From an optimization exercise on the open Yosys and OpenROAD flow, aimed at small area and a short achievable clock period; shortcuts taken in it are not production practice.
RTL that was checked went through simulation tests only; none was proved equivalent to the original.
The series may have gaps, and a smaller design here may also do less where the tests do not look.
For runs 2 to 4 and 6 to 8, only the layout was checked, not whether the RTL still works.

run_1/top_view.png
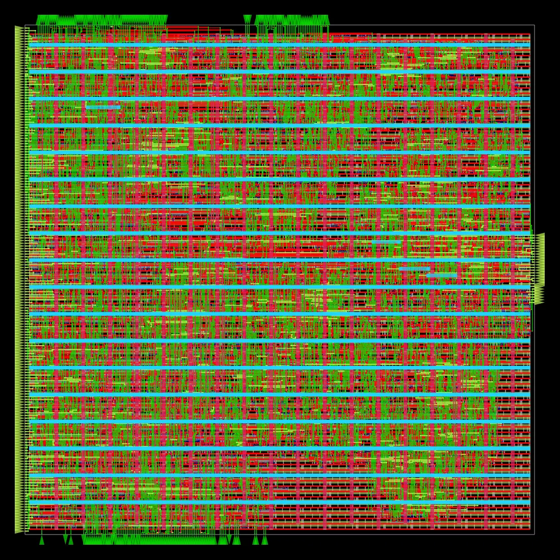
run_1/layers.png
The bar under the picture is 100 um long.
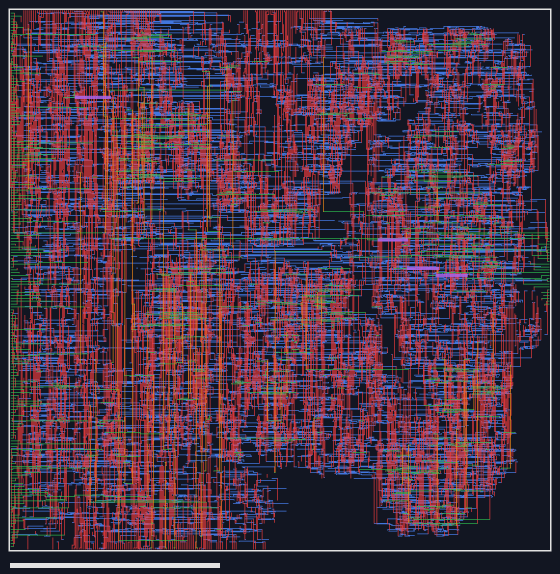
run_1/ff_map.png
Other sequential cells in the stronger grey, the rest of the logic in the fainter grey.
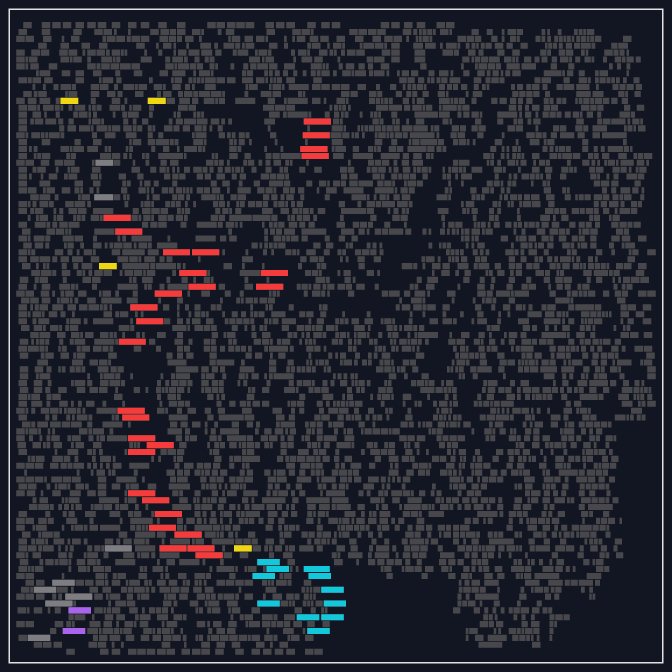
==> flow/design.v <==
module debounce(clk,rst_n,nextButton,buttonOut);
input clk;
input rst_n;
input nextButton;
output buttonOut;
reg buttonOut;
reg [1:0]button_pressed, button_not_pressed;
reg button_state;
always @ (posedge clk or negedge rst_n)
begin
	if(!rst_n) 
		begin
		button_pressed<= 2'b00;
		button_not_pressed<= 2'b00;
		buttonOut <= 0;
		end
	else
		begin
		if(!nextButton & !button_state)
			begin
			button_pressed <= button_pressed + 1'b1;		 
			end
		else
			begin
			button_pressed <= 2'b00;  
			end
		if(button_pressed == 2'b01  ) 
			begin
			buttonOut <= 1;
			button_state <= 1'b1;
			button_pressed <= 2'b00;
			end
		if(nextButton & button_state)
			begin
			button_not_pressed <= button_not_pressed + 1'b1;
			buttonOut <= 0;
			end
		else
			begin
			button_not_pressed <= 2'b0;
			end
		if(button_not_pressed == 2'b01)
			begin
			button_not_pressed <= 2'b0;
			button_state <= 1'b0;
			end
		end 
end 
endmodule
module countvote(clk,result,status_switch,counter_A, counter_B, counter_DC_A, counter_DC_B, counter_MD_A, counter_MD_B, 
						  counter_VA_A, counter_VA_B);
input clk;
input status_switch;
input[28:0] counter_A;
input[28:0] counter_B;
input[28:0] counter_DC_A;
input[28:0] counter_DC_B;
input[28:0] counter_MD_A;
input[28:0] counter_MD_B;
input[28:0] counter_VA_A;
input[28:0] counter_VA_B;
output[3:0] result;
reg[3:0] result;
always @ (posedge clk)
begin
	if (status_switch)
	begin
		result[3] <= 1;
		if (counter_DC_A > counter_DC_B)
			result[2] <= 1;
		else
			result[2] <= 0;
		if (counter_MD_A > counter_MD_B)
			result[1] <= 1;
		else
			result[1] <= 0;
		if (counter_VA_A > counter_VA_B)
			result[0] <= 1;
		else
			result[0] <= 0;
	end
	else
	begin
		result[3] <= 0; 
		if (counter_A > counter_B)
			result[2:0] <= 3'b111;
		else
			result[2:0] <= 3'b011;
	end
end					  						  
endmodule
module segmentdisplay(clk, rst_n, DC_switch, MD_switch, VA_switch, 
						  counter_A, counter_B, counter_DC_A, counter_DC_B, counter_MD_A, counter_MD_B, 
						  counter_VA_A, counter_VA_B, counter_total, counter_DC_total, counter_MD_total, counter_VA_total,
						  LED_out0, LED_out1, LED_out2, LED_out3, LED_out4, LED_out5, LED_out6, LED_out7);
parameter total_showvote = 2'b00, DC_showvote = 2'b01, MD_showvote = 2'b10, VA_showvote = 2'b11;
input clk;
input rst_n;
input DC_switch;
input MD_switch;
input VA_switch;
input[28:0] counter_A;
input[28:0] counter_B;
input[28:0] counter_DC_A;
input[28:0] counter_DC_B;
input[28:0] counter_MD_A;
input[28:0] counter_MD_B;
input[28:0] counter_VA_A;
input[28:0] counter_VA_B;
input[28:0] counter_total;
input[28:0] counter_DC_total;
input[28:0] counter_MD_total;
input[28:0] counter_VA_total;
output reg [6:0] LED_out0;
output reg [6:0] LED_out1;
output reg [6:0] LED_out2;
output reg [6:0] LED_out3;
output reg [6:0] LED_out4;
output reg [6:0] LED_out5;
output reg [6:0] LED_out6;
output reg [6:0] LED_out7;
reg[28:0] showvote;
reg[2:0] currentState;
reg[2:0] nextState;
reg[10:0] timer;
reg[1:0] votestag;
wire[28:0] LED_BCD0;
wire[28:0] LED_BCD1;
wire[28:0] LED_BCD2;
wire[28:0] LED_BCD3;
wire[28:0] LED_BCD4;
wire[28:0] LED_BCD5;
wire[28:0] LED_BCD6;
always @ (posedge clk or negedge rst_n)
	begin
		if (!rst_n)
			timer <= 0;
		else
			begin
			if (timer == 24)
				timer <= 0;
			else
				timer <= timer + 1;
			end
	end
always @ (posedge clk or negedge rst_n)
	begin
	if (!rst_n)
		currentState <= total_showvote;
	else
		currentState <= nextState;		
	end
always @ (posedge clk)
	begin
		case(currentState)
		total_showvote: begin
							 if (DC_switch && !MD_switch && !VA_switch)
								nextState <= DC_showvote;
							 else if (MD_switch && !VA_switch && !DC_switch)
								nextState <= MD_showvote;
							 else if (VA_switch && !MD_switch && !DC_switch)
								nextState <= VA_showvote;
							 else
								nextState <= total_showvote;
							 end
		DC_showvote: begin
						 if (DC_switch && !MD_switch && !VA_switch)
							   nextState <= DC_showvote;
						 else if (MD_switch && !VA_switch && !DC_switch)
								nextState <= MD_showvote;
						 else if (VA_switch && !MD_switch && !DC_switch)
								nextState <= VA_showvote;
						 else
								nextState <= total_showvote;
						 end
		MD_showvote: begin
						 if (DC_switch && !MD_switch && !VA_switch)
							   nextState <= DC_showvote;
						 else if (MD_switch && !VA_switch && !DC_switch)
								nextState <= MD_showvote;
						 else if (VA_switch && !MD_switch && !DC_switch)
								nextState <= VA_showvote;
						 else
								nextState <= total_showvote;
						 end
		VA_showvote: begin
						 if (DC_switch && !MD_switch && !VA_switch)
							   nextState <= DC_showvote;
						 else if (MD_switch && !VA_switch && !DC_switch)
								nextState <= MD_showvote;
						 else if (VA_switch && !MD_switch && !DC_switch)
								nextState <= VA_showvote;
						 else
								nextState <= total_showvote;
						 end
		default: nextState <= total_showvote;
		endcase	
	end
always @ (posedge clk)
	begin
		case(nextState)
		total_showvote: begin
							 if (timer < 8)
							 begin
								showvote <= counter_A;
								votestag <= 0;
							 end
							 else if (timer < 16)
							 begin
								showvote <= counter_B;
								votestag <= 1;
							 end
							 else
							 begin
								showvote <= counter_total; 
								votestag <= 2;
							 end
							 end
		DC_showvote: begin
						 if (timer < 8)
						 begin
							showvote <= counter_DC_A;
							votestag <= 0;
						 end
						 else if (timer < 16)
						 begin
							showvote <= counter_DC_B;
							votestag <= 1;
						 end
						 else
						 begin
							showvote <= counter_DC_total;
							votestag <= 2;
						 end
						 end
		MD_showvote: begin
						 if (timer < 8)
						 begin
							showvote <= counter_MD_A;
							votestag <= 0;
						 end
						 else if (timer < 16)
						 begin
							showvote <= counter_MD_B;
							votestag <= 1;
						 end
						 else
						 begin
							showvote <= counter_MD_total;
							votestag <= 2;
						 end
						 end
		VA_showvote: begin
						 if (timer < 8)
						 begin
							showvote <= counter_VA_A;
							votestag <= 0;
						 end
						 else if (timer < 16)
						 begin
							showvote <= counter_VA_B;
							votestag <= 1;
						 end
						 else
						 begin
							showvote <= counter_VA_total;
							votestag <= 2;
						 end
						 end
		endcase
	end
	assign LED_BCD6 = (showvote%10000000)/1000000;
	assign LED_BCD5 = ((showvote%10000000)%1000000)/100000;
	assign LED_BCD4 = (((showvote%10000000)%1000000)%100000)/10000;
   assign LED_BCD3 = ((((showvote%10000000)%1000000)%100000)%10000)/1000;
	assign LED_BCD2 = (((((showvote%10000000)%1000000)%100000)%10000)%1000)/100;
	assign LED_BCD1 = ((((((showvote%10000000)%1000000)%100000)%10000)%1000)%100)/10;
	assign LED_BCD0 = ((((((showvote%10000000)%1000000)%100000)%10000)%1000)%100)%10;
always @(*)
    begin
        case(LED_BCD0)
        4'b0000: LED_out0 = 7'b1000000;  
        4'b0001: LED_out0 = 7'b1111001;  
        4'b0010: LED_out0 = 7'b0100100;  
        4'b0011: LED_out0 = 7'b0110000;  
        4'b0100: LED_out0 = 7'b0011001;  
        4'b0101: LED_out0 = 7'b0010010;  
        4'b0110: LED_out0 = 7'b0000010;  
        4'b0111: LED_out0 = 7'b1111000;  
        4'b1000: LED_out0 = 7'b0000000;  
        4'b1001: LED_out0 = 7'b0011000;  
        default: LED_out0 = 7'b1000000;  
        endcase
    end
always @(*)
    begin
        case(LED_BCD1)
        4'b0000: LED_out1 = 7'b1000000;  
        4'b0001: LED_out1 = 7'b1111001;  
        4'b0010: LED_out1 = 7'b0100100;  
        4'b0011: LED_out1 = 7'b0110000;  
        4'b0100: LED_out1 = 7'b0011001;  
        4'b0101: LED_out1 = 7'b0010010;  
        4'b0110: LED_out1 = 7'b0000010;  
        4'b0111: LED_out1 = 7'b1111000;  
        4'b1000: LED_out1 = 7'b0000000;  
        4'b1001: LED_out1 = 7'b0011000;  
        default: LED_out1 = 7'b1000000;  
        endcase
    end
always @(*)
    begin
        case(LED_BCD2)
        4'b0000: LED_out2 = 7'b1000000;  
        4'b0001: LED_out2 = 7'b1111001;  
        4'b0010: LED_out2 = 7'b0100100;  
        4'b0011: LED_out2 = 7'b0110000;  
        4'b0100: LED_out2 = 7'b0011001;  
        4'b0101: LED_out2 = 7'b0010010;  
        4'b0110: LED_out2 = 7'b0000010;  
        4'b0111: LED_out2 = 7'b1111000;  
        4'b1000: LED_out2 = 7'b0000000;  
        4'b1001: LED_out2 = 7'b0011000;  
        default: LED_out2 = 7'b1000000;  
        endcase
    end
always @(*)
    begin
        case(LED_BCD3)
        4'b0000: LED_out3 = 7'b1000000;  
        4'b0001: LED_out3 = 7'b1111001;  
        4'b0010: LED_out3 = 7'b0100100;  
        4'b0011: LED_out3 = 7'b0110000;  
        4'b0100: LED_out3 = 7'b0011001;  
        4'b0101: LED_out3 = 7'b0010010;  
        4'b0110: LED_out3 = 7'b0000010;  
        4'b0111: LED_out3 = 7'b1111000;  
        4'b1000: LED_out3 = 7'b0000000;  
        4'b1001: LED_out3 = 7'b0011000;  
        default: LED_out3 = 7'b1000000;  
        endcase
    end
always @(*)
    begin
        case(LED_BCD4)
        4'b0000: LED_out4 = 7'b1000000;  
        4'b0001: LED_out4 = 7'b1111001;  
        4'b0010: LED_out4 = 7'b0100100;  
        4'b0011: LED_out4 = 7'b0110000;  
        4'b0100: LED_out4 = 7'b0011001;  
        4'b0101: LED_out4 = 7'b0010010;  
        4'b0110: LED_out4 = 7'b0000010;  
        4'b0111: LED_out4 = 7'b1111000;  
        4'b1000: LED_out4 = 7'b0000000;  
        4'b1001: LED_out4 = 7'b0011000;  
        default: LED_out4 = 7'b1000000;  
        endcase
    end
always @(*)
    begin
        case(LED_BCD5)
        4'b0000: LED_out5 = 7'b1000000;  
        4'b0001: LED_out5 = 7'b1111001;  
        4'b0010: LED_out5 = 7'b0100100;  
        4'b0011: LED_out5 = 7'b0110000;  
        4'b0100: LED_out5 = 7'b0011001;  
        4'b0101: LED_out5 = 7'b0010010;  
        4'b0110: LED_out5 = 7'b0000010;  
        4'b0111: LED_out5 = 7'b1111000;  
        4'b1000: LED_out5 = 7'b0000000;  
        4'b1001: LED_out5 = 7'b0011000;  
        default: LED_out5 = 7'b1000000;  
        endcase
    end
always @(*)
    begin
        case(LED_BCD6)
        4'b0000: LED_out6 = 7'b1000000;  
        4'b0001: LED_out6 = 7'b1111001;  
        4'b0010: LED_out6 = 7'b0100100;  
        4'b0011: LED_out6 = 7'b0110000;  
        4'b0100: LED_out6 = 7'b0011001;  
        4'b0101: LED_out6 = 7'b0010010;  
        4'b0110: LED_out6 = 7'b0000010;  
        4'b0111: LED_out6 = 7'b1111000;  
        4'b1000: LED_out6 = 7'b0000000;  
        4'b1001: LED_out6 = 7'b0011000;  
        default: LED_out6 = 7'b1000000;  
        endcase
    end
always @(*)
    begin
        case(votestag)
        0: LED_out7 = 7'b0001000;  
        1: LED_out7 = 7'b0000011;  
        2: LED_out7 = 7'b1000110;  
		  default: LED_out7 = 7'b1111111;
        endcase
    end
endmodule 
module evm_display(clk, rst_n, button, DC_switch, MD_switch, VA_switch, status_switch,
                   counter_A, counter_B, counter_DC_A, counter_DC_B, counter_MD_A, counter_MD_B,
                   counter_VA_A, counter_VA_B, counter_total, counter_DC_total, counter_MD_total,
                   counter_VA_total,
                   nextButton, result,
                   LED_out0, LED_out1, LED_out2, LED_out3, LED_out4, LED_out5, LED_out6, LED_out7);
input clk;
input rst_n;
input button;
input DC_switch;
input MD_switch;
input VA_switch;
input status_switch;
input [28:0] counter_A;
input [28:0] counter_B;
input [28:0] counter_DC_A;
input [28:0] counter_DC_B;
input [28:0] counter_MD_A;
input [28:0] counter_MD_B;
input [28:0] counter_VA_A;
input [28:0] counter_VA_B;
input [28:0] counter_total;
input [28:0] counter_DC_total;
input [28:0] counter_MD_total;
input [28:0] counter_VA_total;
output nextButton;
output [3:0] result;
output [6:0] LED_out0;
output [6:0] LED_out1;
output [6:0] LED_out2;
output [6:0] LED_out3;
output [6:0] LED_out4;
output [6:0] LED_out5;
output [6:0] LED_out6;
output [6:0] LED_out7;
debounce bk1(.clk(clk),
             .rst_n(rst_n),
             .nextButton(button),
             .buttonOut(nextButton));
countvote bk3(.clk(clk),
              .status_switch(status_switch),
              .counter_A(counter_A),
              .counter_B(counter_B),
              .counter_DC_A(counter_DC_A),
              .counter_DC_B(counter_DC_B),
              .counter_MD_A(counter_MD_A),
              .counter_MD_B(counter_MD_B),
              .counter_VA_A(counter_VA_A),
              .counter_VA_B(counter_VA_B),
              .result(result));
segmentdisplay bk4(.clk(clk),
                   .rst_n(rst_n),
                   .DC_switch(DC_switch),
                   .MD_switch(MD_switch),
                   .VA_switch(VA_switch),
                   .counter_A(counter_A),
                   .counter_B(counter_B),
                   .counter_DC_A(counter_DC_A),
                   .counter_DC_B(counter_DC_B),
                   .counter_MD_A(counter_MD_A),
                   .counter_MD_B(counter_MD_B),
                   .counter_VA_A(counter_VA_A),
                   .counter_VA_B(counter_VA_B),
                   .counter_total(counter_total),
                   .counter_DC_total(counter_DC_total),
                   .counter_MD_total(counter_MD_total),
                   .counter_VA_total(counter_VA_total),
                   .LED_out0(LED_out0),
                   .LED_out1(LED_out1),
                   .LED_out2(LED_out2),
                   .LED_out3(LED_out3),
                   .LED_out4(LED_out4),
                   .LED_out5(LED_out5),
                   .LED_out6(LED_out6),
                   .LED_out7(LED_out7));
endmodule
==> flow/run.sh <==
#!/bin/bash
# synth_recipe.tcl (not shown) runs the flow's synth.tcl, then flattens the netlist and writes it again
# the make line also repeats each setting of config.mk as NAME=value (left out here)
make -C /OpenROAD-flow-scripts/flow DESIGN_CONFIG=/design/flow/config.mk WORK_HOME=/design/flow/orfs CLKGATE_MAP_FILE= SYNTH_SCRIPT=/design/flow/synth_recipe.tcl finish
==> flow/config.mk <==
export PLATFORM = sky130hd
export DESIGN_NAME = evm_display
export DESIGN_NICKNAME = evm_display
export VERILOG_FILES = /design/flow/design.v
export SDC_FILE = /design/flow/constraint.sdc
export NUM_CORES = 4
export LEC_CHECK = 0
export CAP_MARGIN = 20
export CORE_MARGIN = 2
export CORE_UTILIZATION = 40
export SLEW_MARGIN = 20
==> flow/constraint.sdc <==
create_clock -name core_clock -period 36.0 [get_ports {clk}]
set_input_delay 7.2000 -clock core_clock [delete_from_list [all_inputs] [get_ports {clk}]]
set_output_delay 7.2000 -clock core_clock [all_outputs]
set_load 0.01 [all_outputs]
==> impl_metrics.tcl, run 1 <==
set metrics [dict create \
    status "timing/DRC/antenna clean" \
    worst_path_largest_cell_delay_ps 600 \
    die-area_mm2 0.06634 \
    syn-cell-area_mm2 0.02572 \
    post-route-min-period_ps 34630 \
    clkbuf_count 5 \
    cts_buffer_depth 2 \
    clock_sinks 54 \
    grt_pass1_vias 28101 \
    io_pins 416 \
    worstMarginPinSlew_ps 1031 \
    n_antenna_cell 5 \
    dpl_worst_slack_ps 214.7 \
    antenna_found_initial 9 \
    drc 0 \
    syn2layout_area_growth_pct 29.49 \
    grt_pass1_wl_um 164100 \
    initial_core_util 0.4062 \
    inv_count 211 \
    gp_congestion 0.9461 \
    holdCritStartpoint "bk1.button_not_pressed[0]" \
    hold_buffers 0 \
    crit_start "bk4.showvote[12]" \
    post-cts-setup-buffer-count 1 \
    slowest_stage "clkdlybuf4s50_1" \
    dp.final_hpwl_um 88950 \
    nMultiInputCombCells 3184 \
    relSlewSlack 0.3074 \
    core_area_mm2 0.06331 \
    cap_viol_max_count 0 \
    whs_ps 440.7 \
    insertion_delay_ps 330 \
    cts_resized 3 \
    hp-class "reg -> reg" \
    whs_endpoint "bk1.button_not_pressed[0]" \
    port_buffers 415 \
    crit_top_cell "buf_4" \
    antenna_left 0 \
    overflow 0 \
    worst-setup-path-type "reg -> out" \
    drv_slew 0 \
    rr_worst_depth 5 \
    reg2reg_to "bk4.showvote[18]" \
    grt_max_degree 199 \
    rrSetupSlack_ps 32080 \
    dpl-instance-area_mm2 0.03189 \
    buf_share 0.1982 \
    seq_area_mm2 0.001486 \
    skew_ps 17.71 \
    yosysUniqueCellTypes 164 \
]
## Picture notes: top_view.png
# rows: 92
Finished Cell Area: 0.03330 mm2
non-filler instance count after layout: 5,043
post-layout util: 0.5260
die width: 257.6 um

## Picture notes: layers.png
legend:
  blue:
    layer: M1
    wire_length: 46.7 mm
  red:
    layer: M2
    wire_length: 51.4 mm
  purple:
    layer: M5
    wire_length: 56.1 um
  orange:
    layer: M4
    wire_length: 3,720 um
  green:
    layer: M3
    wire_length: 6,000 um
Total GRT Usage: 0.3074
routed wire length: 107,900 um
Vias: 30,317
Routed wire per std cell: 21.40 um

## Picture notes: ff_map.png
legend:
  yellow:
    signal: bk3.result
    placed_flops: 4
  cyan:
    signal: bk4.timer
    placed_flops: 11
    where: bottom centre
  purple:
    signal: bk1.button_pressed
    placed_flops: 2
  red:
    signal: bk4.showvote
    placed_flops: 29

run 1: critical path: cells and delay by family, from the launching register on:
kind | cells | cell delay (ps)
compound gates | 55 | 14310
simple gates | 25 | 6790
xor+xnor | 4 | 750
fa+ha+maj | 1 | 270
mux | 4 | 1220
buf+inv | 17 | 3420
flops | 1 | 330
run 1: placed cells by master, fill, tap and decap left out, types with 19 or more instances in the layout:
cell type / count
o22ai_1: 20
nand2_1: 250
nand4_1: 52
xnor2_1: 141
and2_1: 32
a211oi_1: 42
a21oi_1: 326
clkdlybuf4s50_1: 415
ha_1: 161
nor3_1: 102
a211o_1: 21
and3_1: 40
nand3_1: 112
nor4_1: 33
nor2_1: 406
nand2b_1: 41
conb_1: 31
mux2i_1: 181
o21ai_1: 34
edfxtp_1: 32
mux4_2: 30
nor2b_1: 34
or3_1: 28
o21ai_0: 166
a31oi_1: 43
o21a_1: 32
o2111ai_1: 22
inv_1: 201
o31ai_1: 21
or2_2: 19
o211ai_1: 59
a21o_1: 57
xor2_1: 43
buf_4: 315
run 1: Yosys cell counts, types with 35 or more instances:
cell type	count	area (um2)
nand4_1	52	325.3
and2_1	35	219.0
nor4_1	40	250.2
nor3_1	107	535.5
nand2b_1	41	256.5
buf_2	49	245.2
a21oi_1	330	1652
a31oi_1	45	281.5
o211ai_1	59	442.9
clkbuf_1	88	330.3
ha_1	161	2014
nor2_1	411	1543
a211oi_1	48	360.4
buf_4	37	277.8
xor2_1	46	402.9
mux2i_1	184	1842
inv_1	201	754.5
nand2_1	253	949.7
and3_1	40	250.2
o21ai_0	168	840.8
xnor2_1	148	1296
nand3_1	114	570.6
a21o_1	58	435.4
run 1: logic make-up (layout without fill, tap and decap cells):
family	count (synthesis)	in the layout	share of synthesized area
compound gates	1231	1233	0.3496
xor+xnor	205	205	0.07375
simple gates	1303	1303	0.2528
flops	54	54	0.05760
mux	241	241	0.1104
buf+inv	415	954	0.07341
other cells	1	36	0.0001458
fa+ha+maj	171	171	0.08222
run 1: routing by layer:
layer,track usage,share of wire,vias up
li1,-,-,14772
met1,0.4008,0.43,14319
met2,0.5262,0.48,1085
met3,0.03514,0.056,133
met4,0.1016,0.035,8
met5,0,0.00052,-
run 1: flip-flops by register name, indices dropped and copies added (netlist names), 2 cells and up:
name and count:
bk4.votestag 2, bk4.showvote 29, bk1.button_not_pressed 2, bk4.nextState 2, bk3.result 4, bk4.timer 11
bk1.button_pressed 2
run_1/m2.png
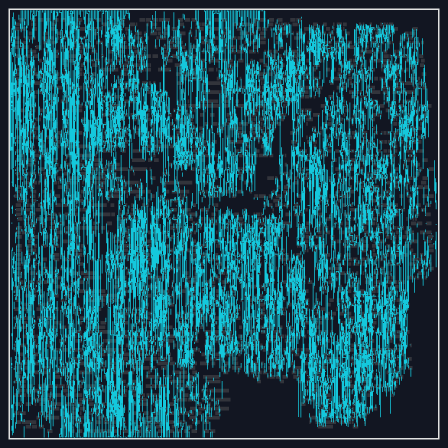

==> run 2: a larger rewrite; changed files in full <==
==> flow/design.v <==
module debounce(clk,rst_n,nextButton,buttonOut);
input clk;
input rst_n;
input nextButton;
output buttonOut;
reg buttonOut;
reg button_pressed, button_not_pressed;
reg button_state;
always @ (posedge clk or negedge rst_n)
begin
	if (!rst_n)
		begin
		button_pressed <= 1'b0;
		button_not_pressed <= 1'b0;
		buttonOut <= 1'b0;
		end
	else
		begin
		button_pressed <= !nextButton & !button_state & !button_pressed;
		button_not_pressed <= nextButton & button_state & !button_not_pressed;
		if (nextButton & button_state)
			buttonOut <= 1'b0;
		else if (button_pressed)
			buttonOut <= 1'b1;
		end
end
always @ (posedge clk)
begin
	if (rst_n)
		begin
		if (button_not_pressed)
			button_state <= 1'b0;
		else if (button_pressed)
			button_state <= 1'b1;
		end
end
endmodule
module countvote(clk,result,status_switch,counter_A, counter_B, counter_DC_A, counter_DC_B, counter_MD_A, counter_MD_B,
						  counter_VA_A, counter_VA_B);
input clk;
input status_switch;
input[28:0] counter_A;
input[28:0] counter_B;
input[28:0] counter_DC_A;
input[28:0] counter_DC_B;
input[28:0] counter_MD_A;
input[28:0] counter_MD_B;
input[28:0] counter_VA_A;
input[28:0] counter_VA_B;
output[3:0] result;
reg[3:0] result;
wire gt    = counter_A > counter_B;
wire gt_dc = counter_DC_A > counter_DC_B;
wire gt_md = counter_MD_A > counter_MD_B;
wire gt_va = counter_VA_A > counter_VA_B;
always @ (posedge clk)
begin
	result[3] <= status_switch;
	result[2] <= status_switch ? gt_dc : gt;
	result[1] <= status_switch ? gt_md : 1'b1;
	result[0] <= status_switch ? gt_va : 1'b1;
end
endmodule
module segmentdisplay(clk, rst_n, DC_switch, MD_switch, VA_switch,
						  counter_A, counter_B, counter_DC_A, counter_DC_B, counter_MD_A, counter_MD_B,
						  counter_VA_A, counter_VA_B, counter_total, counter_DC_total, counter_MD_total, counter_VA_total,
						  LED_out0, LED_out1, LED_out2, LED_out3, LED_out4, LED_out5, LED_out6, LED_out7);
parameter SPLIT = 14;
input clk;
input rst_n;
input DC_switch;
input MD_switch;
input VA_switch;
input[28:0] counter_A;
input[28:0] counter_B;
input[28:0] counter_DC_A;
input[28:0] counter_DC_B;
input[28:0] counter_MD_A;
input[28:0] counter_MD_B;
input[28:0] counter_VA_A;
input[28:0] counter_VA_B;
input[28:0] counter_total;
input[28:0] counter_DC_total;
input[28:0] counter_MD_total;
input[28:0] counter_VA_total;
output [6:0] LED_out0;
output [6:0] LED_out1;
output [6:0] LED_out2;
output [6:0] LED_out3;
output [6:0] LED_out4;
output [6:0] LED_out5;
output [6:0] LED_out6;
output [6:0] LED_out7;
reg [4:0] timer;
reg [1:0] group;      
reg tagA, tagC;       
function [3:0] add3;
	input [3:0] a;
	reg c;
	begin
		c = a[3] | a[2] & (a[1] | a[0]);
		add3[3] = c;
		add3[0] = a[0] ^ c;
		add3[1] = c ? ~(a[1] ^ a[0]) : a[1];
		add3[2] = c ? a[2] ^ (a[1] | a[0]) : a[2];
	end
endfunction
function [27:0] dd_step;
	input [27:0] d;
	input b;
	reg [27:0] a;
	integer k;
	begin
		for (k = 0; k < 7; k = k + 1)
			a[4*k +: 4] = add3(d[4*k +: 4]);
		dd_step = {a[26:0], b};
	end
endfunction
function [6:0] seg;
	input [3:0] d;
	case (d)
	4'd0: seg = 7'b1000000;
	4'd1: seg = 7'b1111001;
	4'd2: seg = 7'b0100100;
	4'd3: seg = 7'b0110000;
	4'd4: seg = 7'b0011001;
	4'd5: seg = 7'b0010010;
	4'd6: seg = 7'b0000010;
	4'd7: seg = 7'b1111000;
	4'd8: seg = 7'b0000000;
	4'd9: seg = 7'b0011000;
	default: seg = 7'b1000000;
	endcase
endfunction
always @ (posedge clk or negedge rst_n)
	if (!rst_n)
		timer <= 5'd0;
	else if (timer == 5'd24)
		timer <= 5'd0;
	else
		timer <= timer + 5'd1;
always @ (posedge clk)
	if (DC_switch && !MD_switch && !VA_switch)
		group <= 2'd1;
	else if (MD_switch && !VA_switch && !DC_switch)
		group <= 2'd2;
	else if (VA_switch && !MD_switch && !DC_switch)
		group <= 2'd3;
	else
		group <= 2'd0;
wire slotA = timer < 5'd8;
wire slotB = !slotA && timer < 5'd16;
wire slotC = !slotA && !slotB;
wire [28:0] candA = group == 2'd1 ? counter_DC_A : group == 2'd2 ? counter_MD_A :
                    group == 2'd3 ? counter_VA_A : counter_A;
wire [28:0] candB = group == 2'd1 ? counter_DC_B : group == 2'd2 ? counter_MD_B :
                    group == 2'd3 ? counter_VA_B : counter_B;
wire [28:0] candT = group == 2'd1 ? counter_DC_total : group == 2'd2 ? counter_MD_total :
                    group == 2'd3 ? counter_VA_total : counter_total;
wire [28:0] sel = slotA ? candA : slotB ? candB : candT;
reg [27:0] pre_bcd;
integer i;
always @(*) begin
	pre_bcd = 28'd0;
	for (i = 28; i > 28 - SPLIT; i = i - 1)
		pre_bcd = dd_step(pre_bcd, sel[i]);
end
reg [27:0] bcd_q;
reg [28-SPLIT:0] bin_q;
always @ (posedge clk) begin
	bcd_q <= pre_bcd;
	bin_q <= sel[28-SPLIT:0];
	tagA <= slotA;
	tagC <= slotC;
end
reg [27:0] bcd;
integer j;
always @(*) begin
	bcd = bcd_q;
	for (j = 28 - SPLIT; j >= 0; j = j - 1)
		bcd = dd_step(bcd, bin_q[j]);
end
assign LED_out0 = seg(bcd[3:0]);
assign LED_out1 = seg(bcd[7:4]);
assign LED_out2 = seg(bcd[11:8]);
assign LED_out3 = seg(bcd[15:12]);
assign LED_out4 = seg(bcd[19:16]);
assign LED_out5 = seg(bcd[23:20]);
assign LED_out6 = seg(bcd[27:24]);
assign LED_out7 = {tagC, 1'b0, 1'b0, tagA, tagC, !tagA, !tagA && !tagC};
endmodule
module evm_display(clk, rst_n, button, DC_switch, MD_switch, VA_switch, status_switch,
                   counter_A, counter_B, counter_DC_A, counter_DC_B, counter_MD_A, counter_MD_B,
                   counter_VA_A, counter_VA_B, counter_total, counter_DC_total, counter_MD_total,
                   counter_VA_total,
                   nextButton, result,
                   LED_out0, LED_out1, LED_out2, LED_out3, LED_out4, LED_out5, LED_out6, LED_out7);
input clk;
input rst_n;
input button;
input DC_switch;
input MD_switch;
input VA_switch;
input status_switch;
input [28:0] counter_A;
input [28:0] counter_B;
input [28:0] counter_DC_A;
input [28:0] counter_DC_B;
input [28:0] counter_MD_A;
input [28:0] counter_MD_B;
input [28:0] counter_VA_A;
input [28:0] counter_VA_B;
input [28:0] counter_total;
input [28:0] counter_DC_total;
input [28:0] counter_MD_total;
input [28:0] counter_VA_total;
output nextButton;
output [3:0] result;
output [6:0] LED_out0;
output [6:0] LED_out1;
output [6:0] LED_out2;
output [6:0] LED_out3;
output [6:0] LED_out4;
output [6:0] LED_out5;
output [6:0] LED_out6;
output [6:0] LED_out7;
debounce bk1(.clk(clk),
             .rst_n(rst_n),
             .nextButton(button),
             .buttonOut(nextButton));
countvote bk3(.clk(clk),
              .status_switch(status_switch),
              .counter_A(counter_A),
              .counter_B(counter_B),
              .counter_DC_A(counter_DC_A),
              .counter_DC_B(counter_DC_B),
              .counter_MD_A(counter_MD_A),
              .counter_MD_B(counter_MD_B),
              .counter_VA_A(counter_VA_A),
              .counter_VA_B(counter_VA_B),
              .result(result));
segmentdisplay bk4(.clk(clk),
                   .rst_n(rst_n),
                   .DC_switch(DC_switch),
                   .MD_switch(MD_switch),
                   .VA_switch(VA_switch),
                   .counter_A(counter_A),
                   .counter_B(counter_B),
                   .counter_DC_A(counter_DC_A),
                   .counter_DC_B(counter_DC_B),
                   .counter_MD_A(counter_MD_A),
                   .counter_MD_B(counter_MD_B),
                   .counter_VA_A(counter_VA_A),
                   .counter_VA_B(counter_VA_B),
                   .counter_total(counter_total),
                   .counter_DC_total(counter_DC_total),
                   .counter_MD_total(counter_MD_total),
                   .counter_VA_total(counter_VA_total),
                   .LED_out0(LED_out0),
                   .LED_out1(LED_out1),
                   .LED_out2(LED_out2),
                   .LED_out3(LED_out3),
                   .LED_out4(LED_out4),
                   .LED_out5(LED_out5),
                   .LED_out6(LED_out6),
                   .LED_out7(LED_out7));
endmodule
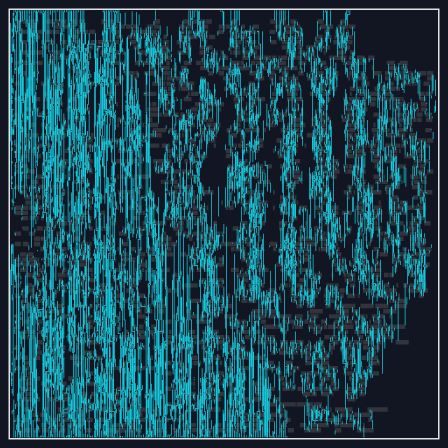
run_2/m2.png
nets with wire on the layer: 3,086
main direction: vertical
longest straight run: 114 um

==> impl_metrics.tcl, run 2 <==
set metrics [dict create \
    wire_per_inst_um 19.65 \
    core_area_mm2 0.04795 \
    vias 20040 \
    cap_viol_max_count 0 \
    crit_arrival_ps 22220 \
    status "timing/DRC/antenna clean" \
    grt_pass1_vias 19657 \
    stdcell_count 3514 \
    multi_input_area_mm2 0.01655 \
    synthTopCellsByCount "inv_1 (383), ha_1 (380), nor2_1 (179), mux2i_1 (146), o21ai_0 (131)" \
    skew_ps 15.04 \
    cts_buffer_depth 2 \
    whs_endpoint "bk1.button_not_pressed" \
    dp.final_hpwl_um 60200 \
    relSlewSlack 0.3012 \
    rrSetupSlack_ps 21830 \
    final_common_cell "clkdlybuf4s50_1" \
    die_w_um 225.0 \
    synthTopCellsByArea "ha_1 (24%), mux2i_1 (7.5%), inv_1 (7.4%)" \
    rr_worst_depth 61 \
    post-cts-setup-buffer-count 0 \
    overflow 0 \
    yosysUniqueCellTypes 127 \
    seq_area_mm2 0.001060 \
    yosysMostFrequentCell "inv_1" \
    grtUsageTotal 0.2665 \
    reg.largest.list "bk4.bcd_q: 18 flops, bk4.bin_q: 15 flops, bk4.timer: 5 flops" \
    gp_congestion 0.9591 \
    syn-cell-area_mm2 0.01953 \
    worst-setup-path-type "reg -> out" \
    port_buffers 413 \
    insertion_delay_ps 340 \
    worst_path_largest_cell_delay_ps 680 \
    die-area_mm2 0.05062 \
    crit_top_cell "ha_1" \
    wl_um 69040 \
    antenna_left 0 \
    initial_core_util 0.4074 \
    grt_max_degree 53 \
    synth_top_area_frac 0.2434 \
    grt_pass1_wl_um 106900 \
    syn2layout_area_growth_pct 24.47 \
    fmax_ghz 0.03399 \
    post-route-min-period_ps 29420 \
    synth_top_area_cell "ha_1" \
    drv_slew 0 \
    antenna_found_initial 18 \
    clock_sinks 50 \
]
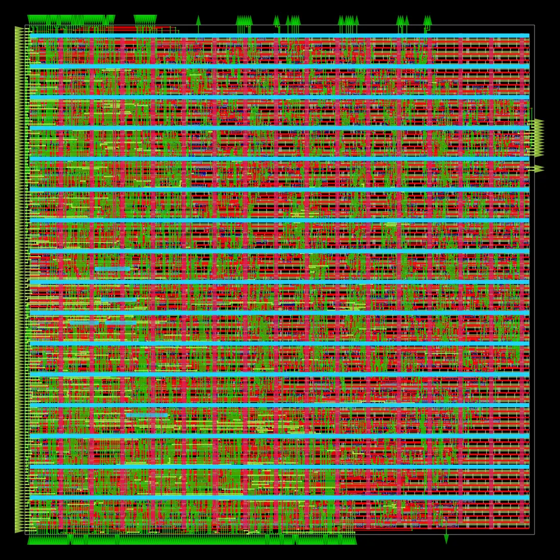
run_2/top_view.png
Finished Cell Area: 0.02431 mm2
Top-Level Pins: 416

-- run 2: kinds of logic (layout without fill, tap and decap cells) --
group                    Yosys count  count (layout)  share of synthesized area
multiplexers                     204             204                     0.1217
XOR/XNOR                         116             116                    0.05201
AO/OA/AOI/OAI                    655             655                     0.2515
adder cells (fa/ha/maj)          380             380                     0.2434
other                              1              13                  0.0001920
buffers and inverters            495             837                    0.09921
AND/OR/NAND/NOR                  644             644                     0.1782
flip-flops                        50              50                    0.05380
-- run 2: metal layers --
metal  up-vias  part of all wire  GRT usage
li1       9958                 -          -
met1      9479              0.44     0.3328
met2       528              0.49     0.4850
met3        65             0.049    0.03351
met4        10             0.015    0.05960
met5         -           0.00097          0
-- run 2: critical path, delay by kind of cell (launching register included) --
kind / cells / cell delay, ps
flip-flops: 1 / 330
AND/OR/NAND/NOR: 13 / 3720
XOR/XNOR: 10 / 2020
AO/OA/AOI/OAI: 17 / 4780
buffers and inverters: 28 / 3580
adder cells (fa/ha/maj): 30 / 5960
multiplexers: 4 / 1440
-- run 2: area by class of cell --
class,count,area share
antenna,11,0.001132
clock buffer,5,0.005146
timing repair buffer,426,0.1740
tap,615,0.03165
sequential,50,0.04359
multi-input combinational,2001,0.6807
inverter,403,0.06263
clock inverter,3,0.001081
-- run 2: through the flow --
stage | utilization | hold slack [ps] | worst slack, ps | cell area [um2]
2_1_floorplan | - | 410.8 | 9891 | 19540
3_3_place_gp | 0.5034 | 439.4 | 7829 | 24140
3_5_place_dp | 0.5034 | 446.8 | 7104 | 24140
4_1_cts | 0.5066 | 458.4 | 6639 | 24290
5_1_grt | 0.5069 | 477.3 | 4585 | 24300
6_report | 0.5071 | 456.2 | 6580 | 24310
-- run 2: worst max-delay path by stage --
stage,start,end,slack [ps],cells after the start
after floorplan,bk4.bcd_q[0],LED_out5[4],9890,111
after global placement,bk4.bcd_q[0],LED_out5[4],7830,102
after detailed placement,bk4.bcd_q[4],LED_out5[4],7100,102
after CTS,bk4.bcd_q[4],LED_out5[4],6640,102
after global routing,bk4.bcd_q[0],LED_out5[4],4580,101
final,bk4.bcd_q[4],LED_out5[4],6580,102
run_2/layers.png
The bar under the picture is 50 um long.
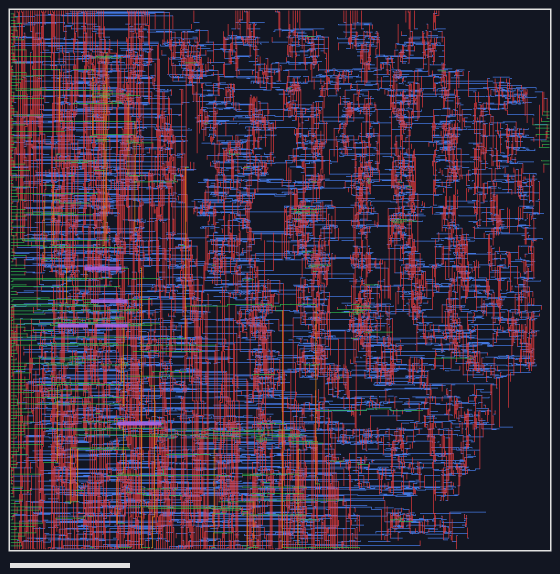

==> run 2 -> run 3 <==
--- a/flow/design.v
+++ b/flow/design.v
@@ -49,10 +49,20 @@
 input[28:0] counter_VA_B;
 output[3:0] result;
 reg[3:0] result;
-wire gt    = counter_A > counter_B;
-wire gt_dc = counter_DC_A > counter_DC_B;
-wire gt_md = counter_MD_A > counter_MD_B;
-wire gt_va = counter_VA_A > counter_VA_B;
+function greater;
+	input [28:0] a;
+	input [28:0] b;
+	integer i;
+	begin
+		greater = 1'b0;
+		for (i = 0; i < 29; i = i + 1)
+			greater = a[i] & !b[i] | (a[i] | !b[i]) & greater;
+	end
+endfunction
+wire gt    = greater(counter_A, counter_B);
+wire gt_dc = greater(counter_DC_A, counter_DC_B);
+wire gt_md = greater(counter_MD_A, counter_MD_B);
+wire gt_va = greater(counter_VA_A, counter_VA_B);
 always @ (posedge clk)
 begin
 	result[3] <= status_switch;
@@ -96,13 +106,11 @@
 reg tagA, tagC;       
 function [3:0] add3;
 	input [3:0] a;
-	reg c;
 	begin
-		c = a[3] | a[2] & (a[1] | a[0]);
-		add3[3] = c;
-		add3[0] = a[0] ^ c;
-		add3[1] = c ? ~(a[1] ^ a[0]) : a[1];
-		add3[2] = c ? a[2] ^ (a[1] | a[0]) : a[2];
+		add3[3] = a[3] | a[2] & (a[1] | a[0]);
+		add3[2] = a[2] & !a[1] & !a[0] | a[3] & a[0];
+		add3[1] = !a[2] & a[1] | a[2] & a[1] & a[0] | a[3] & !a[0];
+		add3[0] = !a[3] & !a[2] & a[0] | a[2] & a[1] & !a[0] | a[3] & !a[0];
 	end
 endfunction
 function [27:0] dd_step;
@@ -151,13 +159,13 @@
 wire slotA = timer < 5'd8;
 wire slotB = !slotA && timer < 5'd16;
 wire slotC = !slotA && !slotB;
-wire [28:0] candA = group == 2'd1 ? counter_DC_A : group == 2'd2 ? counter_MD_A :
-                    group == 2'd3 ? counter_VA_A : counter_A;
-wire [28:0] candB = group == 2'd1 ? counter_DC_B : group == 2'd2 ? counter_MD_B :
-                    group == 2'd3 ? counter_VA_B : counter_B;
-wire [28:0] candT = group == 2'd1 ? counter_DC_total : group == 2'd2 ? counter_MD_total :
-                    group == 2'd3 ? counter_VA_total : counter_total;
-wire [28:0] sel = slotA ? candA : slotB ? candB : candT;
+wire g0 = group == 2'd0, g1 = group == 2'd1, g2 = group == 2'd2, g3 = group == 2'd3;
+wire [28:0] sel = {29{slotA & g0}} & counter_A        | {29{slotA & g1}} & counter_DC_A |
+                  {29{slotA & g2}} & counter_MD_A     | {29{slotA & g3}} & counter_VA_A |
+                  {29{slotB & g0}} & counter_B        | {29{slotB & g1}} & counter_DC_B |
+                  {29{slotB & g2}} & counter_MD_B     | {29{slotB & g3}} & counter_VA_B |
+                  {29{slotC & g0}} & counter_total    | {29{slotC & g1}} & counter_DC_total |
+                  {29{slotC & g2}} & counter_MD_total | {29{slotC & g3}} & counter_VA_total;
 reg [27:0] pre_bcd;
 integer i;
 always @(*) begin
--- a/flow/config.mk
+++ b/flow/config.mk
@@ -5,6 +5,7 @@
 export SDC_FILE = /design/flow/constraint.sdc
 export NUM_CORES = 4
 export LEC_CHECK = 0
+export ABC_AREA = 1
 export CAP_MARGIN = 20
 export CORE_MARGIN = 2
 export CORE_UTILIZATION = 40
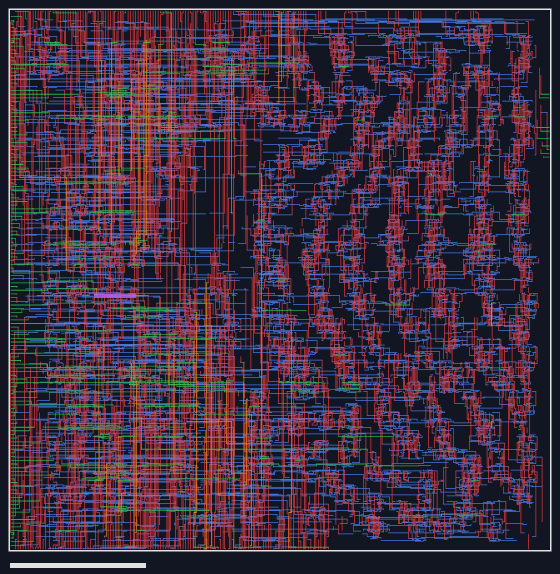
run_3/layers.png
The bar under the picture is 50 um long.
legend:
  red:
    layer: M2
    wire_length: 31.0 mm
  green:
    layer: M3
    wire_length: 3,560 um
  blue:
    layer: M1
    wire_length: 26.5 mm
  orange:
    layer: M4
    wire_length: 1,990 um
  purple:
    layer: M5
    wire_length: 13.8 um

==> impl_metrics.tcl, run 3 <==
set metrics [dict create \
    rr_worst_depth 36 \
    die-area_mm2 0.03944 \
    post-route-min-period_ps 13680 \
    final_cell_mix "nand2_1 (1,040), clkdlybuf4s50_1 (413), inv_1 (376), nand3_1 (313), nor2_1 (242)" \
    row_count 71 \
    cts_buffer_depth 2 \
    insertion_delay_ps 320 \
    dp.final_hpwl_um 54370 \
    fmax_ghz 0.07311 \
    grt_pass1_vias 19492 \
    synth_top_area_cell "nand2_1" \
    hold_buffers 0 \
    synth_top_area_frac 0.2577 \
    overflow 0 \
    largest_register_ffs 18 \
    status "timing/DRC/antenna clean" \
    cts_resized 0 \
    rrSetupSlack_ps 29230 \
    io_pins 416 \
    die_w_um 198.6 \
    synthTopCellsByCount "nand2_1 (1,040), inv_1 (376), nand3_1 (313), nor2_1 (244), o21ai_0 (105)" \
    grt_max_degree 31 \
    clock_sinks 50 \
    critPathBufInv 4 \
    syn2layout_area_growth_pct 32.21 \
    core_area_mm2 0.03749 \
    grtUsageTotal 0.3126 \
    synthTopCellsByArea "nand2_1 (26%), nand3_1 (10%), inv_1 (9.3%)" \
    top_register "bk4.bcd_q" \
    vias 21020 \
    crit_top_cell "nand2_1" \
]
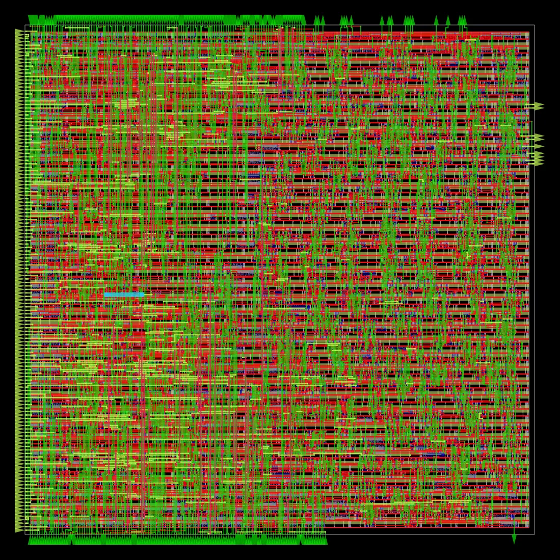
run_3/routed.png
WL met1: 26,550 um
met2 WL: 30,980 um

==> run 3: logic make-up (layout without fill, tap and decap cells) <==
group / after synthesis / in the layout / synth area share
buffers and inverters: 511 / 902 / 0.1285
AO/OA/AOI/OAI: 508 / 508 / 0.2247
other: 1 / 18 / 0.0002476
adder cells (fa/ha/maj): 24 / 24 / 0.01982
flip-flops: 50 / 50 / 0.06938
XOR/XNOR: 3 / 3 / 0.001735
AND/OR/NAND/NOR: 1885 / 1885 / 0.5555
==> run 3: worst reg2reg max path: cells and delay by family (launching register included) <==
family | cells | cell delay (ps)
compound gates | 8 | 1570
flops | 1 | 330
simple gates | 23 | 3340
buf+inv | 5 | 1420
==> run 3: area by class of cell <==
cell class	count	share of cell area
Antenna cell	15	0.001874
Clock buffer	6	0.006934
Clock inverter	2	0.0008121
Inverter	472	0.08859
Multi-Input combinational cell	2423	0.6076
Sequential cell	50	0.05248
Tap cell	511	0.03192
Timing Repair Buffer	422	0.2098
==> run 3: per-stage QoR <==
stage / std cells / hold WS (ps) / worst slack, ps / utilization / instance area (um2)
6_report: 3901 / 446.1 / 22320 / 0.5342 / 20030
3_3_place_gp: 3878 / 421.0 / 22930 / 0.5289 / 19830
4_1_cts: 3886 / 441.4 / 22350 / 0.5331 / 19980
5_1_grt: 3899 / 470.6 / 21430 / 0.5341 / 20020
3_5_place_dp: 3878 / 431.9 / 22740 / 0.5289 / 19830
2_1_floorplan: 2984 / 410.8 / 23940 / - / 15160
==> run 3: path summary, 6_finish.rpt <==
kind | from | endpoint
max | bk4.bcd_q[0] | LED_out3[3]
min | bk1.button_state | bk1.button_pressed
max reg2reg | bk4.timer[4] | bk4.bcd_q[14]
min reg2reg | bk1.button_state | bk1.button_pressed
max in group asynchronous | rst_n | bk1.button_not_pressed
min in group asynchronous | rst_n | bk4.timer[4]
==> run 3: per-layer routing <==
metal  GRT usage  vias up  share of wire
met2      0.5698      699           0.49
met1      0.3768     9550           0.42
met4      0.1089        2          0.032
li1            -    10669              -
met5           0        -        0.00021
met3     0.03645      100          0.056
run_3/m2.png
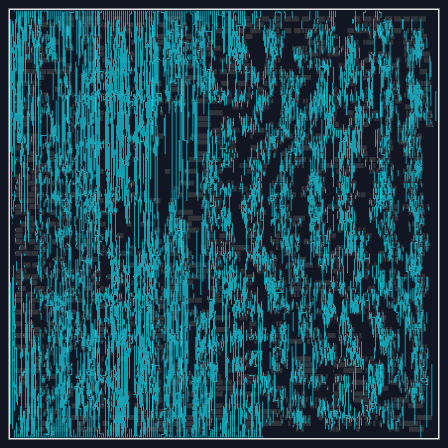

==> run 3 -> run 4 <==
--- a/flow/design.v
+++ b/flow/design.v
@@ -75,7 +75,7 @@
 						  counter_A, counter_B, counter_DC_A, counter_DC_B, counter_MD_A, counter_MD_B,
 						  counter_VA_A, counter_VA_B, counter_total, counter_DC_total, counter_MD_total, counter_VA_total,
 						  LED_out0, LED_out1, LED_out2, LED_out3, LED_out4, LED_out5, LED_out6, LED_out7);
-parameter SPLIT = 14;
+parameter SPLIT = 16;
 input clk;
 input rst_n;
 input DC_switch;
==> flow/flow/run.sh (new file) <==
#!/bin/bash
# Standard layout, except that the port buffers are the smallest buffer cell
# instead of the one buffer_ports picks by default. Each step's full output
# goes to its own log file here; ORFS also keeps per-step logs under orfs/logs.
set -euo pipefail
export BUFFER_PORTS_ARGS="-buffer_cell sky130_fd_sc_hd__buf_1"
bash standard.sh synth > synth.log 2>&1
bash standard.sh floorplan > floorplan.log 2>&1
bash standard.sh place > place.log 2>&1
bash standard.sh cts > cts.log 2>&1
bash standard.sh route > route.log 2>&1
bash standard.sh finish > finish.log 2>&1
==> flow/standard.sh (new file) <==
#!/bin/bash
# synth_recipe.tcl (not shown) runs the flow's synth.tcl, then flattens the netlist and writes it again
# the make line also repeats each setting of config.mk as NAME=value (left out here)
make -C /OpenROAD-flow-scripts/flow DESIGN_CONFIG=/design/flow/config.mk WORK_HOME=/design/flow/orfs CLKGATE_MAP_FILE= SYNTH_SCRIPT=/design/flow/synth_recipe.tcl "${@:-finish}"
removed: flow/run.sh
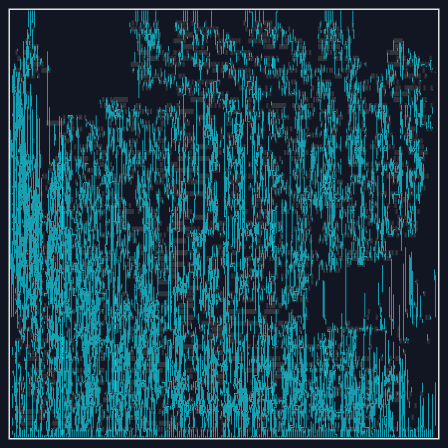
run_4/m2.png
wire length on this layer: 27.0 mm
main direction: vertical
nets with wire on the layer: 3,056
share of all routed wire: 44%
longest straight run: 126 um

==> impl_metrics.tcl, run 4 <==
set metrics [dict create \
    overflow 0 \
    synthTopCellsByArea "nand2_1 (30%), nand3_1 (11%), inv_1 (11%)" \
    dpl-instance-area_mm2 0.01708 \
    dp.final_hpwl_um 53170 \
    yosysMostFrequentCell "nand2_1" \
    grt_pass1_wl_um 94380 \
    synth_top_area_frac 0.2963 \
    cts_buffer_depth 2 \
    hold_buffers 0 \
    reg.largest.list "bk4.bcd_q: 21 flops, bk4.bin_q: 13 flops, bk4.timer: 5 flops" \
    synth_top_area_cell "nand2_1" \
    drv_slew 0 \
    skew_ps 16.81 \
    initial_core_util 0.4085 \
    die_w_um 197.8 \
    dpl.cell_count 3953 \
    insertion_delay_ps 310 \
    dr.pass1.iters 6 \
    post-cts-setup-buffer-count 0 \
    wl_um 61360 \
    drc 0 \
    grt_pass1_vias 18743 \
    cap_viol_max_count 0 \
    worst_path_largest_cell_delay_ps 420 \
    vias 21072 \
    status "timing/DRC/antenna clean" \
    top_register "bk4.bcd_q" \
    cts_resized 0 \
    core_area_mm2 0.03679 \
    syn_inst 3092 \
    grt_max_degree 28 \
    whs_ps 446.2 \
    post-route-min-period_ps 12930 \
    final_cell_mix "nand2_1 (1,186), inv_1 (449), buf_1 (413), nand3_1 (342), nor2_1 (284)" \
    fin_area_mm2 0.01729 \
    die-area_mm2 0.03913 \
    final_common_cell "nand2_1" \
    antenna_left 0 \
    hp-class "reg -> reg" \
    crit_top_cell "nand2_1" \
    antenna_found_initial 20 \
    slowest_stage "dfxtp_1" \
    stdcell_count 3978 \
    ys_warn_count 3 \
    largest_register_ffs 21 \
    clock_sinks 51 \
    syn-cell-area_mm2 0.01503 \
    wire_per_inst_um 15.43 \
    port_buffers 413 \
    grtUsageTotal 0.3029 \
    row_count 70 \
    yosysUniqueCellTypes 55 \
    gp_congestion 1.053 \
    io_pins 416 \
    worstMarginPinSlew_ps 1026 \
    worst-setup-path-type "reg -> out" \
    relSlewSlack 0.3095 \
    synthTopCellsByCount "nand2_1 (1,186), inv_1 (449), nand3_1 (342), nor2_1 (284), o21ai_0 (108)" \
]
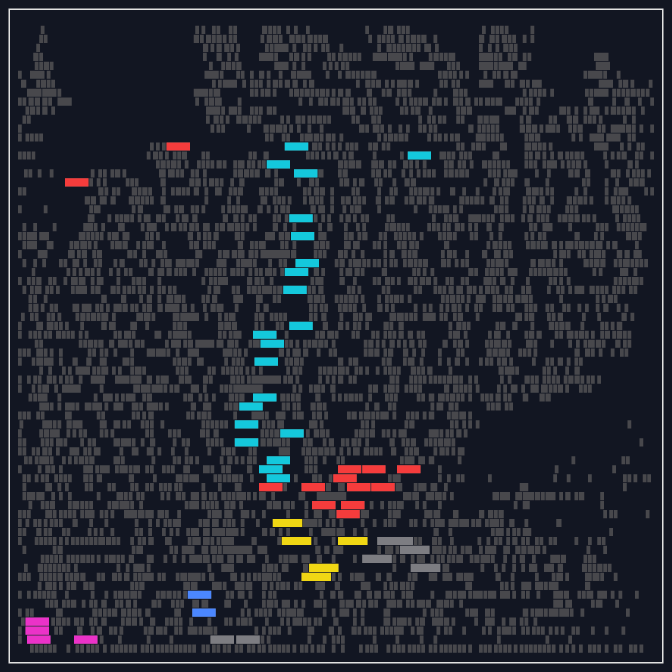
run_4/ff_map.png
Other sequential cells in the stronger grey, the rest of the logic in the fainter grey.
legend:
  red:
    signal: bk4.bin_q
    placed_flops: 13
  blue:
    signal: bk4.group
    placed_flops: 2
  magenta:
    signal: bk3.result
    placed_flops: 4
    where: lower left
  yellow:
    signal: bk4.timer
    placed_flops: 5
    where: bottom centre
  cyan:
    signal: bk4.bcd_q
    placed_flops: 21
    where: centre
not coloured: 6
Seq area share: 0.06194
Register Area: 0.001071 mm2
post-layout util: 0.4701

[run 4: routing by layer]
metal	GRT usage	share of wire
met1	0.3648	0.42
met2	0.5108	0.44
met3	0.06626	0.089
met4	0.1451	0.053
met5	0	0.00080
[run 4: kinds of logic (layout without fill, tap and decap cells)]
kind of cell	Yosys count	after routing	synth area share
simple gates	2015	2015	0.5722
buf+inv	525	923	0.1337
compound gates	466	466	0.1950
flops	51	51	0.07128
fa+ha+maj	31	31	0.02581
xor+xnor	3	3	0.001749
other cells	1	21	0.0002496
[run 4: final cells by class]
class	count	area [um2]
well taps	468	585.6
inverters	495	1861
clock buffers	5	125.1
fillers	4204	19490
repair buffers	420	1603
diodes	17	42.54
flip-flops and latches	51	1071
multi-input cells	2519	11980
clock inverters	3	27.53
[run 4: critical path, delay by kind of cell (launching register included)]
kind / cells / cell delay [ps]
and+or+nand+nor: 25 / 2780
DFF: 1 / 420
AOI/OAI and AO/OA: 6 / 1230
adders and majority gates: 1 / 320
buffers and inverters: 7 / 640
[run 4: worst paths after layout]
| check | slack (ps) | depth (start not counted) | from | to |
|---|---|---|---|---|
| setup / recovery | 23070 | 39 | bk4.bcd_q[3] | LED_out5[3] |
| hold / removal | 450 | 1 | bk1.button_state | bk1.button_pressed |
| setup reg to reg | 29870 | 30 | bk4.timer[4] | bk4.bcd_q[13] |
| hold reg to reg | 450 | 1 | bk1.button_state | bk1.button_pressed |
| max in group asynchronous | 28720 | 1 | rst_n | bk4.timer[2] |
| min in group asynchronous | 6880 | 1 | rst_n | bk4.timer[3] |
[run 4: metrics by stage]
| step | worst slack [ps] | util |
|---|---|---|
| 6_report | 23070 | 0.4701 |
| 5_1_grt | 22170 | 0.4698 |
| 4_1_cts | 23090 | 0.4684 |
| 3_5_place_dp | 23440 | 0.4643 |
| 3_3_place_gp | 23430 | 0.4643 |
| 2_1_floorplan | 24250 | - |
run_4/top_view.png
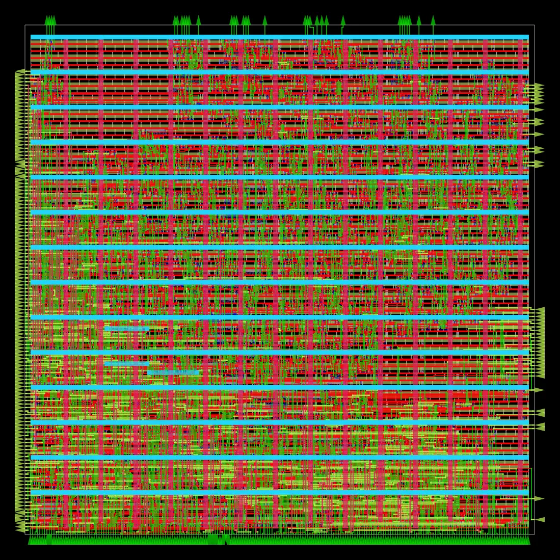

==> run 4 -> run 5 <==
--- a/flow/design.v
+++ b/flow/design.v
@@ -104,26 +104,6 @@
 reg [4:0] timer;
 reg [1:0] group;      
 reg tagA, tagC;       
-function [3:0] add3;
-	input [3:0] a;
-	begin
-		add3[3] = a[3] | a[2] & (a[1] | a[0]);
-		add3[2] = a[2] & !a[1] & !a[0] | a[3] & a[0];
-		add3[1] = !a[2] & a[1] | a[2] & a[1] & a[0] | a[3] & !a[0];
-		add3[0] = !a[3] & !a[2] & a[0] | a[2] & a[1] & !a[0] | a[3] & !a[0];
-	end
-endfunction
-function [27:0] dd_step;
-	input [27:0] d;
-	input b;
-	reg [27:0] a;
-	integer k;
-	begin
-		for (k = 0; k < 7; k = k + 1)
-			a[4*k +: 4] = add3(d[4*k +: 4]);
-		dd_step = {a[26:0], b};
-	end
-endfunction
 function [6:0] seg;
 	input [3:0] d;
 	case (d)
@@ -166,28 +146,44 @@
                   {29{slotB & g2}} & counter_MD_B     | {29{slotB & g3}} & counter_VA_B |
                   {29{slotC & g0}} & counter_total    | {29{slotC & g1}} & counter_DC_total |
                   {29{slotC & g2}} & counter_MD_total | {29{slotC & g3}} & counter_VA_total;
-reg [27:0] pre_bcd;
-integer i;
-always @(*) begin
-	pre_bcd = 28'd0;
-	for (i = 28; i > 28 - SPLIT; i = i - 1)
-		pre_bcd = dd_step(pre_bcd, sel[i]);
-end
+function integer maxval;
+	input integer n;
+	input integer k;
+	integer m, p, j;
+	begin
+		m = (1 << n) - 1;
+		p = 1;
+		for (j = 0; j < k; j = j + 1) p = p * 10;
+		if (m / p >= 10) maxval = 9;
+		else maxval = m / p;
+	end
+endfunction
+wire [27:0] st [0:29];      
+assign st[0] = 28'd0;
 reg [27:0] bcd_q;
 reg [28-SPLIT:0] bin_q;
+genvar n, k;
+generate
+	for (n = 1; n <= 29; n = n + 1) begin : step
+		wire [27:0] prev = (n == SPLIT + 1) ? bcd_q : st[n-1];
+		wire b = (n <= SPLIT) ? sel[29-n] : bin_q[29-n];
+		wire [27:0] adj;
+		for (k = 0; k < 7; k = k + 1) begin : dig
+			if (maxval(n-1, k) >= 5)
+				add3 c(.a(prev[4*k +: 4]), .y(adj[4*k +: 4]));
+			else
+				assign adj[4*k +: 4] = prev[4*k +: 4];
+		end
+		assign st[n] = {adj[26:0], b};
+	end
+endgenerate
 always @ (posedge clk) begin
-	bcd_q <= pre_bcd;
+	bcd_q <= st[SPLIT];
 	bin_q <= sel[28-SPLIT:0];
 	tagA <= slotA;
 	tagC <= slotC;
 end
-reg [27:0] bcd;
-integer j;
-always @(*) begin
-	bcd = bcd_q;
-	for (j = 28 - SPLIT; j >= 0; j = j - 1)
-		bcd = dd_step(bcd, bin_q[j]);
-end
+wire [27:0] bcd = st[29];
 assign LED_out0 = seg(bcd[3:0]);
 assign LED_out1 = seg(bcd[7:4]);
 assign LED_out2 = seg(bcd[11:8]);
@@ -196,6 +192,14 @@
 assign LED_out5 = seg(bcd[23:20]);
 assign LED_out6 = seg(bcd[27:24]);
 assign LED_out7 = {tagC, 1'b0, 1'b0, tagA, tagC, !tagA, !tagA && !tagC};
+endmodule
+module add3(a, y);
+input [3:0] a;
+output [3:0] y;
+assign y[3] = a[3] | a[2] & (a[1] | a[0]);
+assign y[2] = a[2] & !a[1] & !a[0] | a[3] & a[0];
+assign y[1] = !a[2] & a[1] | a[2] & a[1] & a[0] | a[3] & !a[0];
+assign y[0] = !a[3] & !a[2] & a[0] | a[2] & a[1] & !a[0] | a[3] & !a[0];
 endmodule
 module evm_display(clk, rst_n, button, DC_switch, MD_switch, VA_switch, status_switch,
                    counter_A, counter_B, counter_DC_A, counter_DC_B, counter_MD_A, counter_MD_B,
==> flow/flow/run.sh (replaced) <==
#!/bin/bash
# The standard layout (standard.sh) with two changes to how it is made:
#  - ABC maps for area first ("map -a") and then buffers and sizes, instead of
#    the stock area script's "map -B 0.9"; see flow/abc_area.script;
#  - the port buffers are the smallest buffer cell instead of the one
#    buffer_ports picks by default.
# The ORFS scripts folder is copied here with only abc_area.script replaced.
# Each step's full output goes to its own log file in this folder; ORFS also
# keeps per-step logs under orfs/logs.
set -euo pipefail
rm -rf scripts
cp -r "$FLOW_HOME/scripts" scripts
cp flow/abc_area.script scripts/abc_area.script
export SCRIPTS_DIR="$PWD/scripts"
export BUFFER_PORTS_ARGS="-buffer_cell sky130_fd_sc_hd__buf_1"
bash standard.sh synth > synth.log 2>&1
bash standard.sh floorplan > floorplan.log 2>&1
bash standard.sh place > place.log 2>&1
bash standard.sh cts > cts.log 2>&1
bash standard.sh route > route.log 2>&1
bash standard.sh finish > finish.log 2>&1
==> flow/flow/abc_area.script (new file) <==
strash
dch
map -a
topo
stime -c
buffer -c
upsize -c
dnsize -c
--- a/flow/config.mk
+++ b/flow/config.mk
@@ -10,3 +10,4 @@
 export CORE_MARGIN = 2
 export CORE_UTILIZATION = 40
 export SLEW_MARGIN = 20
+export SYNTH_HIERARCHICAL = 1
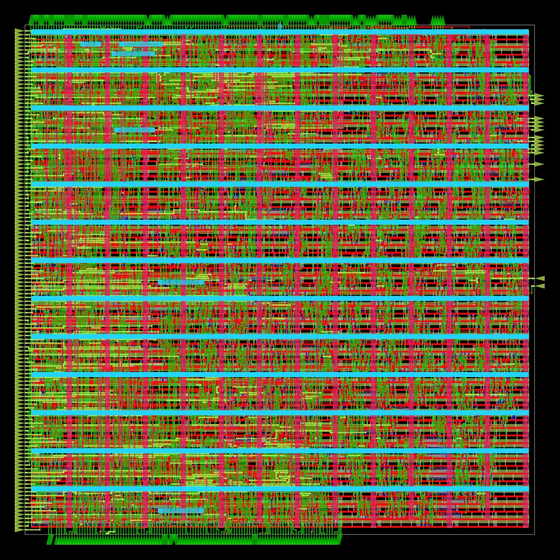
run_5/top_view.png
Die ar.: 0.03311 mm2
Die Height: 182.0 um
die width: 182.0 um

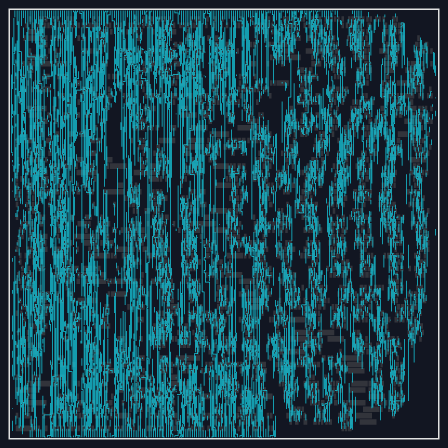
run_5/m2.png
longest straight run: 75.1 um
wire length on this layer: 27.3 mm
routed wire length: 55,600 um
Vias: 18,534
grt met2 use: 0.6003

==> impl_metrics.tcl, run 5 <==
set metrics [dict create \
    relSlewSlack 0.4941 \
    worstMarginPinSlew_ps 757.0 \
    antenna_found_initial 17 \
    top_register "bk4.bcd_q" \
    cts_buffer_depth 2 \
    wire_per_inst_um 16.89 \
    post-route-min-period_ps 13120 \
    port_buffers 413 \
    grtUsageTotal 0.3216 \
    hold_buffers 0 \
    worst_path_largest_cell_delay_ps 390 \
    stdcell_count 3292 \
    grt_pass1_vias 17495 \
    whs_ps 453.9 \
    syn-cell-area_mm2 0.01267 \
    timing.rr.start "bk4.timer[4]" \
    dp.final_hpwl_um 47030 \
    syn_inst 2487 \
    ys_warn_count 9 \
    io_pins 416 \
    post-cts-setup-buffer-count 0 \
    met1_usage 0.3512 \
    final_common_cell "nand2_1" \
    met3_usage 0.06137 \
    grt_max_degree 34 \
    core_area_mm2 0.03139 \
    dpl.cell_count 3272 \
    clock_sinks 49 \
    grt_pass1_wl_um 85140 \
    crit_path_end "LED_out6[3]" \
    crit_start "bk4.bcd_q[0]" \
    reg2reg_to "bk4.bcd_q[13]" \
    status "timing/DRC/antenna clean" \
    syn2layout_area_growth_pct 16.84 \
    dpl-instance-area_mm2 0.01462 \
    rrSetupSlack_ps 28730 \
    gp_congestion 1.029 \
    slowest_stage "dfxtp_1" \
    skew_ps 22.73 \
    reg.largest.list "bk4.bcd_q: 19 flops, bk4.bin_q: 13 flops, bk4.timer: 5 flops" \
    insertion_delay_ps 330 \
    crit_arrival_ps 5920 \
    initial_core_util 0.4036 \
    hp-class "reg -> reg" \
    fin_area_mm2 0.01480 \
    fmax_ghz 0.07625 \
    drc 0 \
    endpoint_kind "output pin" \
]
-- run 5: critical path: cells and delay by family, from the launching register on --
family / cells / cell delay [ps]
AO/OA/AOI/OAI: 10 / 2240
adder cells (fa/ha/maj): 1 / 320
buffers and inverters: 5 / 580
flip-flops: 1 / 390
AND/OR/NAND/NOR: 20 / 2060
-- run 5: routing by layer --
metal | up-vias | share of wire
met2 | 665 | 0.49
met1 | 8523 | 0.39
met3 | 146 | 0.072
met4 | 12 | 0.043
met5 | - | 0.0013
li1 | 9188 | -
-- run 5: worst min path at each step --
stage                           startpoint                      to  slack (ps)  cells past startpoint
floorplan                 bk1.button_state      bk1.button_pressed         410                      1
global placement          bk1.button_state      bk1.button_pressed         440                      1
detailed placement        bk1.button_state      bk1.button_pressed         450                      1
CTS                       bk1.button_state      bk1.button_pressed         450                      1
global route        bk1.button_not_pressed  bk1.button_not_pressed         480                      1
finish                    bk1.button_state      bk1.button_pressed         450                      1
-- run 5: area by class of cell --
class                   instances  area (um2)
repair buffers                427        1655
clock buffers                   5       125.1
inverters                     552        2072
well taps                     402       503.0
flip-flops and latches         49        1031
clock inverters                 3       23.77
diodes                         12       30.03
fillers                      3478       16590
multi-input cells            1842        9363
-- run 5: stage by stage --
step	util	worst slack (ps)
2_1_floorplan	-	24150
3_3_place_gp	0.4658	23620
3_5_place_dp	0.4658	23310
4_1_cts	0.4706	22930
5_1_grt	0.4711	21910
6_report	0.4715	22880
run_5/routed.png
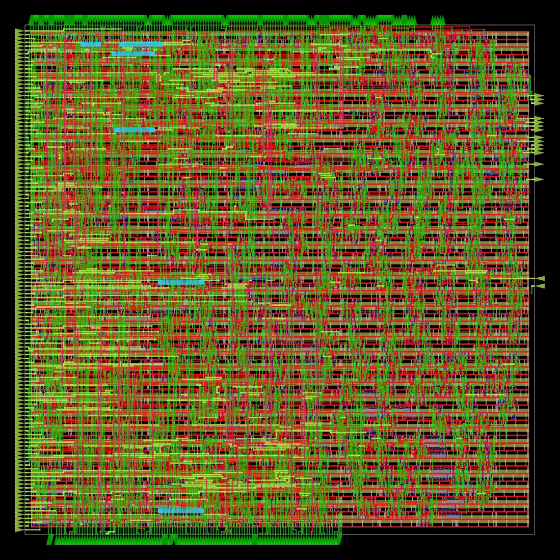

==> run 5 -> run 6 <==
--- a/flow/design.v
+++ b/flow/design.v
@@ -123,10 +123,11 @@
 always @ (posedge clk or negedge rst_n)
 	if (!rst_n)
 		timer <= 5'd0;
-	else if (timer == 5'd24)
+	else if (timer[4] & timer[3])
 		timer <= 5'd0;
 	else
-		timer <= timer + 5'd1;
+		timer <= {timer[4] ^ (&timer[3:0]), timer[3] ^ (&timer[2:0]), timer[2] ^ (&timer[1:0]),
+		          timer[1] ^ timer[0], !timer[0]};
 always @ (posedge clk)
 	if (DC_switch && !MD_switch && !VA_switch)
 		group <= 2'd1;
@@ -136,9 +137,9 @@
 		group <= 2'd3;
 	else
 		group <= 2'd0;
-wire slotA = timer < 5'd8;
-wire slotB = !slotA && timer < 5'd16;
-wire slotC = !slotA && !slotB;
+wire slotA = !timer[4] & !timer[3];
+wire slotB = !timer[4] & timer[3];
+wire slotC = timer[4];
 wire g0 = group == 2'd0, g1 = group == 2'd1, g2 = group == 2'd2, g3 = group == 2'd3;
 wire [28:0] sel = {29{slotA & g0}} & counter_A        | {29{slotA & g1}} & counter_DC_A |
                   {29{slotA & g2}} & counter_MD_A     | {29{slotA & g3}} & counter_VA_A |
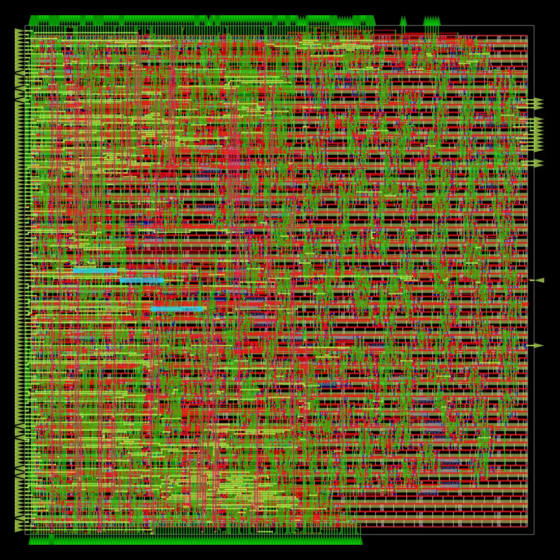
run_6/routed.png
routed wire length: 54,490 um
met2 WL: 25,750 um
WL met1: 21,420 um
top sig layer: met5

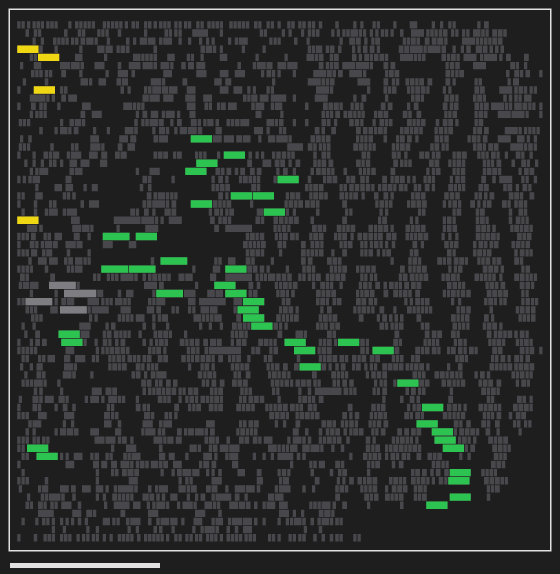
run_6/blocks.png
The bar under the picture is 50 um long. Other sequential cells in the stronger grey, the rest of the logic in the fainter grey.
legend:
  yellow:
    scope: bk3
    placed_flops: 4
    where: upper left
  green:
    scope: bk4
    placed_flops: 41
not coloured: 4
post-layout util: 0.4782
Die ar.: 0.03254 mm2
non-filler instance count after layout: 3,207

==> impl_metrics.tcl, run 6 <==
set metrics [dict create \
    antenna_found_initial 15 \
    dpl_worst_slack_ps 23250 \
    post-cts-setup-buffer-count 0 \
    final_common_cell "nand2_1" \
    port_buffers 413 \
    core_area_mm2 0.03059 \
    crit_family "compound AO/OA/AOI/OAI gates" \
    clock_sinks 49 \
    grtUsageTotal 0.3185 \
    status "timing/DRC/antenna clean" \
    row_count 64 \
    wire_per_inst_um 16.99 \
    die_height_um 180.4 \
    ys_warn_count 9 \
    fmax_ghz 0.07597 \
    syn2layout_area_growth_pct 17.53 \
    setup_ws_ps 22840 \
    crit_top_cell "o21ai_1" \
    relSlewSlack 0.4016 \
    overflow 0 \
    critPathBufInv 8 \
    vias 18222 \
    initial_core_util 0.4069 \
    grt_pass1_vias 17036 \
    worst_path_largest_cell_delay_ps 350 \
]
run 6: metrics by stage:
stage | hold WS, ps | util
floorplan | 409.9 | -
global placement | 421.3 | 0.4718
detailed placement | 425.3 | 0.4718
CTS | 437.6 | 0.4772
global route | 449.9 | 0.4780
finish | 438.9 | 0.4782
run 6: final timing paths:
kind                                    from       endpoint  slack, ps  depth (start not counted)
worst max-delay path            bk4.bcd_q[2]    LED_out6[3]      22840                         37
worst min-delay path            bk4.timer[0]   bk4.timer[0]        440                          1
worst max register to register  bk4.timer[3]   bk4.bcd_q[9]      28870                         45
worst min register to register  bk4.timer[0]   bk4.timer[0]        440                          1
max in group asynchronous              rst_n   bk4.timer[1]      28820                          1
min in group asynchronous              rst_n  bk1.buttonOut       6830                          1
run 6: layout make-up:
type | count | area, um2
Clock buffer | 6 | 128.9
Sequential cell | 49 | 1031
Tap cell | 396 | 495.5
Inverter | 519 | 1948
Antenna cell | 13 | 32.53
Fill cell | 3332 | 15960
Clock inverter | 2 | 35.03
Multi-Input combinational cell | 1797 | 9318
Timing Repair Buffer | 425 | 1640
run 6: metal layers:
metal	wire length, um	share of wire	track usage	up-vias
met5	44	0.00081	0	-
met4	3048	0.056	0.1723	6
met3	4226	0.078	0.05962	158
met2	25750	0.47	0.5649	722
met1	21420	0.39	0.3598	8322
li1	-	-	-	9014
run_6/layers.png
The bar under the picture is 50 um long.
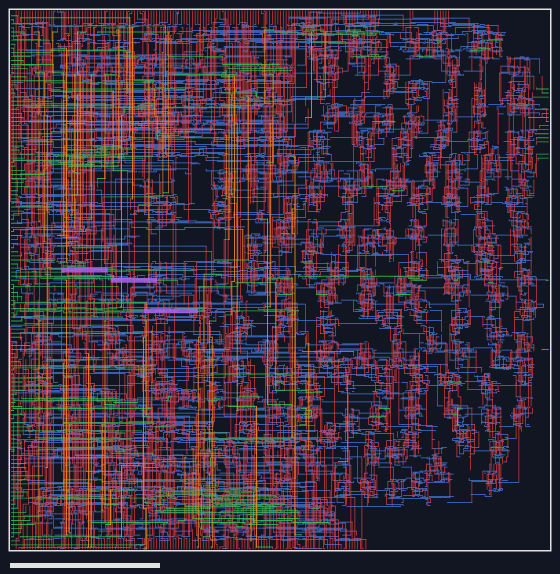

==> run 6 -> run 7 <==
--- a/flow/design.v
+++ b/flow/design.v
@@ -141,12 +141,22 @@
 wire slotB = !timer[4] & timer[3];
 wire slotC = timer[4];
 wire g0 = group == 2'd0, g1 = group == 2'd1, g2 = group == 2'd2, g3 = group == 2'd3;
-wire [28:0] sel = {29{slotA & g0}} & counter_A        | {29{slotA & g1}} & counter_DC_A |
-                  {29{slotA & g2}} & counter_MD_A     | {29{slotA & g3}} & counter_VA_A |
-                  {29{slotB & g0}} & counter_B        | {29{slotB & g1}} & counter_DC_B |
-                  {29{slotB & g2}} & counter_MD_B     | {29{slotB & g3}} & counter_VA_B |
-                  {29{slotC & g0}} & counter_total    | {29{slotC & g1}} & counter_DC_total |
-                  {29{slotC & g2}} & counter_MD_total | {29{slotC & g3}} & counter_VA_total;
+wire [11:0] s = {slotC & g3, slotB & g3, slotA & g3,
+                 slotC & g2, slotB & g2, slotA & g2,
+                 slotC & g1, slotB & g1, slotA & g1,
+                 slotC & g0, slotB & g0, slotA & g0};
+wire [28:0] sel;
+genvar m;
+generate
+	for (m = 0; m < 29; m = m + 1) begin : mux
+		wire n0, n1, n2, n3;
+		m_a222oi r0(.A1(counter_A[m]),    .A2(s[0]),  .B1(counter_B[m]),    .B2(s[1]),  .C1(counter_total[m]),    .C2(s[2]),  .Y(n0));
+		m_a222oi r1(.A1(counter_DC_A[m]), .A2(s[3]),  .B1(counter_DC_B[m]), .B2(s[4]),  .C1(counter_DC_total[m]), .C2(s[5]),  .Y(n1));
+		m_a222oi r2(.A1(counter_MD_A[m]), .A2(s[6]),  .B1(counter_MD_B[m]), .B2(s[7]),  .C1(counter_MD_total[m]), .C2(s[8]),  .Y(n2));
+		m_a222oi r3(.A1(counter_VA_A[m]), .A2(s[9]),  .B1(counter_VA_B[m]), .B2(s[10]), .C1(counter_VA_total[m]), .C2(s[11]), .Y(n3));
+		m_nand4 o(.A(n0), .B(n1), .C(n2), .D(n3), .Y(sel[m]));
+	end
+endgenerate
 function integer maxval;
 	input integer n;
 	input integer k;
@@ -170,7 +180,9 @@
 		wire b = (n <= SPLIT) ? sel[29-n] : bin_q[29-n];
 		wire [27:0] adj;
 		for (k = 0; k < 7; k = k + 1) begin : dig
-			if (maxval(n-1, k) >= 5)
+			if (maxval(n-1, k) >= 5 && k == 6)
+				add3_top c(.a(prev[4*k +: 4]), .y(adj[4*k +: 3]));
+			else if (maxval(n-1, k) >= 5)
 				add3 c(.a(prev[4*k +: 4]), .y(adj[4*k +: 4]));
 			else
 				assign adj[4*k +: 4] = prev[4*k +: 4];
@@ -202,6 +214,22 @@
 assign y[1] = !a[2] & a[1] | a[2] & a[1] & a[0] | a[3] & !a[0];
 assign y[0] = !a[3] & !a[2] & a[0] | a[2] & a[1] & !a[0] | a[3] & !a[0];
 endmodule
+module add3_top(a, y);
+input [3:0] a;
+output [2:0] y;
+assign y[2] = a[2] & !a[1] & !a[0] | a[3] & a[0];
+assign y[1] = !a[2] & a[1] | a[2] & a[1] & a[0] | a[3] & !a[0];
+assign y[0] = !a[3] & !a[2] & a[0] | a[2] & a[1] & !a[0] | a[3] & !a[0];
+endmodule
+module m_a221oi(input A1, A2, B1, B2, C1, output Y); assign Y = !(A1 & A2 | B1 & B2 | C1); endmodule
+module m_a222oi(input A1, A2, B1, B2, C1, C2, output Y); assign Y = !(A1 & A2 | B1 & B2 | C1 & C2); endmodule
+module m_nand4(input A, B, C, D, output Y); assign Y = !(A & B & C & D); endmodule
+module m_xnor2(input A, B, output Y); assign Y = !(A ^ B); endmodule
+module m_a22o(input A1, A2, B1, B2, output X); assign X = A1 & A2 | B1 & B2; endmodule
+module m_o21ai(input A1, A2, B1, output Y); assign Y = !((A1 | A2) & B1); endmodule
+module m_nand2b(input A_N, B, output Y); assign Y = !(!A_N & B); endmodule
+module m_nand2(input A, B, output Y); assign Y = !(A & B); endmodule
+module m_inv(input A, output Y); assign Y = !A; endmodule
 module evm_display(clk, rst_n, button, DC_switch, MD_switch, VA_switch, status_switch,
                    counter_A, counter_B, counter_DC_A, counter_DC_B, counter_MD_A, counter_MD_B,
                    counter_VA_A, counter_VA_B, counter_total, counter_DC_total, counter_MD_total,
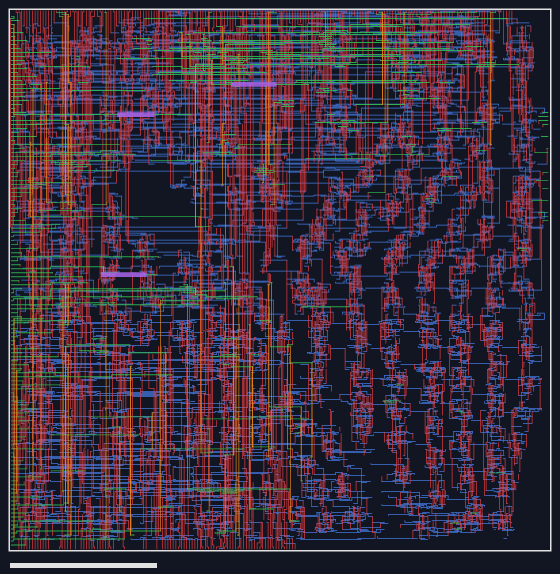
run_7/layers.png
The bar under the picture is 50 um long.
legend:
  green:
    layer: M3
    wire_length: 3,830 um
  blue:
    layer: M1
    wire_length: 21.2 mm
  orange:
    layer: M4
    wire_length: 2,680 um
  purple:
    layer: M5
    wire_length: 38.6 um
  red:
    layer: M2
    wire_length: 26.5 mm

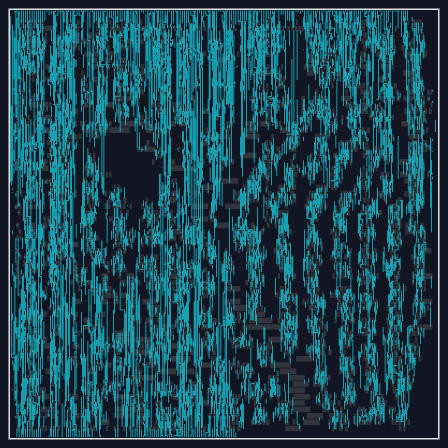
run_7/m2.png
grt met2 use: 0.5654
routed wire length: 54,240 um

==> impl_metrics.tcl, run 7 <==
set metrics [dict create \
    grt_max_degree 30 \
    cts_buffer_depth 2 \
    worst-setup-path-type "reg -> out" \
    worst_path_largest_cell_delay_ps 390 \
    die_w_um 183.4 \
    reg.largest.list "bk4.bcd_q: 19 flops, bk4.bin_q: 13 flops, bk4.timer: 5 flops" \
    synthTopCellsByArea "nand3_1 (14%), o21ai_1 (13%), nand2_1 (13%)" \
    crit_arrival_ps 6040 \
    relSlewSlack 0.3718 \
    status "timing/DRC/antenna clean" \
    skew_ps 13.15 \
    post-route-min-period_ps 13240 \
    insertion_delay_ps 320 \
    dr.pass1.iters 6 \
    top_register "bk4.bcd_q" \
    fillerInstances 3489 \
    grtUsageTotal 0.3126 \
    hp-class "reg -> reg" \
    antenna_left 0 \
    die-area_mm2 0.03364 \
    grt_pass1_vias 17054 \
    row_count 65 \
    gp_congestion 1.031 \
    final_util 0.4816 \
    seq_area_mm2 0.001031 \
    largest_register_ffs 19 \
    overflow 0 \
    final_cell_mix "nand2_1 (435), buf_1 (413), inv_1 (394), nand3_1 (351), o21ai_1 (328)" \
    post-cts-setup-buffer-count 0 \
    dp.final_hpwl_um 47560 \
    yosysMostFrequentCell "nand2_1" \
    slowest_stage "dfxtp_1" \
    grt_pass1_wl_um 83370 \
    initial_core_util 0.4070 \
    antenna_found_initial 23 \
    yosysUniqueCellTypes 36 \
    cap_viol_max_count 0 \
    drv_slew 0 \
]
run 7: cell families (layout without fill, tap and decap cells):
kind of cell,after synthesis,after routing,synth area share
other,1,33,0.0002913
buffers and inverters,535,956,0.1607
adders and majority gates,41,41,0.03926
AOI/OAI and AO/OA,741,741,0.3799
and+or+nand+nor,1015,1015,0.3390
DFF,49,49,0.08008
muxes,1,1,0.0007775
run 7: path summary, 6_finish.rpt:
path	from	endpoint	slack (ps)	cells after the start
setup / recovery	bk4.bcd_q[0]	LED_out6[3]	22760	38
hold / removal	bk4.timer[4]	bk4.tagC	450	0
setup reg to reg	bk4.timer[3]	bk4.bcd_q[13]	29420	43
hold reg to reg	bk4.timer[4]	bk4.tagC	450	0
max in group asynchronous	rst_n	bk4.timer[4]	28850	1
min in group asynchronous	rst_n	bk4.timer[2]	6810	1
run 7: Yosys stat by module, one instance, submodules excluded, a selection:
module          flip-flops and latches  cell area (um2)  times used  cells inside
segmentdisplay                      41             2335           1           299
countvote                            4             1757           1           337
debounce                             4            136.4           1            10
add3_top                             0            58.81           6            12
add3                                 0            56.30         108            13
m_a222oi                             0            17.52         116             2
m_nand4                              0            6.256          29             1
run 7: through the flow:
stage	cells	hold WS, ps	worst slack, ps
after floorplan	2394	405.6	23990
after global placement	3209	425.7	23430
after detailed placement	3209	424.5	23130
after CTS	3217	448.2	22790
after global routing	3231	460.6	21870
final	3238	447.9	22760
run 7: per-layer routing:
metal  GRT usage  routed length, um  vias up
met5           0                 38        -
met4      0.1626               2684        6
met3     0.06652               3832      133
met2      0.5654              26490      554
met1      0.3420              21200     8195
li1            -                  -     8995
run 7: critical path: cells and delay by family, from the launching register on:
family	cells	cell delay [ps]
AO/OA/AOI/OAI	12	2420
AND/OR/NAND/NOR	18	1860
buffers and inverters	7	730
flip-flops	1	390
adder cells (fa/ha/maj)	1	310
run 7: cell type report:
class | instances | area share
multi-input cells | 1810 | 0.6482
inverters | 519 | 0.1279
repair buffers | 429 | 0.1096
flip-flops and latches | 49 | 0.06767
well taps | 402 | 0.03302
clock buffers | 5 | 0.008213
diodes | 21 | 0.003449
clock inverters | 3 | 0.001889
run_7/routed.png
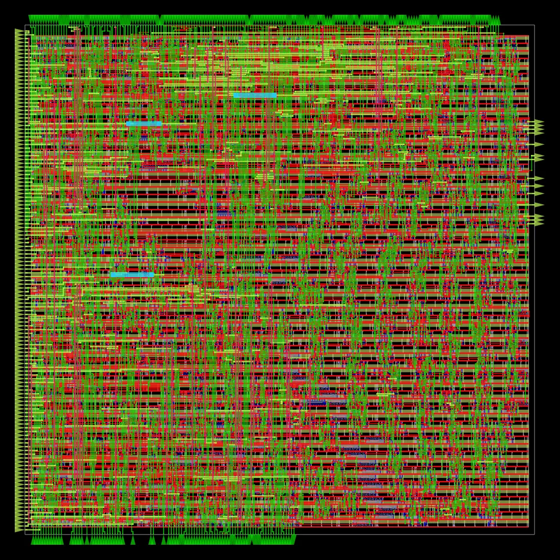

==> run 7 -> run 8 <==
--- a/flow/design.v
+++ b/flow/design.v
@@ -75,7 +75,7 @@
 						  counter_A, counter_B, counter_DC_A, counter_DC_B, counter_MD_A, counter_MD_B,
 						  counter_VA_A, counter_VA_B, counter_total, counter_DC_total, counter_MD_total, counter_VA_total,
 						  LED_out0, LED_out1, LED_out2, LED_out3, LED_out4, LED_out5, LED_out6, LED_out7);
-parameter SPLIT = 16;
+parameter SPLIT = 17;
 input clk;
 input rst_n;
 input DC_switch;
@@ -104,22 +104,6 @@
 reg [4:0] timer;
 reg [1:0] group;      
 reg tagA, tagC;       
-function [6:0] seg;
-	input [3:0] d;
-	case (d)
-	4'd0: seg = 7'b1000000;
-	4'd1: seg = 7'b1111001;
-	4'd2: seg = 7'b0100100;
-	4'd3: seg = 7'b0110000;
-	4'd4: seg = 7'b0011001;
-	4'd5: seg = 7'b0010010;
-	4'd6: seg = 7'b0000010;
-	4'd7: seg = 7'b1111000;
-	4'd8: seg = 7'b0000000;
-	4'd9: seg = 7'b0011000;
-	default: seg = 7'b1000000;
-	endcase
-endfunction
 always @ (posedge clk or negedge rst_n)
 	if (!rst_n)
 		timer <= 5'd0;
@@ -180,9 +164,7 @@
 		wire b = (n <= SPLIT) ? sel[29-n] : bin_q[29-n];
 		wire [27:0] adj;
 		for (k = 0; k < 7; k = k + 1) begin : dig
-			if (maxval(n-1, k) >= 5 && k == 6)
-				add3_top c(.a(prev[4*k +: 4]), .y(adj[4*k +: 3]));
-			else if (maxval(n-1, k) >= 5)
+			if (maxval(n-1, k) >= 5)
 				add3 c(.a(prev[4*k +: 4]), .y(adj[4*k +: 4]));
 			else
 				assign adj[4*k +: 4] = prev[4*k +: 4];
@@ -197,13 +179,13 @@
 	tagC <= slotC;
 end
 wire [27:0] bcd = st[29];
-assign LED_out0 = seg(bcd[3:0]);
-assign LED_out1 = seg(bcd[7:4]);
-assign LED_out2 = seg(bcd[11:8]);
-assign LED_out3 = seg(bcd[15:12]);
-assign LED_out4 = seg(bcd[19:16]);
-assign LED_out5 = seg(bcd[23:20]);
-assign LED_out6 = seg(bcd[27:24]);
+seg7 d0(.d(bcd[3:0]), .s(LED_out0));
+seg7 d1(.d(bcd[7:4]), .s(LED_out1));
+seg7 d2(.d(bcd[11:8]), .s(LED_out2));
+seg7 d3(.d(bcd[15:12]), .s(LED_out3));
+seg7 d4(.d(bcd[19:16]), .s(LED_out4));
+seg7 d5(.d(bcd[23:20]), .s(LED_out5));
+seg7 d6(.d(bcd[27:24]), .s(LED_out6));
 assign LED_out7 = {tagC, 1'b0, 1'b0, tagA, tagC, !tagA, !tagA && !tagC};
 endmodule
 module add3(a, y);
@@ -214,22 +196,19 @@
 assign y[1] = !a[2] & a[1] | a[2] & a[1] & a[0] | a[3] & !a[0];
 assign y[0] = !a[3] & !a[2] & a[0] | a[2] & a[1] & !a[0] | a[3] & !a[0];
 endmodule
-module add3_top(a, y);
-input [3:0] a;
-output [2:0] y;
-assign y[2] = a[2] & !a[1] & !a[0] | a[3] & a[0];
-assign y[1] = !a[2] & a[1] | a[2] & a[1] & a[0] | a[3] & !a[0];
-assign y[0] = !a[3] & !a[2] & a[0] | a[2] & a[1] & !a[0] | a[3] & !a[0];
-endmodule
-module m_a221oi(input A1, A2, B1, B2, C1, output Y); assign Y = !(A1 & A2 | B1 & B2 | C1); endmodule
+module seg7(d, s);
+input [3:0] d;
+output [6:0] s;
+assign s[0] = !d[3] & !d[2] & !d[1] & d[0] | d[2] & !d[1] & !d[0];
+assign s[1] = d[2] & !d[1] & d[0] | d[2] & d[1] & !d[0];
+assign s[2] = !d[2] & d[1] & !d[0];
+assign s[3] = !d[2] & !d[1] & d[0] | d[2] & !d[1] & !d[0] | d[2] & d[1] & d[0];
+assign s[4] = d[0] | d[2] & !d[1];
+assign s[5] = !d[2] & d[1] | !d[3] & !d[2] & d[0] | d[1] & d[0];
+assign s[6] = !d[3] & !d[2] & !d[1] | d[2] & d[1] & d[0];
+endmodule
 module m_a222oi(input A1, A2, B1, B2, C1, C2, output Y); assign Y = !(A1 & A2 | B1 & B2 | C1 & C2); endmodule
 module m_nand4(input A, B, C, D, output Y); assign Y = !(A & B & C & D); endmodule
-module m_xnor2(input A, B, output Y); assign Y = !(A ^ B); endmodule
-module m_a22o(input A1, A2, B1, B2, output X); assign X = A1 & A2 | B1 & B2; endmodule
-module m_o21ai(input A1, A2, B1, output Y); assign Y = !((A1 | A2) & B1); endmodule
-module m_nand2b(input A_N, B, output Y); assign Y = !(!A_N & B); endmodule
-module m_nand2(input A, B, output Y); assign Y = !(A & B); endmodule
-module m_inv(input A, output Y); assign Y = !A; endmodule
 module evm_display(clk, rst_n, button, DC_switch, MD_switch, VA_switch, status_switch,
                    counter_A, counter_B, counter_DC_A, counter_DC_B, counter_MD_A, counter_MD_B,
                    counter_VA_A, counter_VA_B, counter_total, counter_DC_total, counter_MD_total,
==> flow/flow/run.sh (replaced) <==
#!/bin/bash
# The standard layout (standard.sh) with these changes to how it is made:
#  - ABC maps for area first ("map -a") and then buffers and sizes, instead of
#    the stock area script's "map -B 0.9" (flow/abc_area.script);
#  - modules named m_* (single gates written out in the RTL) are mapped
#    beforehand with "amap" (flow/abc_cells.script), which reaches the
#    six-input gates that "map" does not; the registers are untouched;
#  - the port buffers are the smallest buffer cell instead of the one
#    buffer_ports picks by default.
# The ORFS scripts folder is copied here with those two scripts added and
# the one abc call in synth.tcl split in two.
# Each step's full output goes to its own log file in this folder; ORFS also
# keeps per-step logs under orfs/logs.
set -euo pipefail
rm -rf scripts
cp -r "$FLOW_HOME/scripts" scripts
cp flow/abc_area.script scripts/abc_area.script
cp flow/abc_cells.script scripts/abc_cells.script
sed -i 's|^  log_cmd abc {\*}\$abc_args$|  log_cmd abc {*}[lreplace $abc_args 1 1 $::env(SCRIPTS_DIR)/abc_cells.script] m_*\n  log_cmd abc {*}$abc_args|' scripts/synth.tcl
grep -q 'abc_cells.script\] m_\*' scripts/synth.tcl
export SCRIPTS_DIR="$PWD/scripts"
export BUFFER_PORTS_ARGS="-buffer_cell sky130_fd_sc_hd__buf_1"
bash standard.sh synth > synth.log 2>&1
bash standard.sh floorplan > floorplan.log 2>&1
bash standard.sh place > place.log 2>&1
bash standard.sh cts > cts.log 2>&1
bash standard.sh route > route.log 2>&1
bash standard.sh finish > finish.log 2>&1
==> flow/flow/abc_cells.script (new file) <==
strash
amap
topo
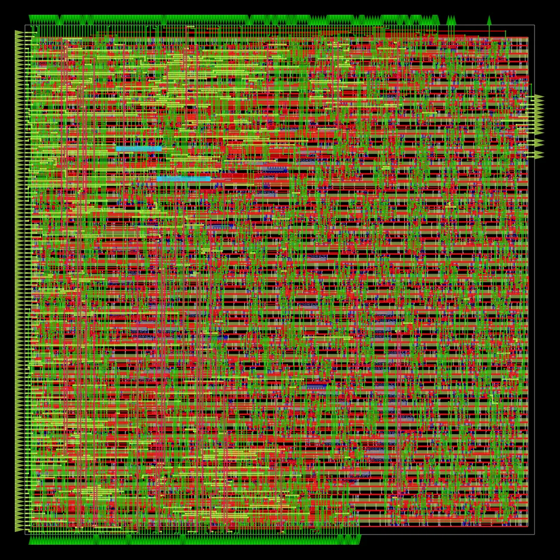
run_8/routed.png
WL met1: 19,580 um
Vias: 17,109
Routed wire per std cell: 16.57 um
met2 WL: 24,270 um

==> impl_metrics.tcl, run 8 <==
set metrics [dict create \
    grt_pass1_vias 15652 \
    final_common_cell "nand2_1" \
    overflow 0 \
    largest_register_ffs 21 \
    post-route-min-period_ps 12670 \
    fin_area_mm2 0.01381 \
    syn-cell-area_mm2 0.01141 \
    grtUsageTotal 0.3176 \
    insertion_delay_ps 310 \
    dr.pass1.iters 12 \
    worstMarginPinSlew_ps 828.8 \
    worst_path_largest_cell_delay_ps 400 \
    antenna_found_initial 13 \
    syn2layout_area_growth_pct 20.98 \
    cts_buffer_depth 2 \
    met2_usage 0.5737 \
    dpl-instance-area_mm2 0.01362 \
    fmax_ghz 0.07892 \
    met1_usage 0.3629 \
    gp_congestion 1.017 \
    crit_arrival_ps 5470 \
    reg.largest.list "bk4.bcd_q: 21 flops, bk4.bin_q: 12 flops, bk4.timer: 5 flops" \
    die-area_mm2 0.02990 \
    row_count 61 \
    hp-class "reg -> reg" \
    dpl.cell_count 2996 \
    whs_ps 439.8 \
    wl_um 49950 \
    stdcell_count 3015 \
    cts_resized 0 \
    syn_inst 2183 \
    hold_buffers 0 \
    grt_max_degree 30 \
    final_cell_mix "nand2_1 (425), buf_1 (413), inv_1 (367), nand3_1 (351), o21ai_1 (340)" \
    cap_viol_max_count 0 \
    initial_core_util 0.4085 \
    status "timing/DRC/antenna clean" \
]
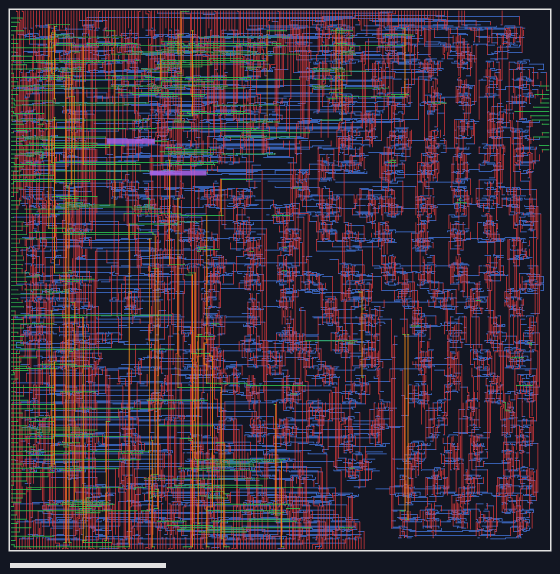
run_8/layers.png
The bar under the picture is 50 um long.
legend:
  red:
    layer: M2
    wire_length: 24.3 mm
  orange:
    layer: M4
    wire_length: 2,130 um
  blue:
    layer: M1
    wire_length: 19,600 um
  purple:
    layer: M5
    wire_length: 30.4 um
  green:
    layer: M3
    wire_length: 3,930 um

-- run 8: worst max-delay path, delay by kind of cell (launching register included) --
family,cells,cell delay (ps)
compound gates,10,2270
flops,1,400
buf+inv,7,690
simple gates,16,1750
-- run 8: path summary, 6_finish.rpt --
| path | depth (start not counted) | slack [ps] | endpoint | startpoint |
|---|---|---|---|---|
| max | 33 | 23330 | LED_out6[0] | bk4.bcd_q[0] |
| min | 1 | 440 | bk4.timer[0] | bk4.timer[0] |
| max reg2reg | 42 | 29260 | bk4.bcd_q[19] | bk4.group[0] |
| min reg2reg | 1 | 440 | bk4.timer[0] | bk4.timer[0] |
| max in group asynchronous | 1 | 28860 | bk4.timer[2] | rst_n |
| min in group asynchronous | 1 | 6810 | bk1.buttonOut | rst_n |
-- run 8: area by class of cell --
cell class                 count  area [um2]  area share
antenna                       11       27.53    0.001994
clock buffer                   5       125.1    0.009062
clock inverter                 3       28.78    0.002084
inverter                     506        1899      0.1376
multi-input combinational   1633        8532      0.6179
sequential                    50        1051     0.07612
tap                          378       473.0     0.03425
timing repair buffer         429        1670      0.1210
-- run 8: stage by stage --
step	util	worst slack (ps)
after detailed placement	0.4875	23340
after global routing	0.4940	22590
after CTS	0.4931	23380
final	0.4943	23330
after global placement	0.4875	23570
after floorplan	-	24430
-- run 8: metal layers --
| metal | up-vias | wire length [um] |
|---|---|---|
| met2 | 623 | 24270 |
| li1 | 8545 | - |
| met5 | - | 30 |
| met4 | 4 | 2128 |
| met3 | 114 | 3930 |
| met1 | 7823 | 19580 |
run_8/ff_map.png
Other sequential cells in the stronger grey, the rest of the logic in the fainter grey.
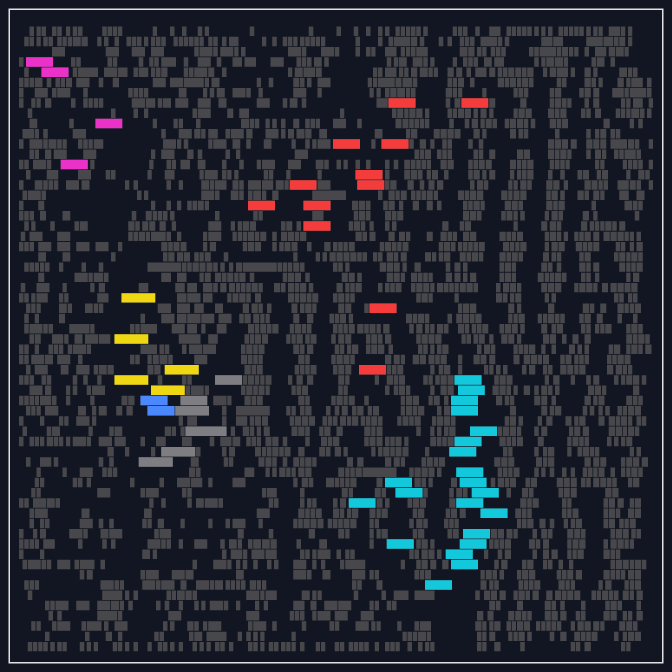

==> run 8 -> run 9 <==
--- a/flow/design.v
+++ b/flow/design.v
@@ -75,7 +75,7 @@
 						  counter_A, counter_B, counter_DC_A, counter_DC_B, counter_MD_A, counter_MD_B,
 						  counter_VA_A, counter_VA_B, counter_total, counter_DC_total, counter_MD_total, counter_VA_total,
 						  LED_out0, LED_out1, LED_out2, LED_out3, LED_out4, LED_out5, LED_out6, LED_out7);
-parameter SPLIT = 17;
+parameter SPLIT = 16;
 input clk;
 input rst_n;
 input DC_switch;
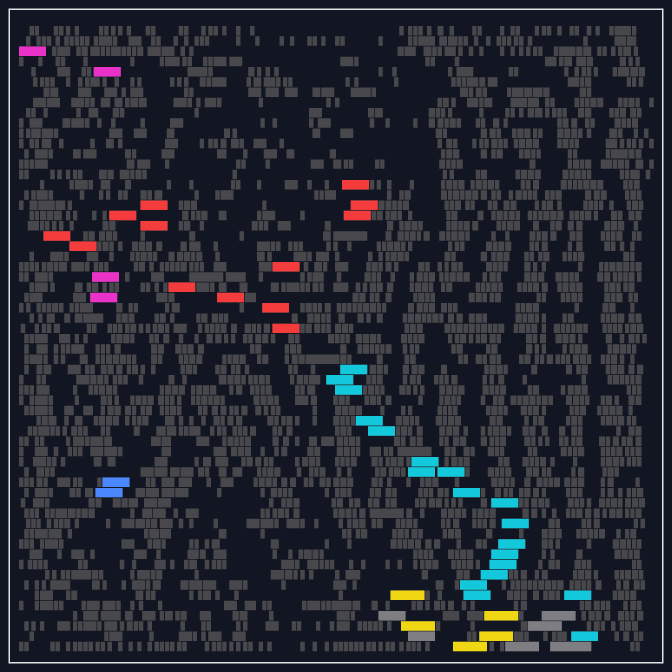
run_9/ff_map.png
Other sequential cells in the stronger grey, the rest of the logic in the fainter grey.
legend:
  magenta:
    signal: bk3.result
    placed_flops: 4
  yellow:
    signal: bk4.timer
    placed_flops: 5
  blue:
    signal: bk4.group
    placed_flops: 2
  red:
    signal: bk4.bin_q
    placed_flops: 13
  cyan:
    signal: bk4.bcd_q
    placed_flops: 19

==> impl_metrics.tcl, run 9 <==
set metrics [dict create \
    reg2reg_to "bk4.bcd_q[15]" \
    skew_ps 17.53 \
    grt_max_degree 29 \
    wire_per_inst_um 17.52 \
    whs_endpoint "bk4.timer[0]" \
    holdCritStartpoint "bk4.timer[0]" \
    die_height_um 172.8 \
    rr_worst_depth 42 \
    drv_slew 0 \
    vias 17124 \
    antenna_found_initial 14 \
    clock_sinks 49 \
    reg.largest.list "bk4.bcd_q: 19 flops, bk4.bin_q: 13 flops, bk4.timer: 5 flops" \
    post-route-min-period_ps 12980 \
    antenna_left 0 \
    worstHoldPathCells 1 \
    grtUsageTotal 0.3382 \
    port_buffers 413 \
    final_common_cell "nand2_1" \
    cap_viol_max_count 0 \
    core_area_mm2 0.02793 \
    dr.max_layer_used "met5" \
    dr.pass1.iters 12 \
    status "timing/DRC/antenna clean" \
    grt_pass1_vias 15575 \
    top_register "bk4.bcd_q" \
    die_w_um 172.8 \
    wl_met3_um 3989 \
    ys_warn_count 9 \
    gp_congestion 1.046 \
    syn-cell-area_mm2 0.01139 \
    insertion_delay_ps 320 \
    fmax_ghz 0.07704 \
    relSlewSlack 0.3168 \
    overflow 0 \
    endpoint_kind "output pin" \
    worst-setup-path-type "reg -> out" \
    post-cts-setup-buffer-count 0 \
]
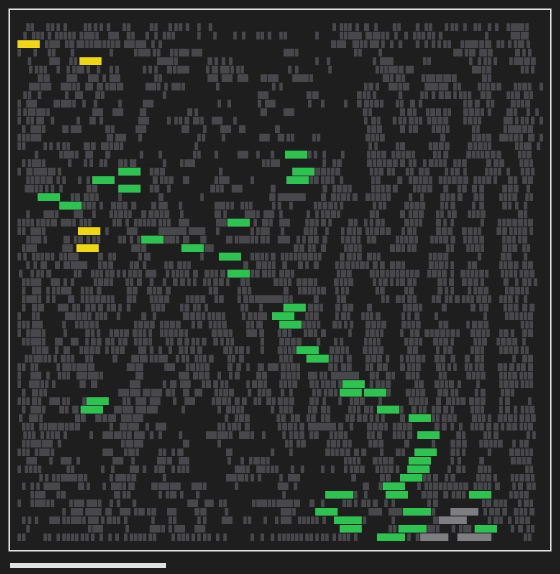
run_9/blocks.png
The bar under the picture is 50 um long. Other sequential cells in the stronger grey, the rest of the logic in the fainter grey.
Die ar.: 0.02985 mm2
non-filler instance count after layout: 3,014

==> run 9: how the worst max path moves through the flow <==
stage	cells past startpoint	from	slack (ps)	to
2_1_floorplan	36	bk4.bcd_q[0]	24330	LED_out6[0]
3_3_place_gp	39	bk4.bcd_q[0]	23680	LED_out4[5]
5_1_grt	37	bk4.bcd_q[0]	22080	LED_out5[0]
4_1_cts	39	bk4.bcd_q[0]	23120	LED_out4[5]
6_report	39	bk4.bcd_q[0]	23020	LED_out1[6]
3_5_place_dp	39	bk4.bcd_q[0]	23470	LED_out4[5]
==> run 9: layout make-up <==
type	count	area, um2
inverters	506	1899
well taps	378	473.0
clock buffers	5	125.1
fillers	3065	14160
flip-flops and latches	49	1031
multi-input cells	1633	8526
clock inverters	3	28.78
repair buffers	427	1655
diodes	13	32.53
==> run 9: critical path, delay by kind of cell (launching register included) <==
kind,cells,cell delay [ps]
AO/OA/AOI/OAI,9,1790
buffers and inverters,8,790
flip-flops,1,380
AND/OR/NAND/NOR,22,2490
==> run 9: metal layers <==
layer  track usage  vias to the layer above
met1        0.4257                     7867
li1              -                     8521
met3       0.04749                       89
met4        0.1211                        4
met5             0                        -
met2        0.5884                      643
==> run 9: metrics by stage <==
stage | instances | hold WS (ps)
2_1_floorplan | 2193 | 405.6
3_3_place_gp | 2993 | 420.2
3_5_place_dp | 2993 | 434.8
4_1_cts | 3001 | 446.3
5_1_grt | 3010 | 465.4
6_report | 3014 | 445.8
run_9/top_view.png
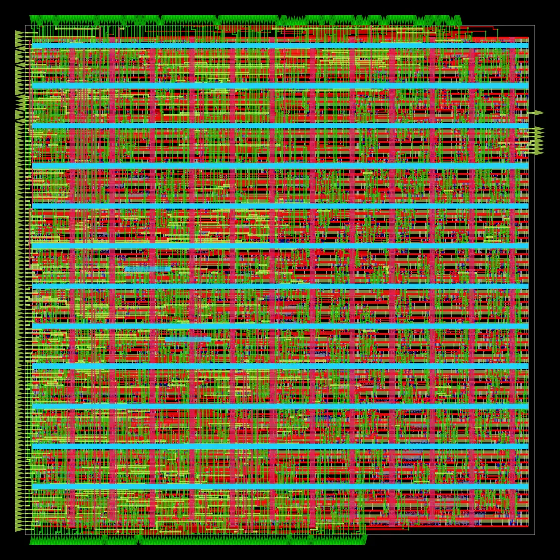

==> run 9 -> run 10 <==
--- a/flow/design.v
+++ b/flow/design.v
@@ -75,7 +75,7 @@
 						  counter_A, counter_B, counter_DC_A, counter_DC_B, counter_MD_A, counter_MD_B,
 						  counter_VA_A, counter_VA_B, counter_total, counter_DC_total, counter_MD_total, counter_VA_total,
 						  LED_out0, LED_out1, LED_out2, LED_out3, LED_out4, LED_out5, LED_out6, LED_out7);
-parameter SPLIT = 16;
+parameter SPLIT = 17;
 input clk;
 input rst_n;
 input DC_switch;
@@ -179,13 +179,13 @@
 	tagC <= slotC;
 end
 wire [27:0] bcd = st[29];
-seg7 d0(.d(bcd[3:0]), .s(LED_out0));
-seg7 d1(.d(bcd[7:4]), .s(LED_out1));
-seg7 d2(.d(bcd[11:8]), .s(LED_out2));
-seg7 d3(.d(bcd[15:12]), .s(LED_out3));
-seg7 d4(.d(bcd[19:16]), .s(LED_out4));
-seg7 d5(.d(bcd[23:20]), .s(LED_out5));
-seg7 d6(.d(bcd[27:24]), .s(LED_out6));
+m_seg7 d0(.d(bcd[3:0]), .s(LED_out0));
+m_seg7 d1(.d(bcd[7:4]), .s(LED_out1));
+m_seg7 d2(.d(bcd[11:8]), .s(LED_out2));
+m_seg7 d3(.d(bcd[15:12]), .s(LED_out3));
+m_seg7 d4(.d(bcd[19:16]), .s(LED_out4));
+m_seg7 d5(.d(bcd[23:20]), .s(LED_out5));
+m_seg7 d6(.d(bcd[27:24]), .s(LED_out6));
 assign LED_out7 = {tagC, 1'b0, 1'b0, tagA, tagC, !tagA, !tagA && !tagC};
 endmodule
 module add3(a, y);
@@ -196,7 +196,7 @@
 assign y[1] = !a[2] & a[1] | a[2] & a[1] & a[0] | a[3] & !a[0];
 assign y[0] = !a[3] & !a[2] & a[0] | a[2] & a[1] & !a[0] | a[3] & !a[0];
 endmodule
-module seg7(d, s);
+module m_seg7(d, s);
 input [3:0] d;
 output [6:0] s;
 assign s[0] = !d[3] & !d[2] & !d[1] & d[0] | d[2] & !d[1] & !d[0];
--- a/flow/flow/run.sh
+++ b/flow/flow/run.sh
@@ -2,8 +2,8 @@
 # The standard layout (standard.sh) with these changes to how it is made:
 #  - ABC maps for area first ("map -a") and then buffers and sizes, instead of
 #    the stock area script's "map -B 0.9" (flow/abc_area.script);
-#  - modules named m_* (single gates written out in the RTL) are mapped
-#    beforehand with "amap" (flow/abc_cells.script), which reaches the
+#  - modules named m_* (small gates and decoders written out in the RTL) are
+#    mapped beforehand with "amap" (flow/abc_cells.script), which reaches the
 #    six-input gates that "map" does not; the registers are untouched;
 #  - the port buffers are the smallest buffer cell instead of the one
 #    buffer_ports picks by default.
--- a/flow/config.mk
+++ b/flow/config.mk
@@ -9,5 +9,6 @@
 export CAP_MARGIN = 20
 export CORE_MARGIN = 2
 export CORE_UTILIZATION = 40
+export PLACE_DENSITY = 0.75
 export SLEW_MARGIN = 20
 export SYNTH_HIERARCHICAL = 1
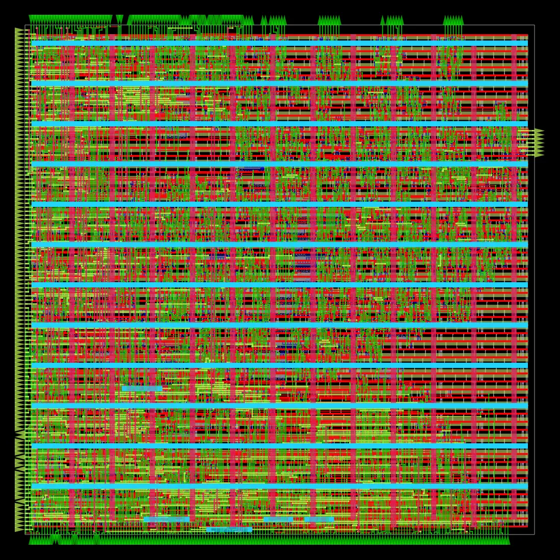
run_10/top_view.png
die width: 172.1 um
Die ar.: 0.02961 mm2
# rows: 61
Die Height: 172.1 um

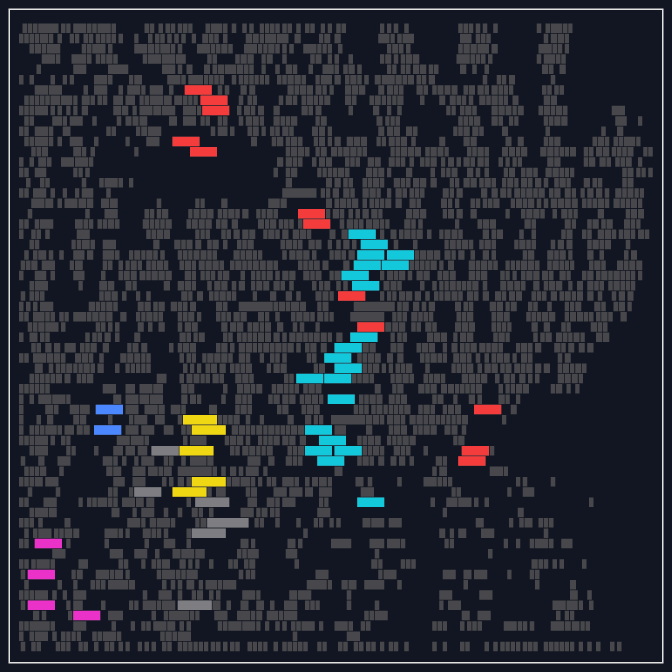
run_10/ff_map.png
Other sequential cells in the stronger grey, the rest of the logic in the fainter grey.
legend:
  yellow:
    signal: bk4.timer
    placed_flops: 5
  blue:
    signal: bk4.group
    placed_flops: 2
  cyan:
    signal: bk4.bcd_q
    placed_flops: 21
    where: centre
  magenta:
    signal: bk3.result
    placed_flops: 4
    where: lower left
  red:
    signal: bk4.bin_q
    placed_flops: 12

==> impl_metrics.tcl, run 10 <==
set metrics [dict create \
    core_area_mm2 0.02778 \
    worstMarginPinSlew_ps 995.0 \
    hold_buffers 0 \
    final_cell_mix "nand2_1 (432), buf_1 (413), inv_1 (353), nand3_1 (351), o21ai_1 (340)" \
    wire_per_inst_um 17.09 \
    stdcell_count 2997 \
    status "timing/DRC/antenna clean" \
    overflow 0 \
    cts_resized 0 \
    cap_viol_max_count 0 \
    reg2reg_to "bk4.bcd_q[13]" \
    drv_slew 0 \
    post-cts-setup-buffer-count 0 \
    grtUsageTotal 0.3290 \
    vias 17443 \
    relSlewSlack 0.3330 \
    fmax_ghz 0.07770 \
    antenna_left 0 \
    slowest_stage "dfxtp_1" \
    holdCritStartpoint "bk1.button_state" \
    grt_max_degree 22 \
    cts_buffer_depth 2 \
    ys_warn_count 9 \
    dp.final_hpwl_um 44120 \
    worst_path_largest_cell_delay_ps 390 \
    rr_worst_depth 44 \
    gp_congestion 1.062 \
    dpl_worst_slack_ps 23280 \
]
## run 10: through the flow
| step | hold WS [ps] | instance area, um2 | utilization |
|---|---|---|---|
| 3_5_place_dp | 425.2 | 13510 | 0.4861 |
| 5_1_grt | 461.1 | 13690 | 0.4927 |
| 3_3_place_gp | 422.5 | 13510 | 0.4861 |
| 4_1_cts | 446.2 | 13680 | 0.4923 |
| 6_report | 448.6 | 13700 | 0.4930 |
| 2_1_floorplan | 405.6 | 11340 | - |
## run 10: layout make-up
class | count | area, um2
Fill cell | 2986 | 14090
Tap cell | 378 | 473.0
Clock buffer | 5 | 125.1
Timing Repair Buffer | 429 | 1670
Clock inverter | 3 | 47.55
Inverter | 492 | 1847
Sequential cell | 50 | 1051
Antenna cell | 7 | 17.52
Multi-Input combinational cell | 1633 | 8464
## run 10: worst max path at each step
stage / to / slack (ps) / cells after the start
2_1_floorplan: LED_out6[3] / 24350 / 32
3_3_place_gp: bk4.bcd_q[19] / 23590 / 41
3_5_place_dp: bk4.bcd_q[17] / 23280 / 39
4_1_cts: LED_out6[3] / 23150 / 33
5_1_grt: LED_out6[3] / 22380 / 33
6_report: LED_out6[3] / 23130 / 31
## run 10: critical path, delay by kind of cell (launching register included)
kind / cells / cell delay [ps]
AOI/OAI and AO/OA: 10 / 2590
and+or+nand+nor: 16 / 1680
buffers and inverters: 5 / 690
DFF: 1 / 390
## run 10: per-layer routing
metal | GRT usage | up-vias | part of all wire | routed length (um)
met3 | 0.07416 | 156 | 0.091 | 4661
met1 | 0.3630 | 7983 | 0.38 | 19260
met5 | 0 | - | 0.0011 | 56
met4 | 0.1633 | 10 | 0.054 | 2743
li1 | - | 8536 | - | -
met2 | 0.5932 | 758 | 0.48 | 24510
run_10/routed.png
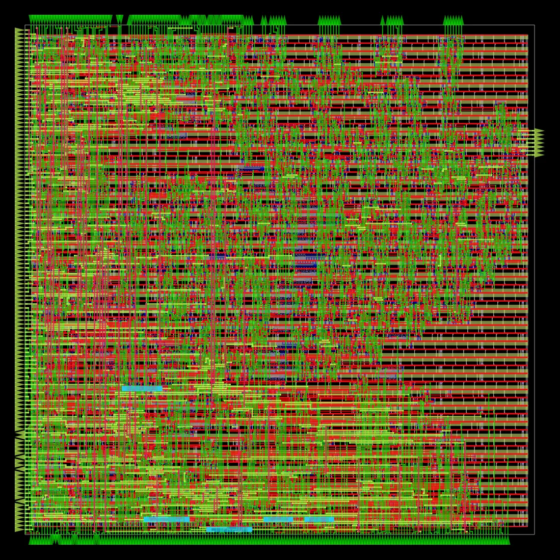

==> run 10 -> run 11 <==
==> flow/flow/abc_area.script (replaced) <==
strash
dc2
dch
map -a
topo
stime -c
upsize -c
dnsize -c
--- a/flow/config.mk
+++ b/flow/config.mk
@@ -9,6 +9,5 @@
 export CAP_MARGIN = 20
 export CORE_MARGIN = 2
 export CORE_UTILIZATION = 40
-export PLACE_DENSITY = 0.75
 export SLEW_MARGIN = 20
 export SYNTH_HIERARCHICAL = 1
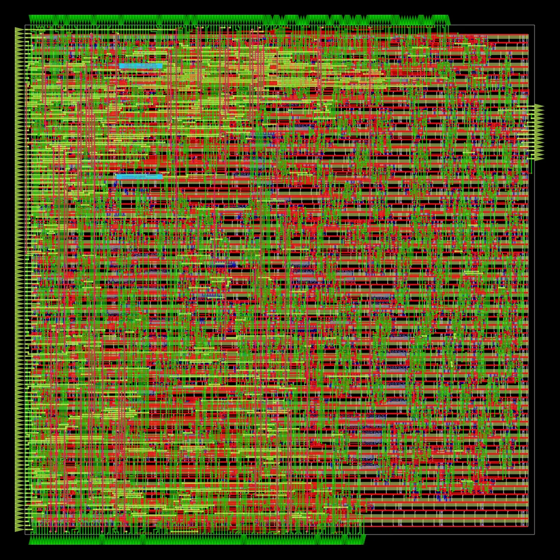
run_11/routed.png
routed wire length: 51,540 um
Total GRT Usage: 0.3314
Routed wire per std cell: 17.33 um
Vias: 17,425

==> impl_metrics.tcl, run 11 <==
set metrics [dict create \
    dr.pass1.iters 10 \
    die_height_um 171.9 \
    finalCritPeriodShare 0.3577 \
    port_buffers 413 \
    ys_warn_count 9 \
    rrSetupSlack_ps 29050 \
    hp-class "reg -> reg" \
    die-area_mm2 0.02955 \
    dpl-instance-area_mm2 0.01346 \
    crit_arrival_ps 5680 \
    insertion_delay_ps 310 \
    cap_viol_max_count 0 \
    core_area_mm2 0.02778 \
    final_common_cell "buf_1" \
    critPathBufInv 4 \
    syn-cell-area_mm2 0.01128 \
    die_w_um 171.9 \
    clock_sinks 50 \
    io_pins 416 \
    syn_inst 2144 \
    status "timing/DRC/antenna clean" \
    worst_path_largest_cell_delay_ps 410 \
    post-cts-setup-buffer-count 0 \
    dp.final_hpwl_um 44640 \
    grt_max_degree 30 \
    setup_viol 0 \
    cts_buffer_depth 2 \
    grt_pass1_vias 15653 \
    reg.largest.list "bk4.bcd_q: 21 flops, bk4.bin_q: 12 flops, bk4.timer: 5 flops" \
    syn2layout_area_growth_pct 21.00 \
    relSlewSlack 0.2860 \
    worstMarginPinSlew_ps 1065 \
    stdcell_count 2974 \
    largest_register_ffs 21 \
    endpoint_kind "output pin" \
    initial_core_util 0.4059 \
    seq_area_mm2 0.001051 \
    crit_family "compound AO/OA/AOI/OAI gates" \
    fin_area_mm2 0.01365 \
    row_count 61 \
    cts_resized 0 \
    post-route-min-period_ps 12880 \
    grt_pass1_wl_um 76940 \
    top_register "bk4.bcd_q" \
    fmax_ghz 0.07766 \
    hold_buffers 0 \
    avgSynthCellArea_um2 5.260 \
    dpl_worst_slack_ps 23240 \
    drc 0 \
    setup_ws_ps 23120 \
    antenna_found_initial 13 \
    fillerInstances 3100 \
    whs_ps 435.3 \
    overflow 0 \
]
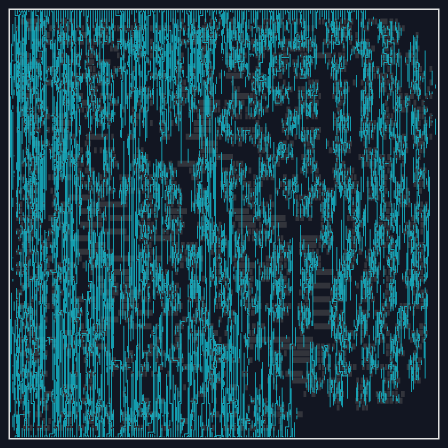
run_11/m2.png
main direction: vertical
longest straight run: 100 um
wire length on this layer: 24.7 mm

[run 11: worst paths after layout]
check,from,endpoint,cells past startpoint
setup / recovery,bk4.bcd_q[0],LED_out6[3],31
hold / removal,bk4.timer[0],bk4.timer[0],1
setup reg to reg,bk4.group[0],bk4.bcd_q[13],44
hold reg to reg,bk4.timer[0],bk4.timer[0],1
max in group asynchronous,rst_n,bk1.button_pressed,1
min in group asynchronous,rst_n,bk4.timer[2],1
[run 11: final cells by class]
cell class	count	area share
diodes	12	0.002201
flip-flops and latches	50	0.07702
clock buffers	5	0.009169
clock inverters	3	0.002109
well taps	378	0.03466
repair buffers	426	0.1208
inverters	489	0.1345
multi-input cells	1611	0.6196
[run 11: metrics by stage]
| stage | utilization |
|---|---|
| 3_3_place_gp | 0.4846 |
| 3_5_place_dp | 0.4846 |
| 5_1_grt | 0.4908 |
| 2_1_floorplan | - |
| 4_1_cts | 0.4901 |
| 6_report | 0.4912 |
[run 11: metal layers]
layer	GRT usage	part of all wire
met1	0.3807	0.39
met2	0.5937	0.48
met3	0.06661	0.083
met4	0.1458	0.046
met5	0	0.00050

==> layout pictures side by side <==
Sequential cells coloured by instance or generate block.
(a)
The bar under the picture is 50 um long. Other sequential cells in the stronger grey, the rest of the logic in the fainter grey.
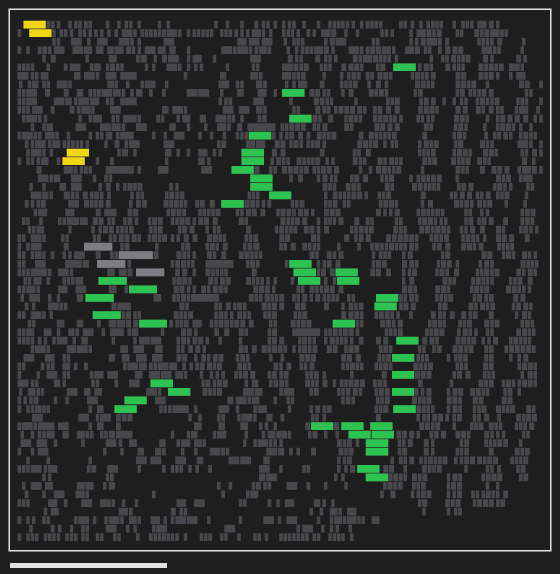
(b)
The bar under the picture is 100 um long. Other cells in grey.
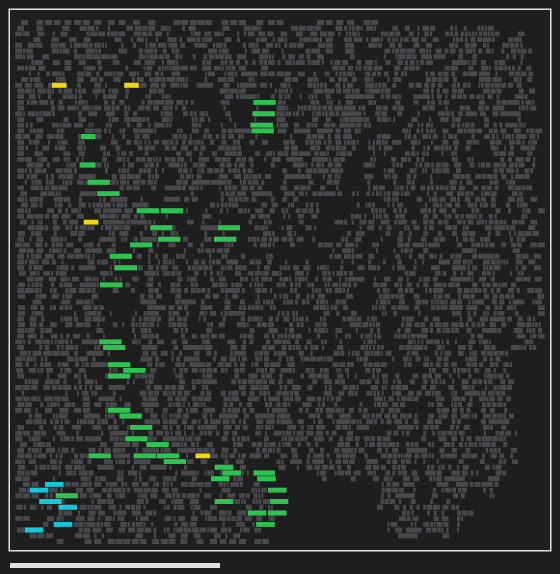
(c)
The bar under the picture is 50 um long. Other sequential cells in the stronger grey, the rest of the logic in the fainter grey.
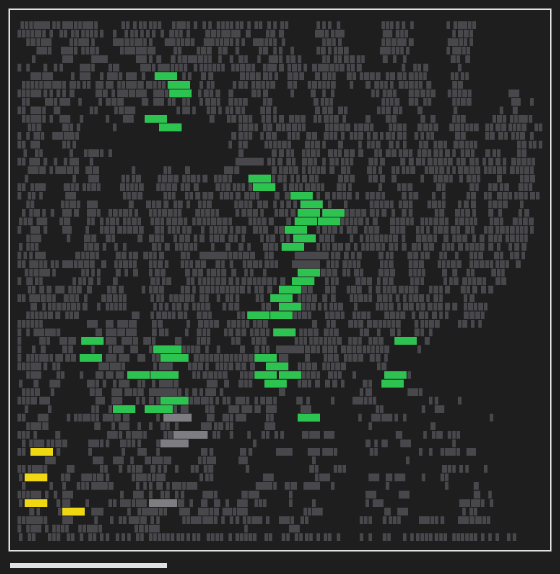
(d)
The bar under the picture is 50 um long. Other sequential cells in the stronger grey, the rest of the logic in the fainter grey.
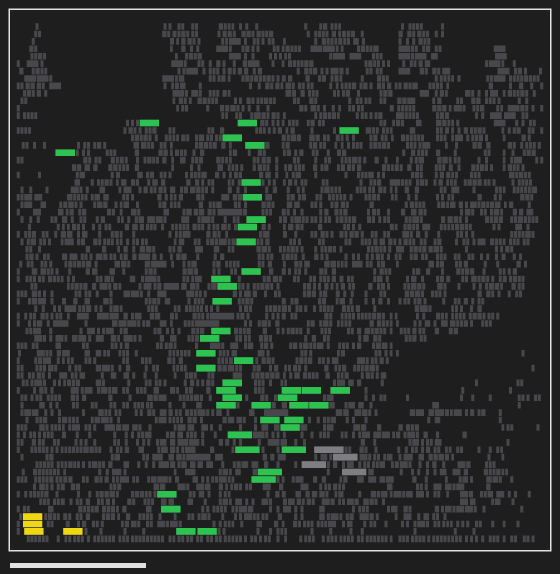
(e)
The bar under the picture is 50 um long. Other sequential cells in the stronger grey, the rest of the logic in the fainter grey.
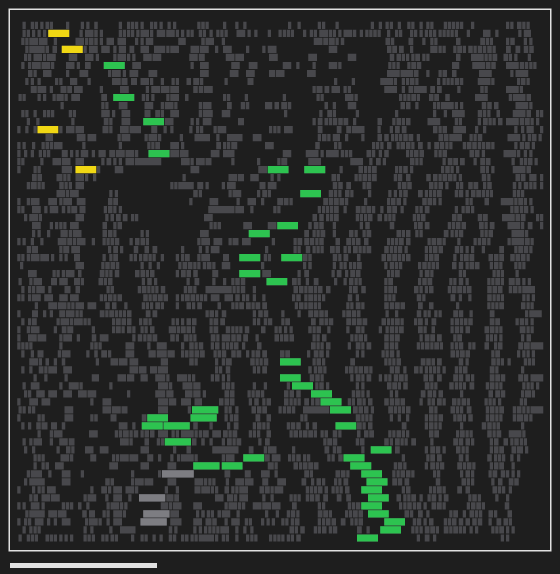
(f)
The bar under the picture is 50 um long. Other sequential cells in the stronger grey, the rest of the logic in the fainter grey.
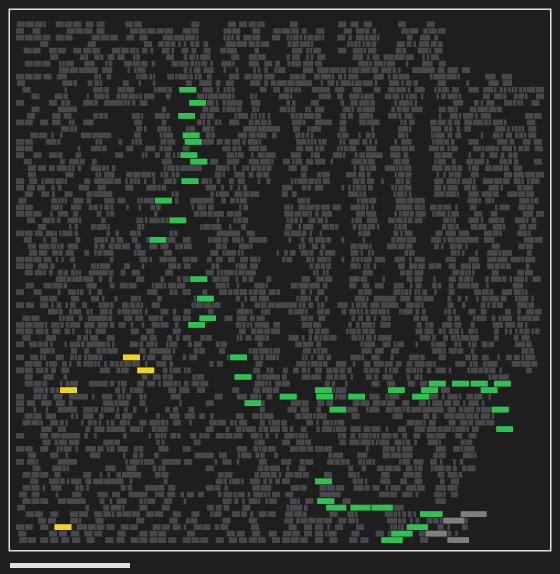
- (b) = run 1
- (f) = run 2
- (c) = run 10
- (d) = run 4
- (a) = run 11
- (e) = run 7
- largest die: (b)


==> notes/layouts.md <==
Pictures saved along the way, in no particular order.

M2 wires.
image #1
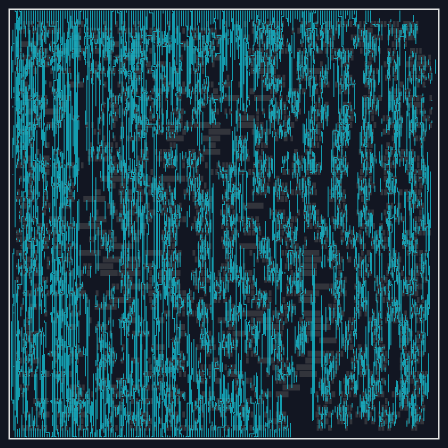
image #2
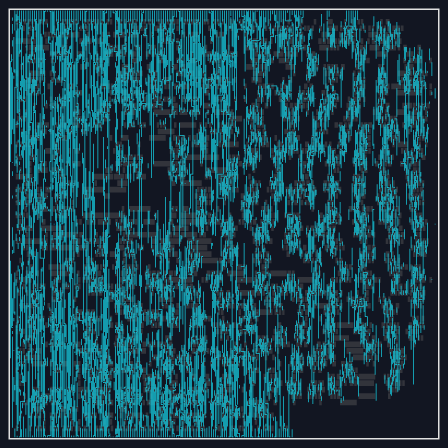
image #3
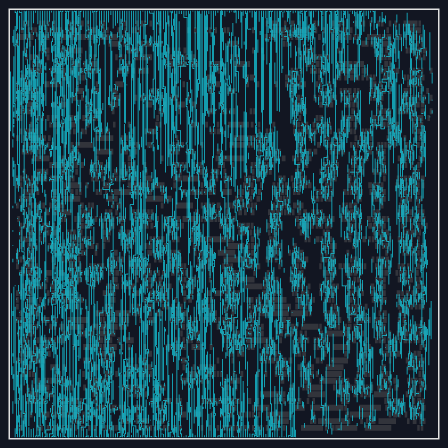
image #4
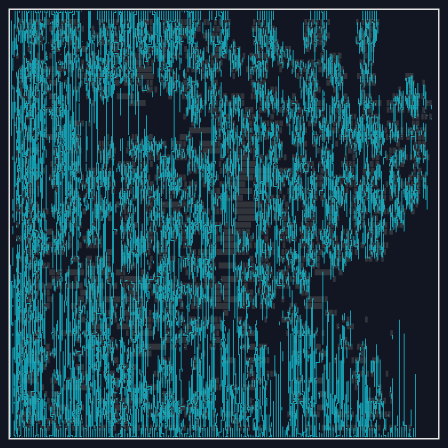
| picture | from |
|---|---|
| image #2 | run 6 |
| image #3 | run 9 |
| image #1 | run 8 |
| image #4 | run 10 |

==> what the ideal ports hide <==
The results above use ideal ports. As a check the final layouts listed here were re-extracted and re-timed, cells and wires unchanged.
Step 1, drivers: a clkbuf_16 drives clk and a buf_2 each remaining input, both assumed.
Step 2 moves the port delays by t, midway between the first and last clock arrival at a register: inputs arrive t later, outputs are due t later. That takes back most of the time a late clock gives input paths.
Three values: no drivers, after step 1, after step 2; two values: the first two.
run	t, ns	setup slack, ns	worst register clock-pin slew, ns
run 1	0.375	1.367 / 1.313 / 1.688	0.09 / 0.09
run 2	0.381	6.580 / 6.532 / 6.912	0.09 / 0.09
run 3	0.363	22.321 / 22.278 / 22.642	0.08 / 0.08
run 4	0.353	23.073 / 23.022 / 23.375	0.08 / 0.08
run 5	0.373	22.885 / 22.832 / 23.206	0.09 / 0.09
run 6	0.355	22.836 / 22.786 / 23.142	0.08 / 0.08
run 7	0.363	22.762 / 22.712 / 23.076	0.08 / 0.08
run 8	0.361	23.329 / 23.278 / 23.296	0.08 / 0.08
run 9	0.362	23.020 / 22.966 / 23.329	0.09 / 0.09
run 10	0.353	23.130 / 23.081 / 23.072	0.08 / 0.08
run 11	0.356	23.124 / 23.075 / 23.124	0.08 / 0.08
After both steps setup and hold are still met in every run listed. For run 10, which loses most, drivers alone change the setup slack by -0.049 ns; drivers and shift together by -0.058 ns.
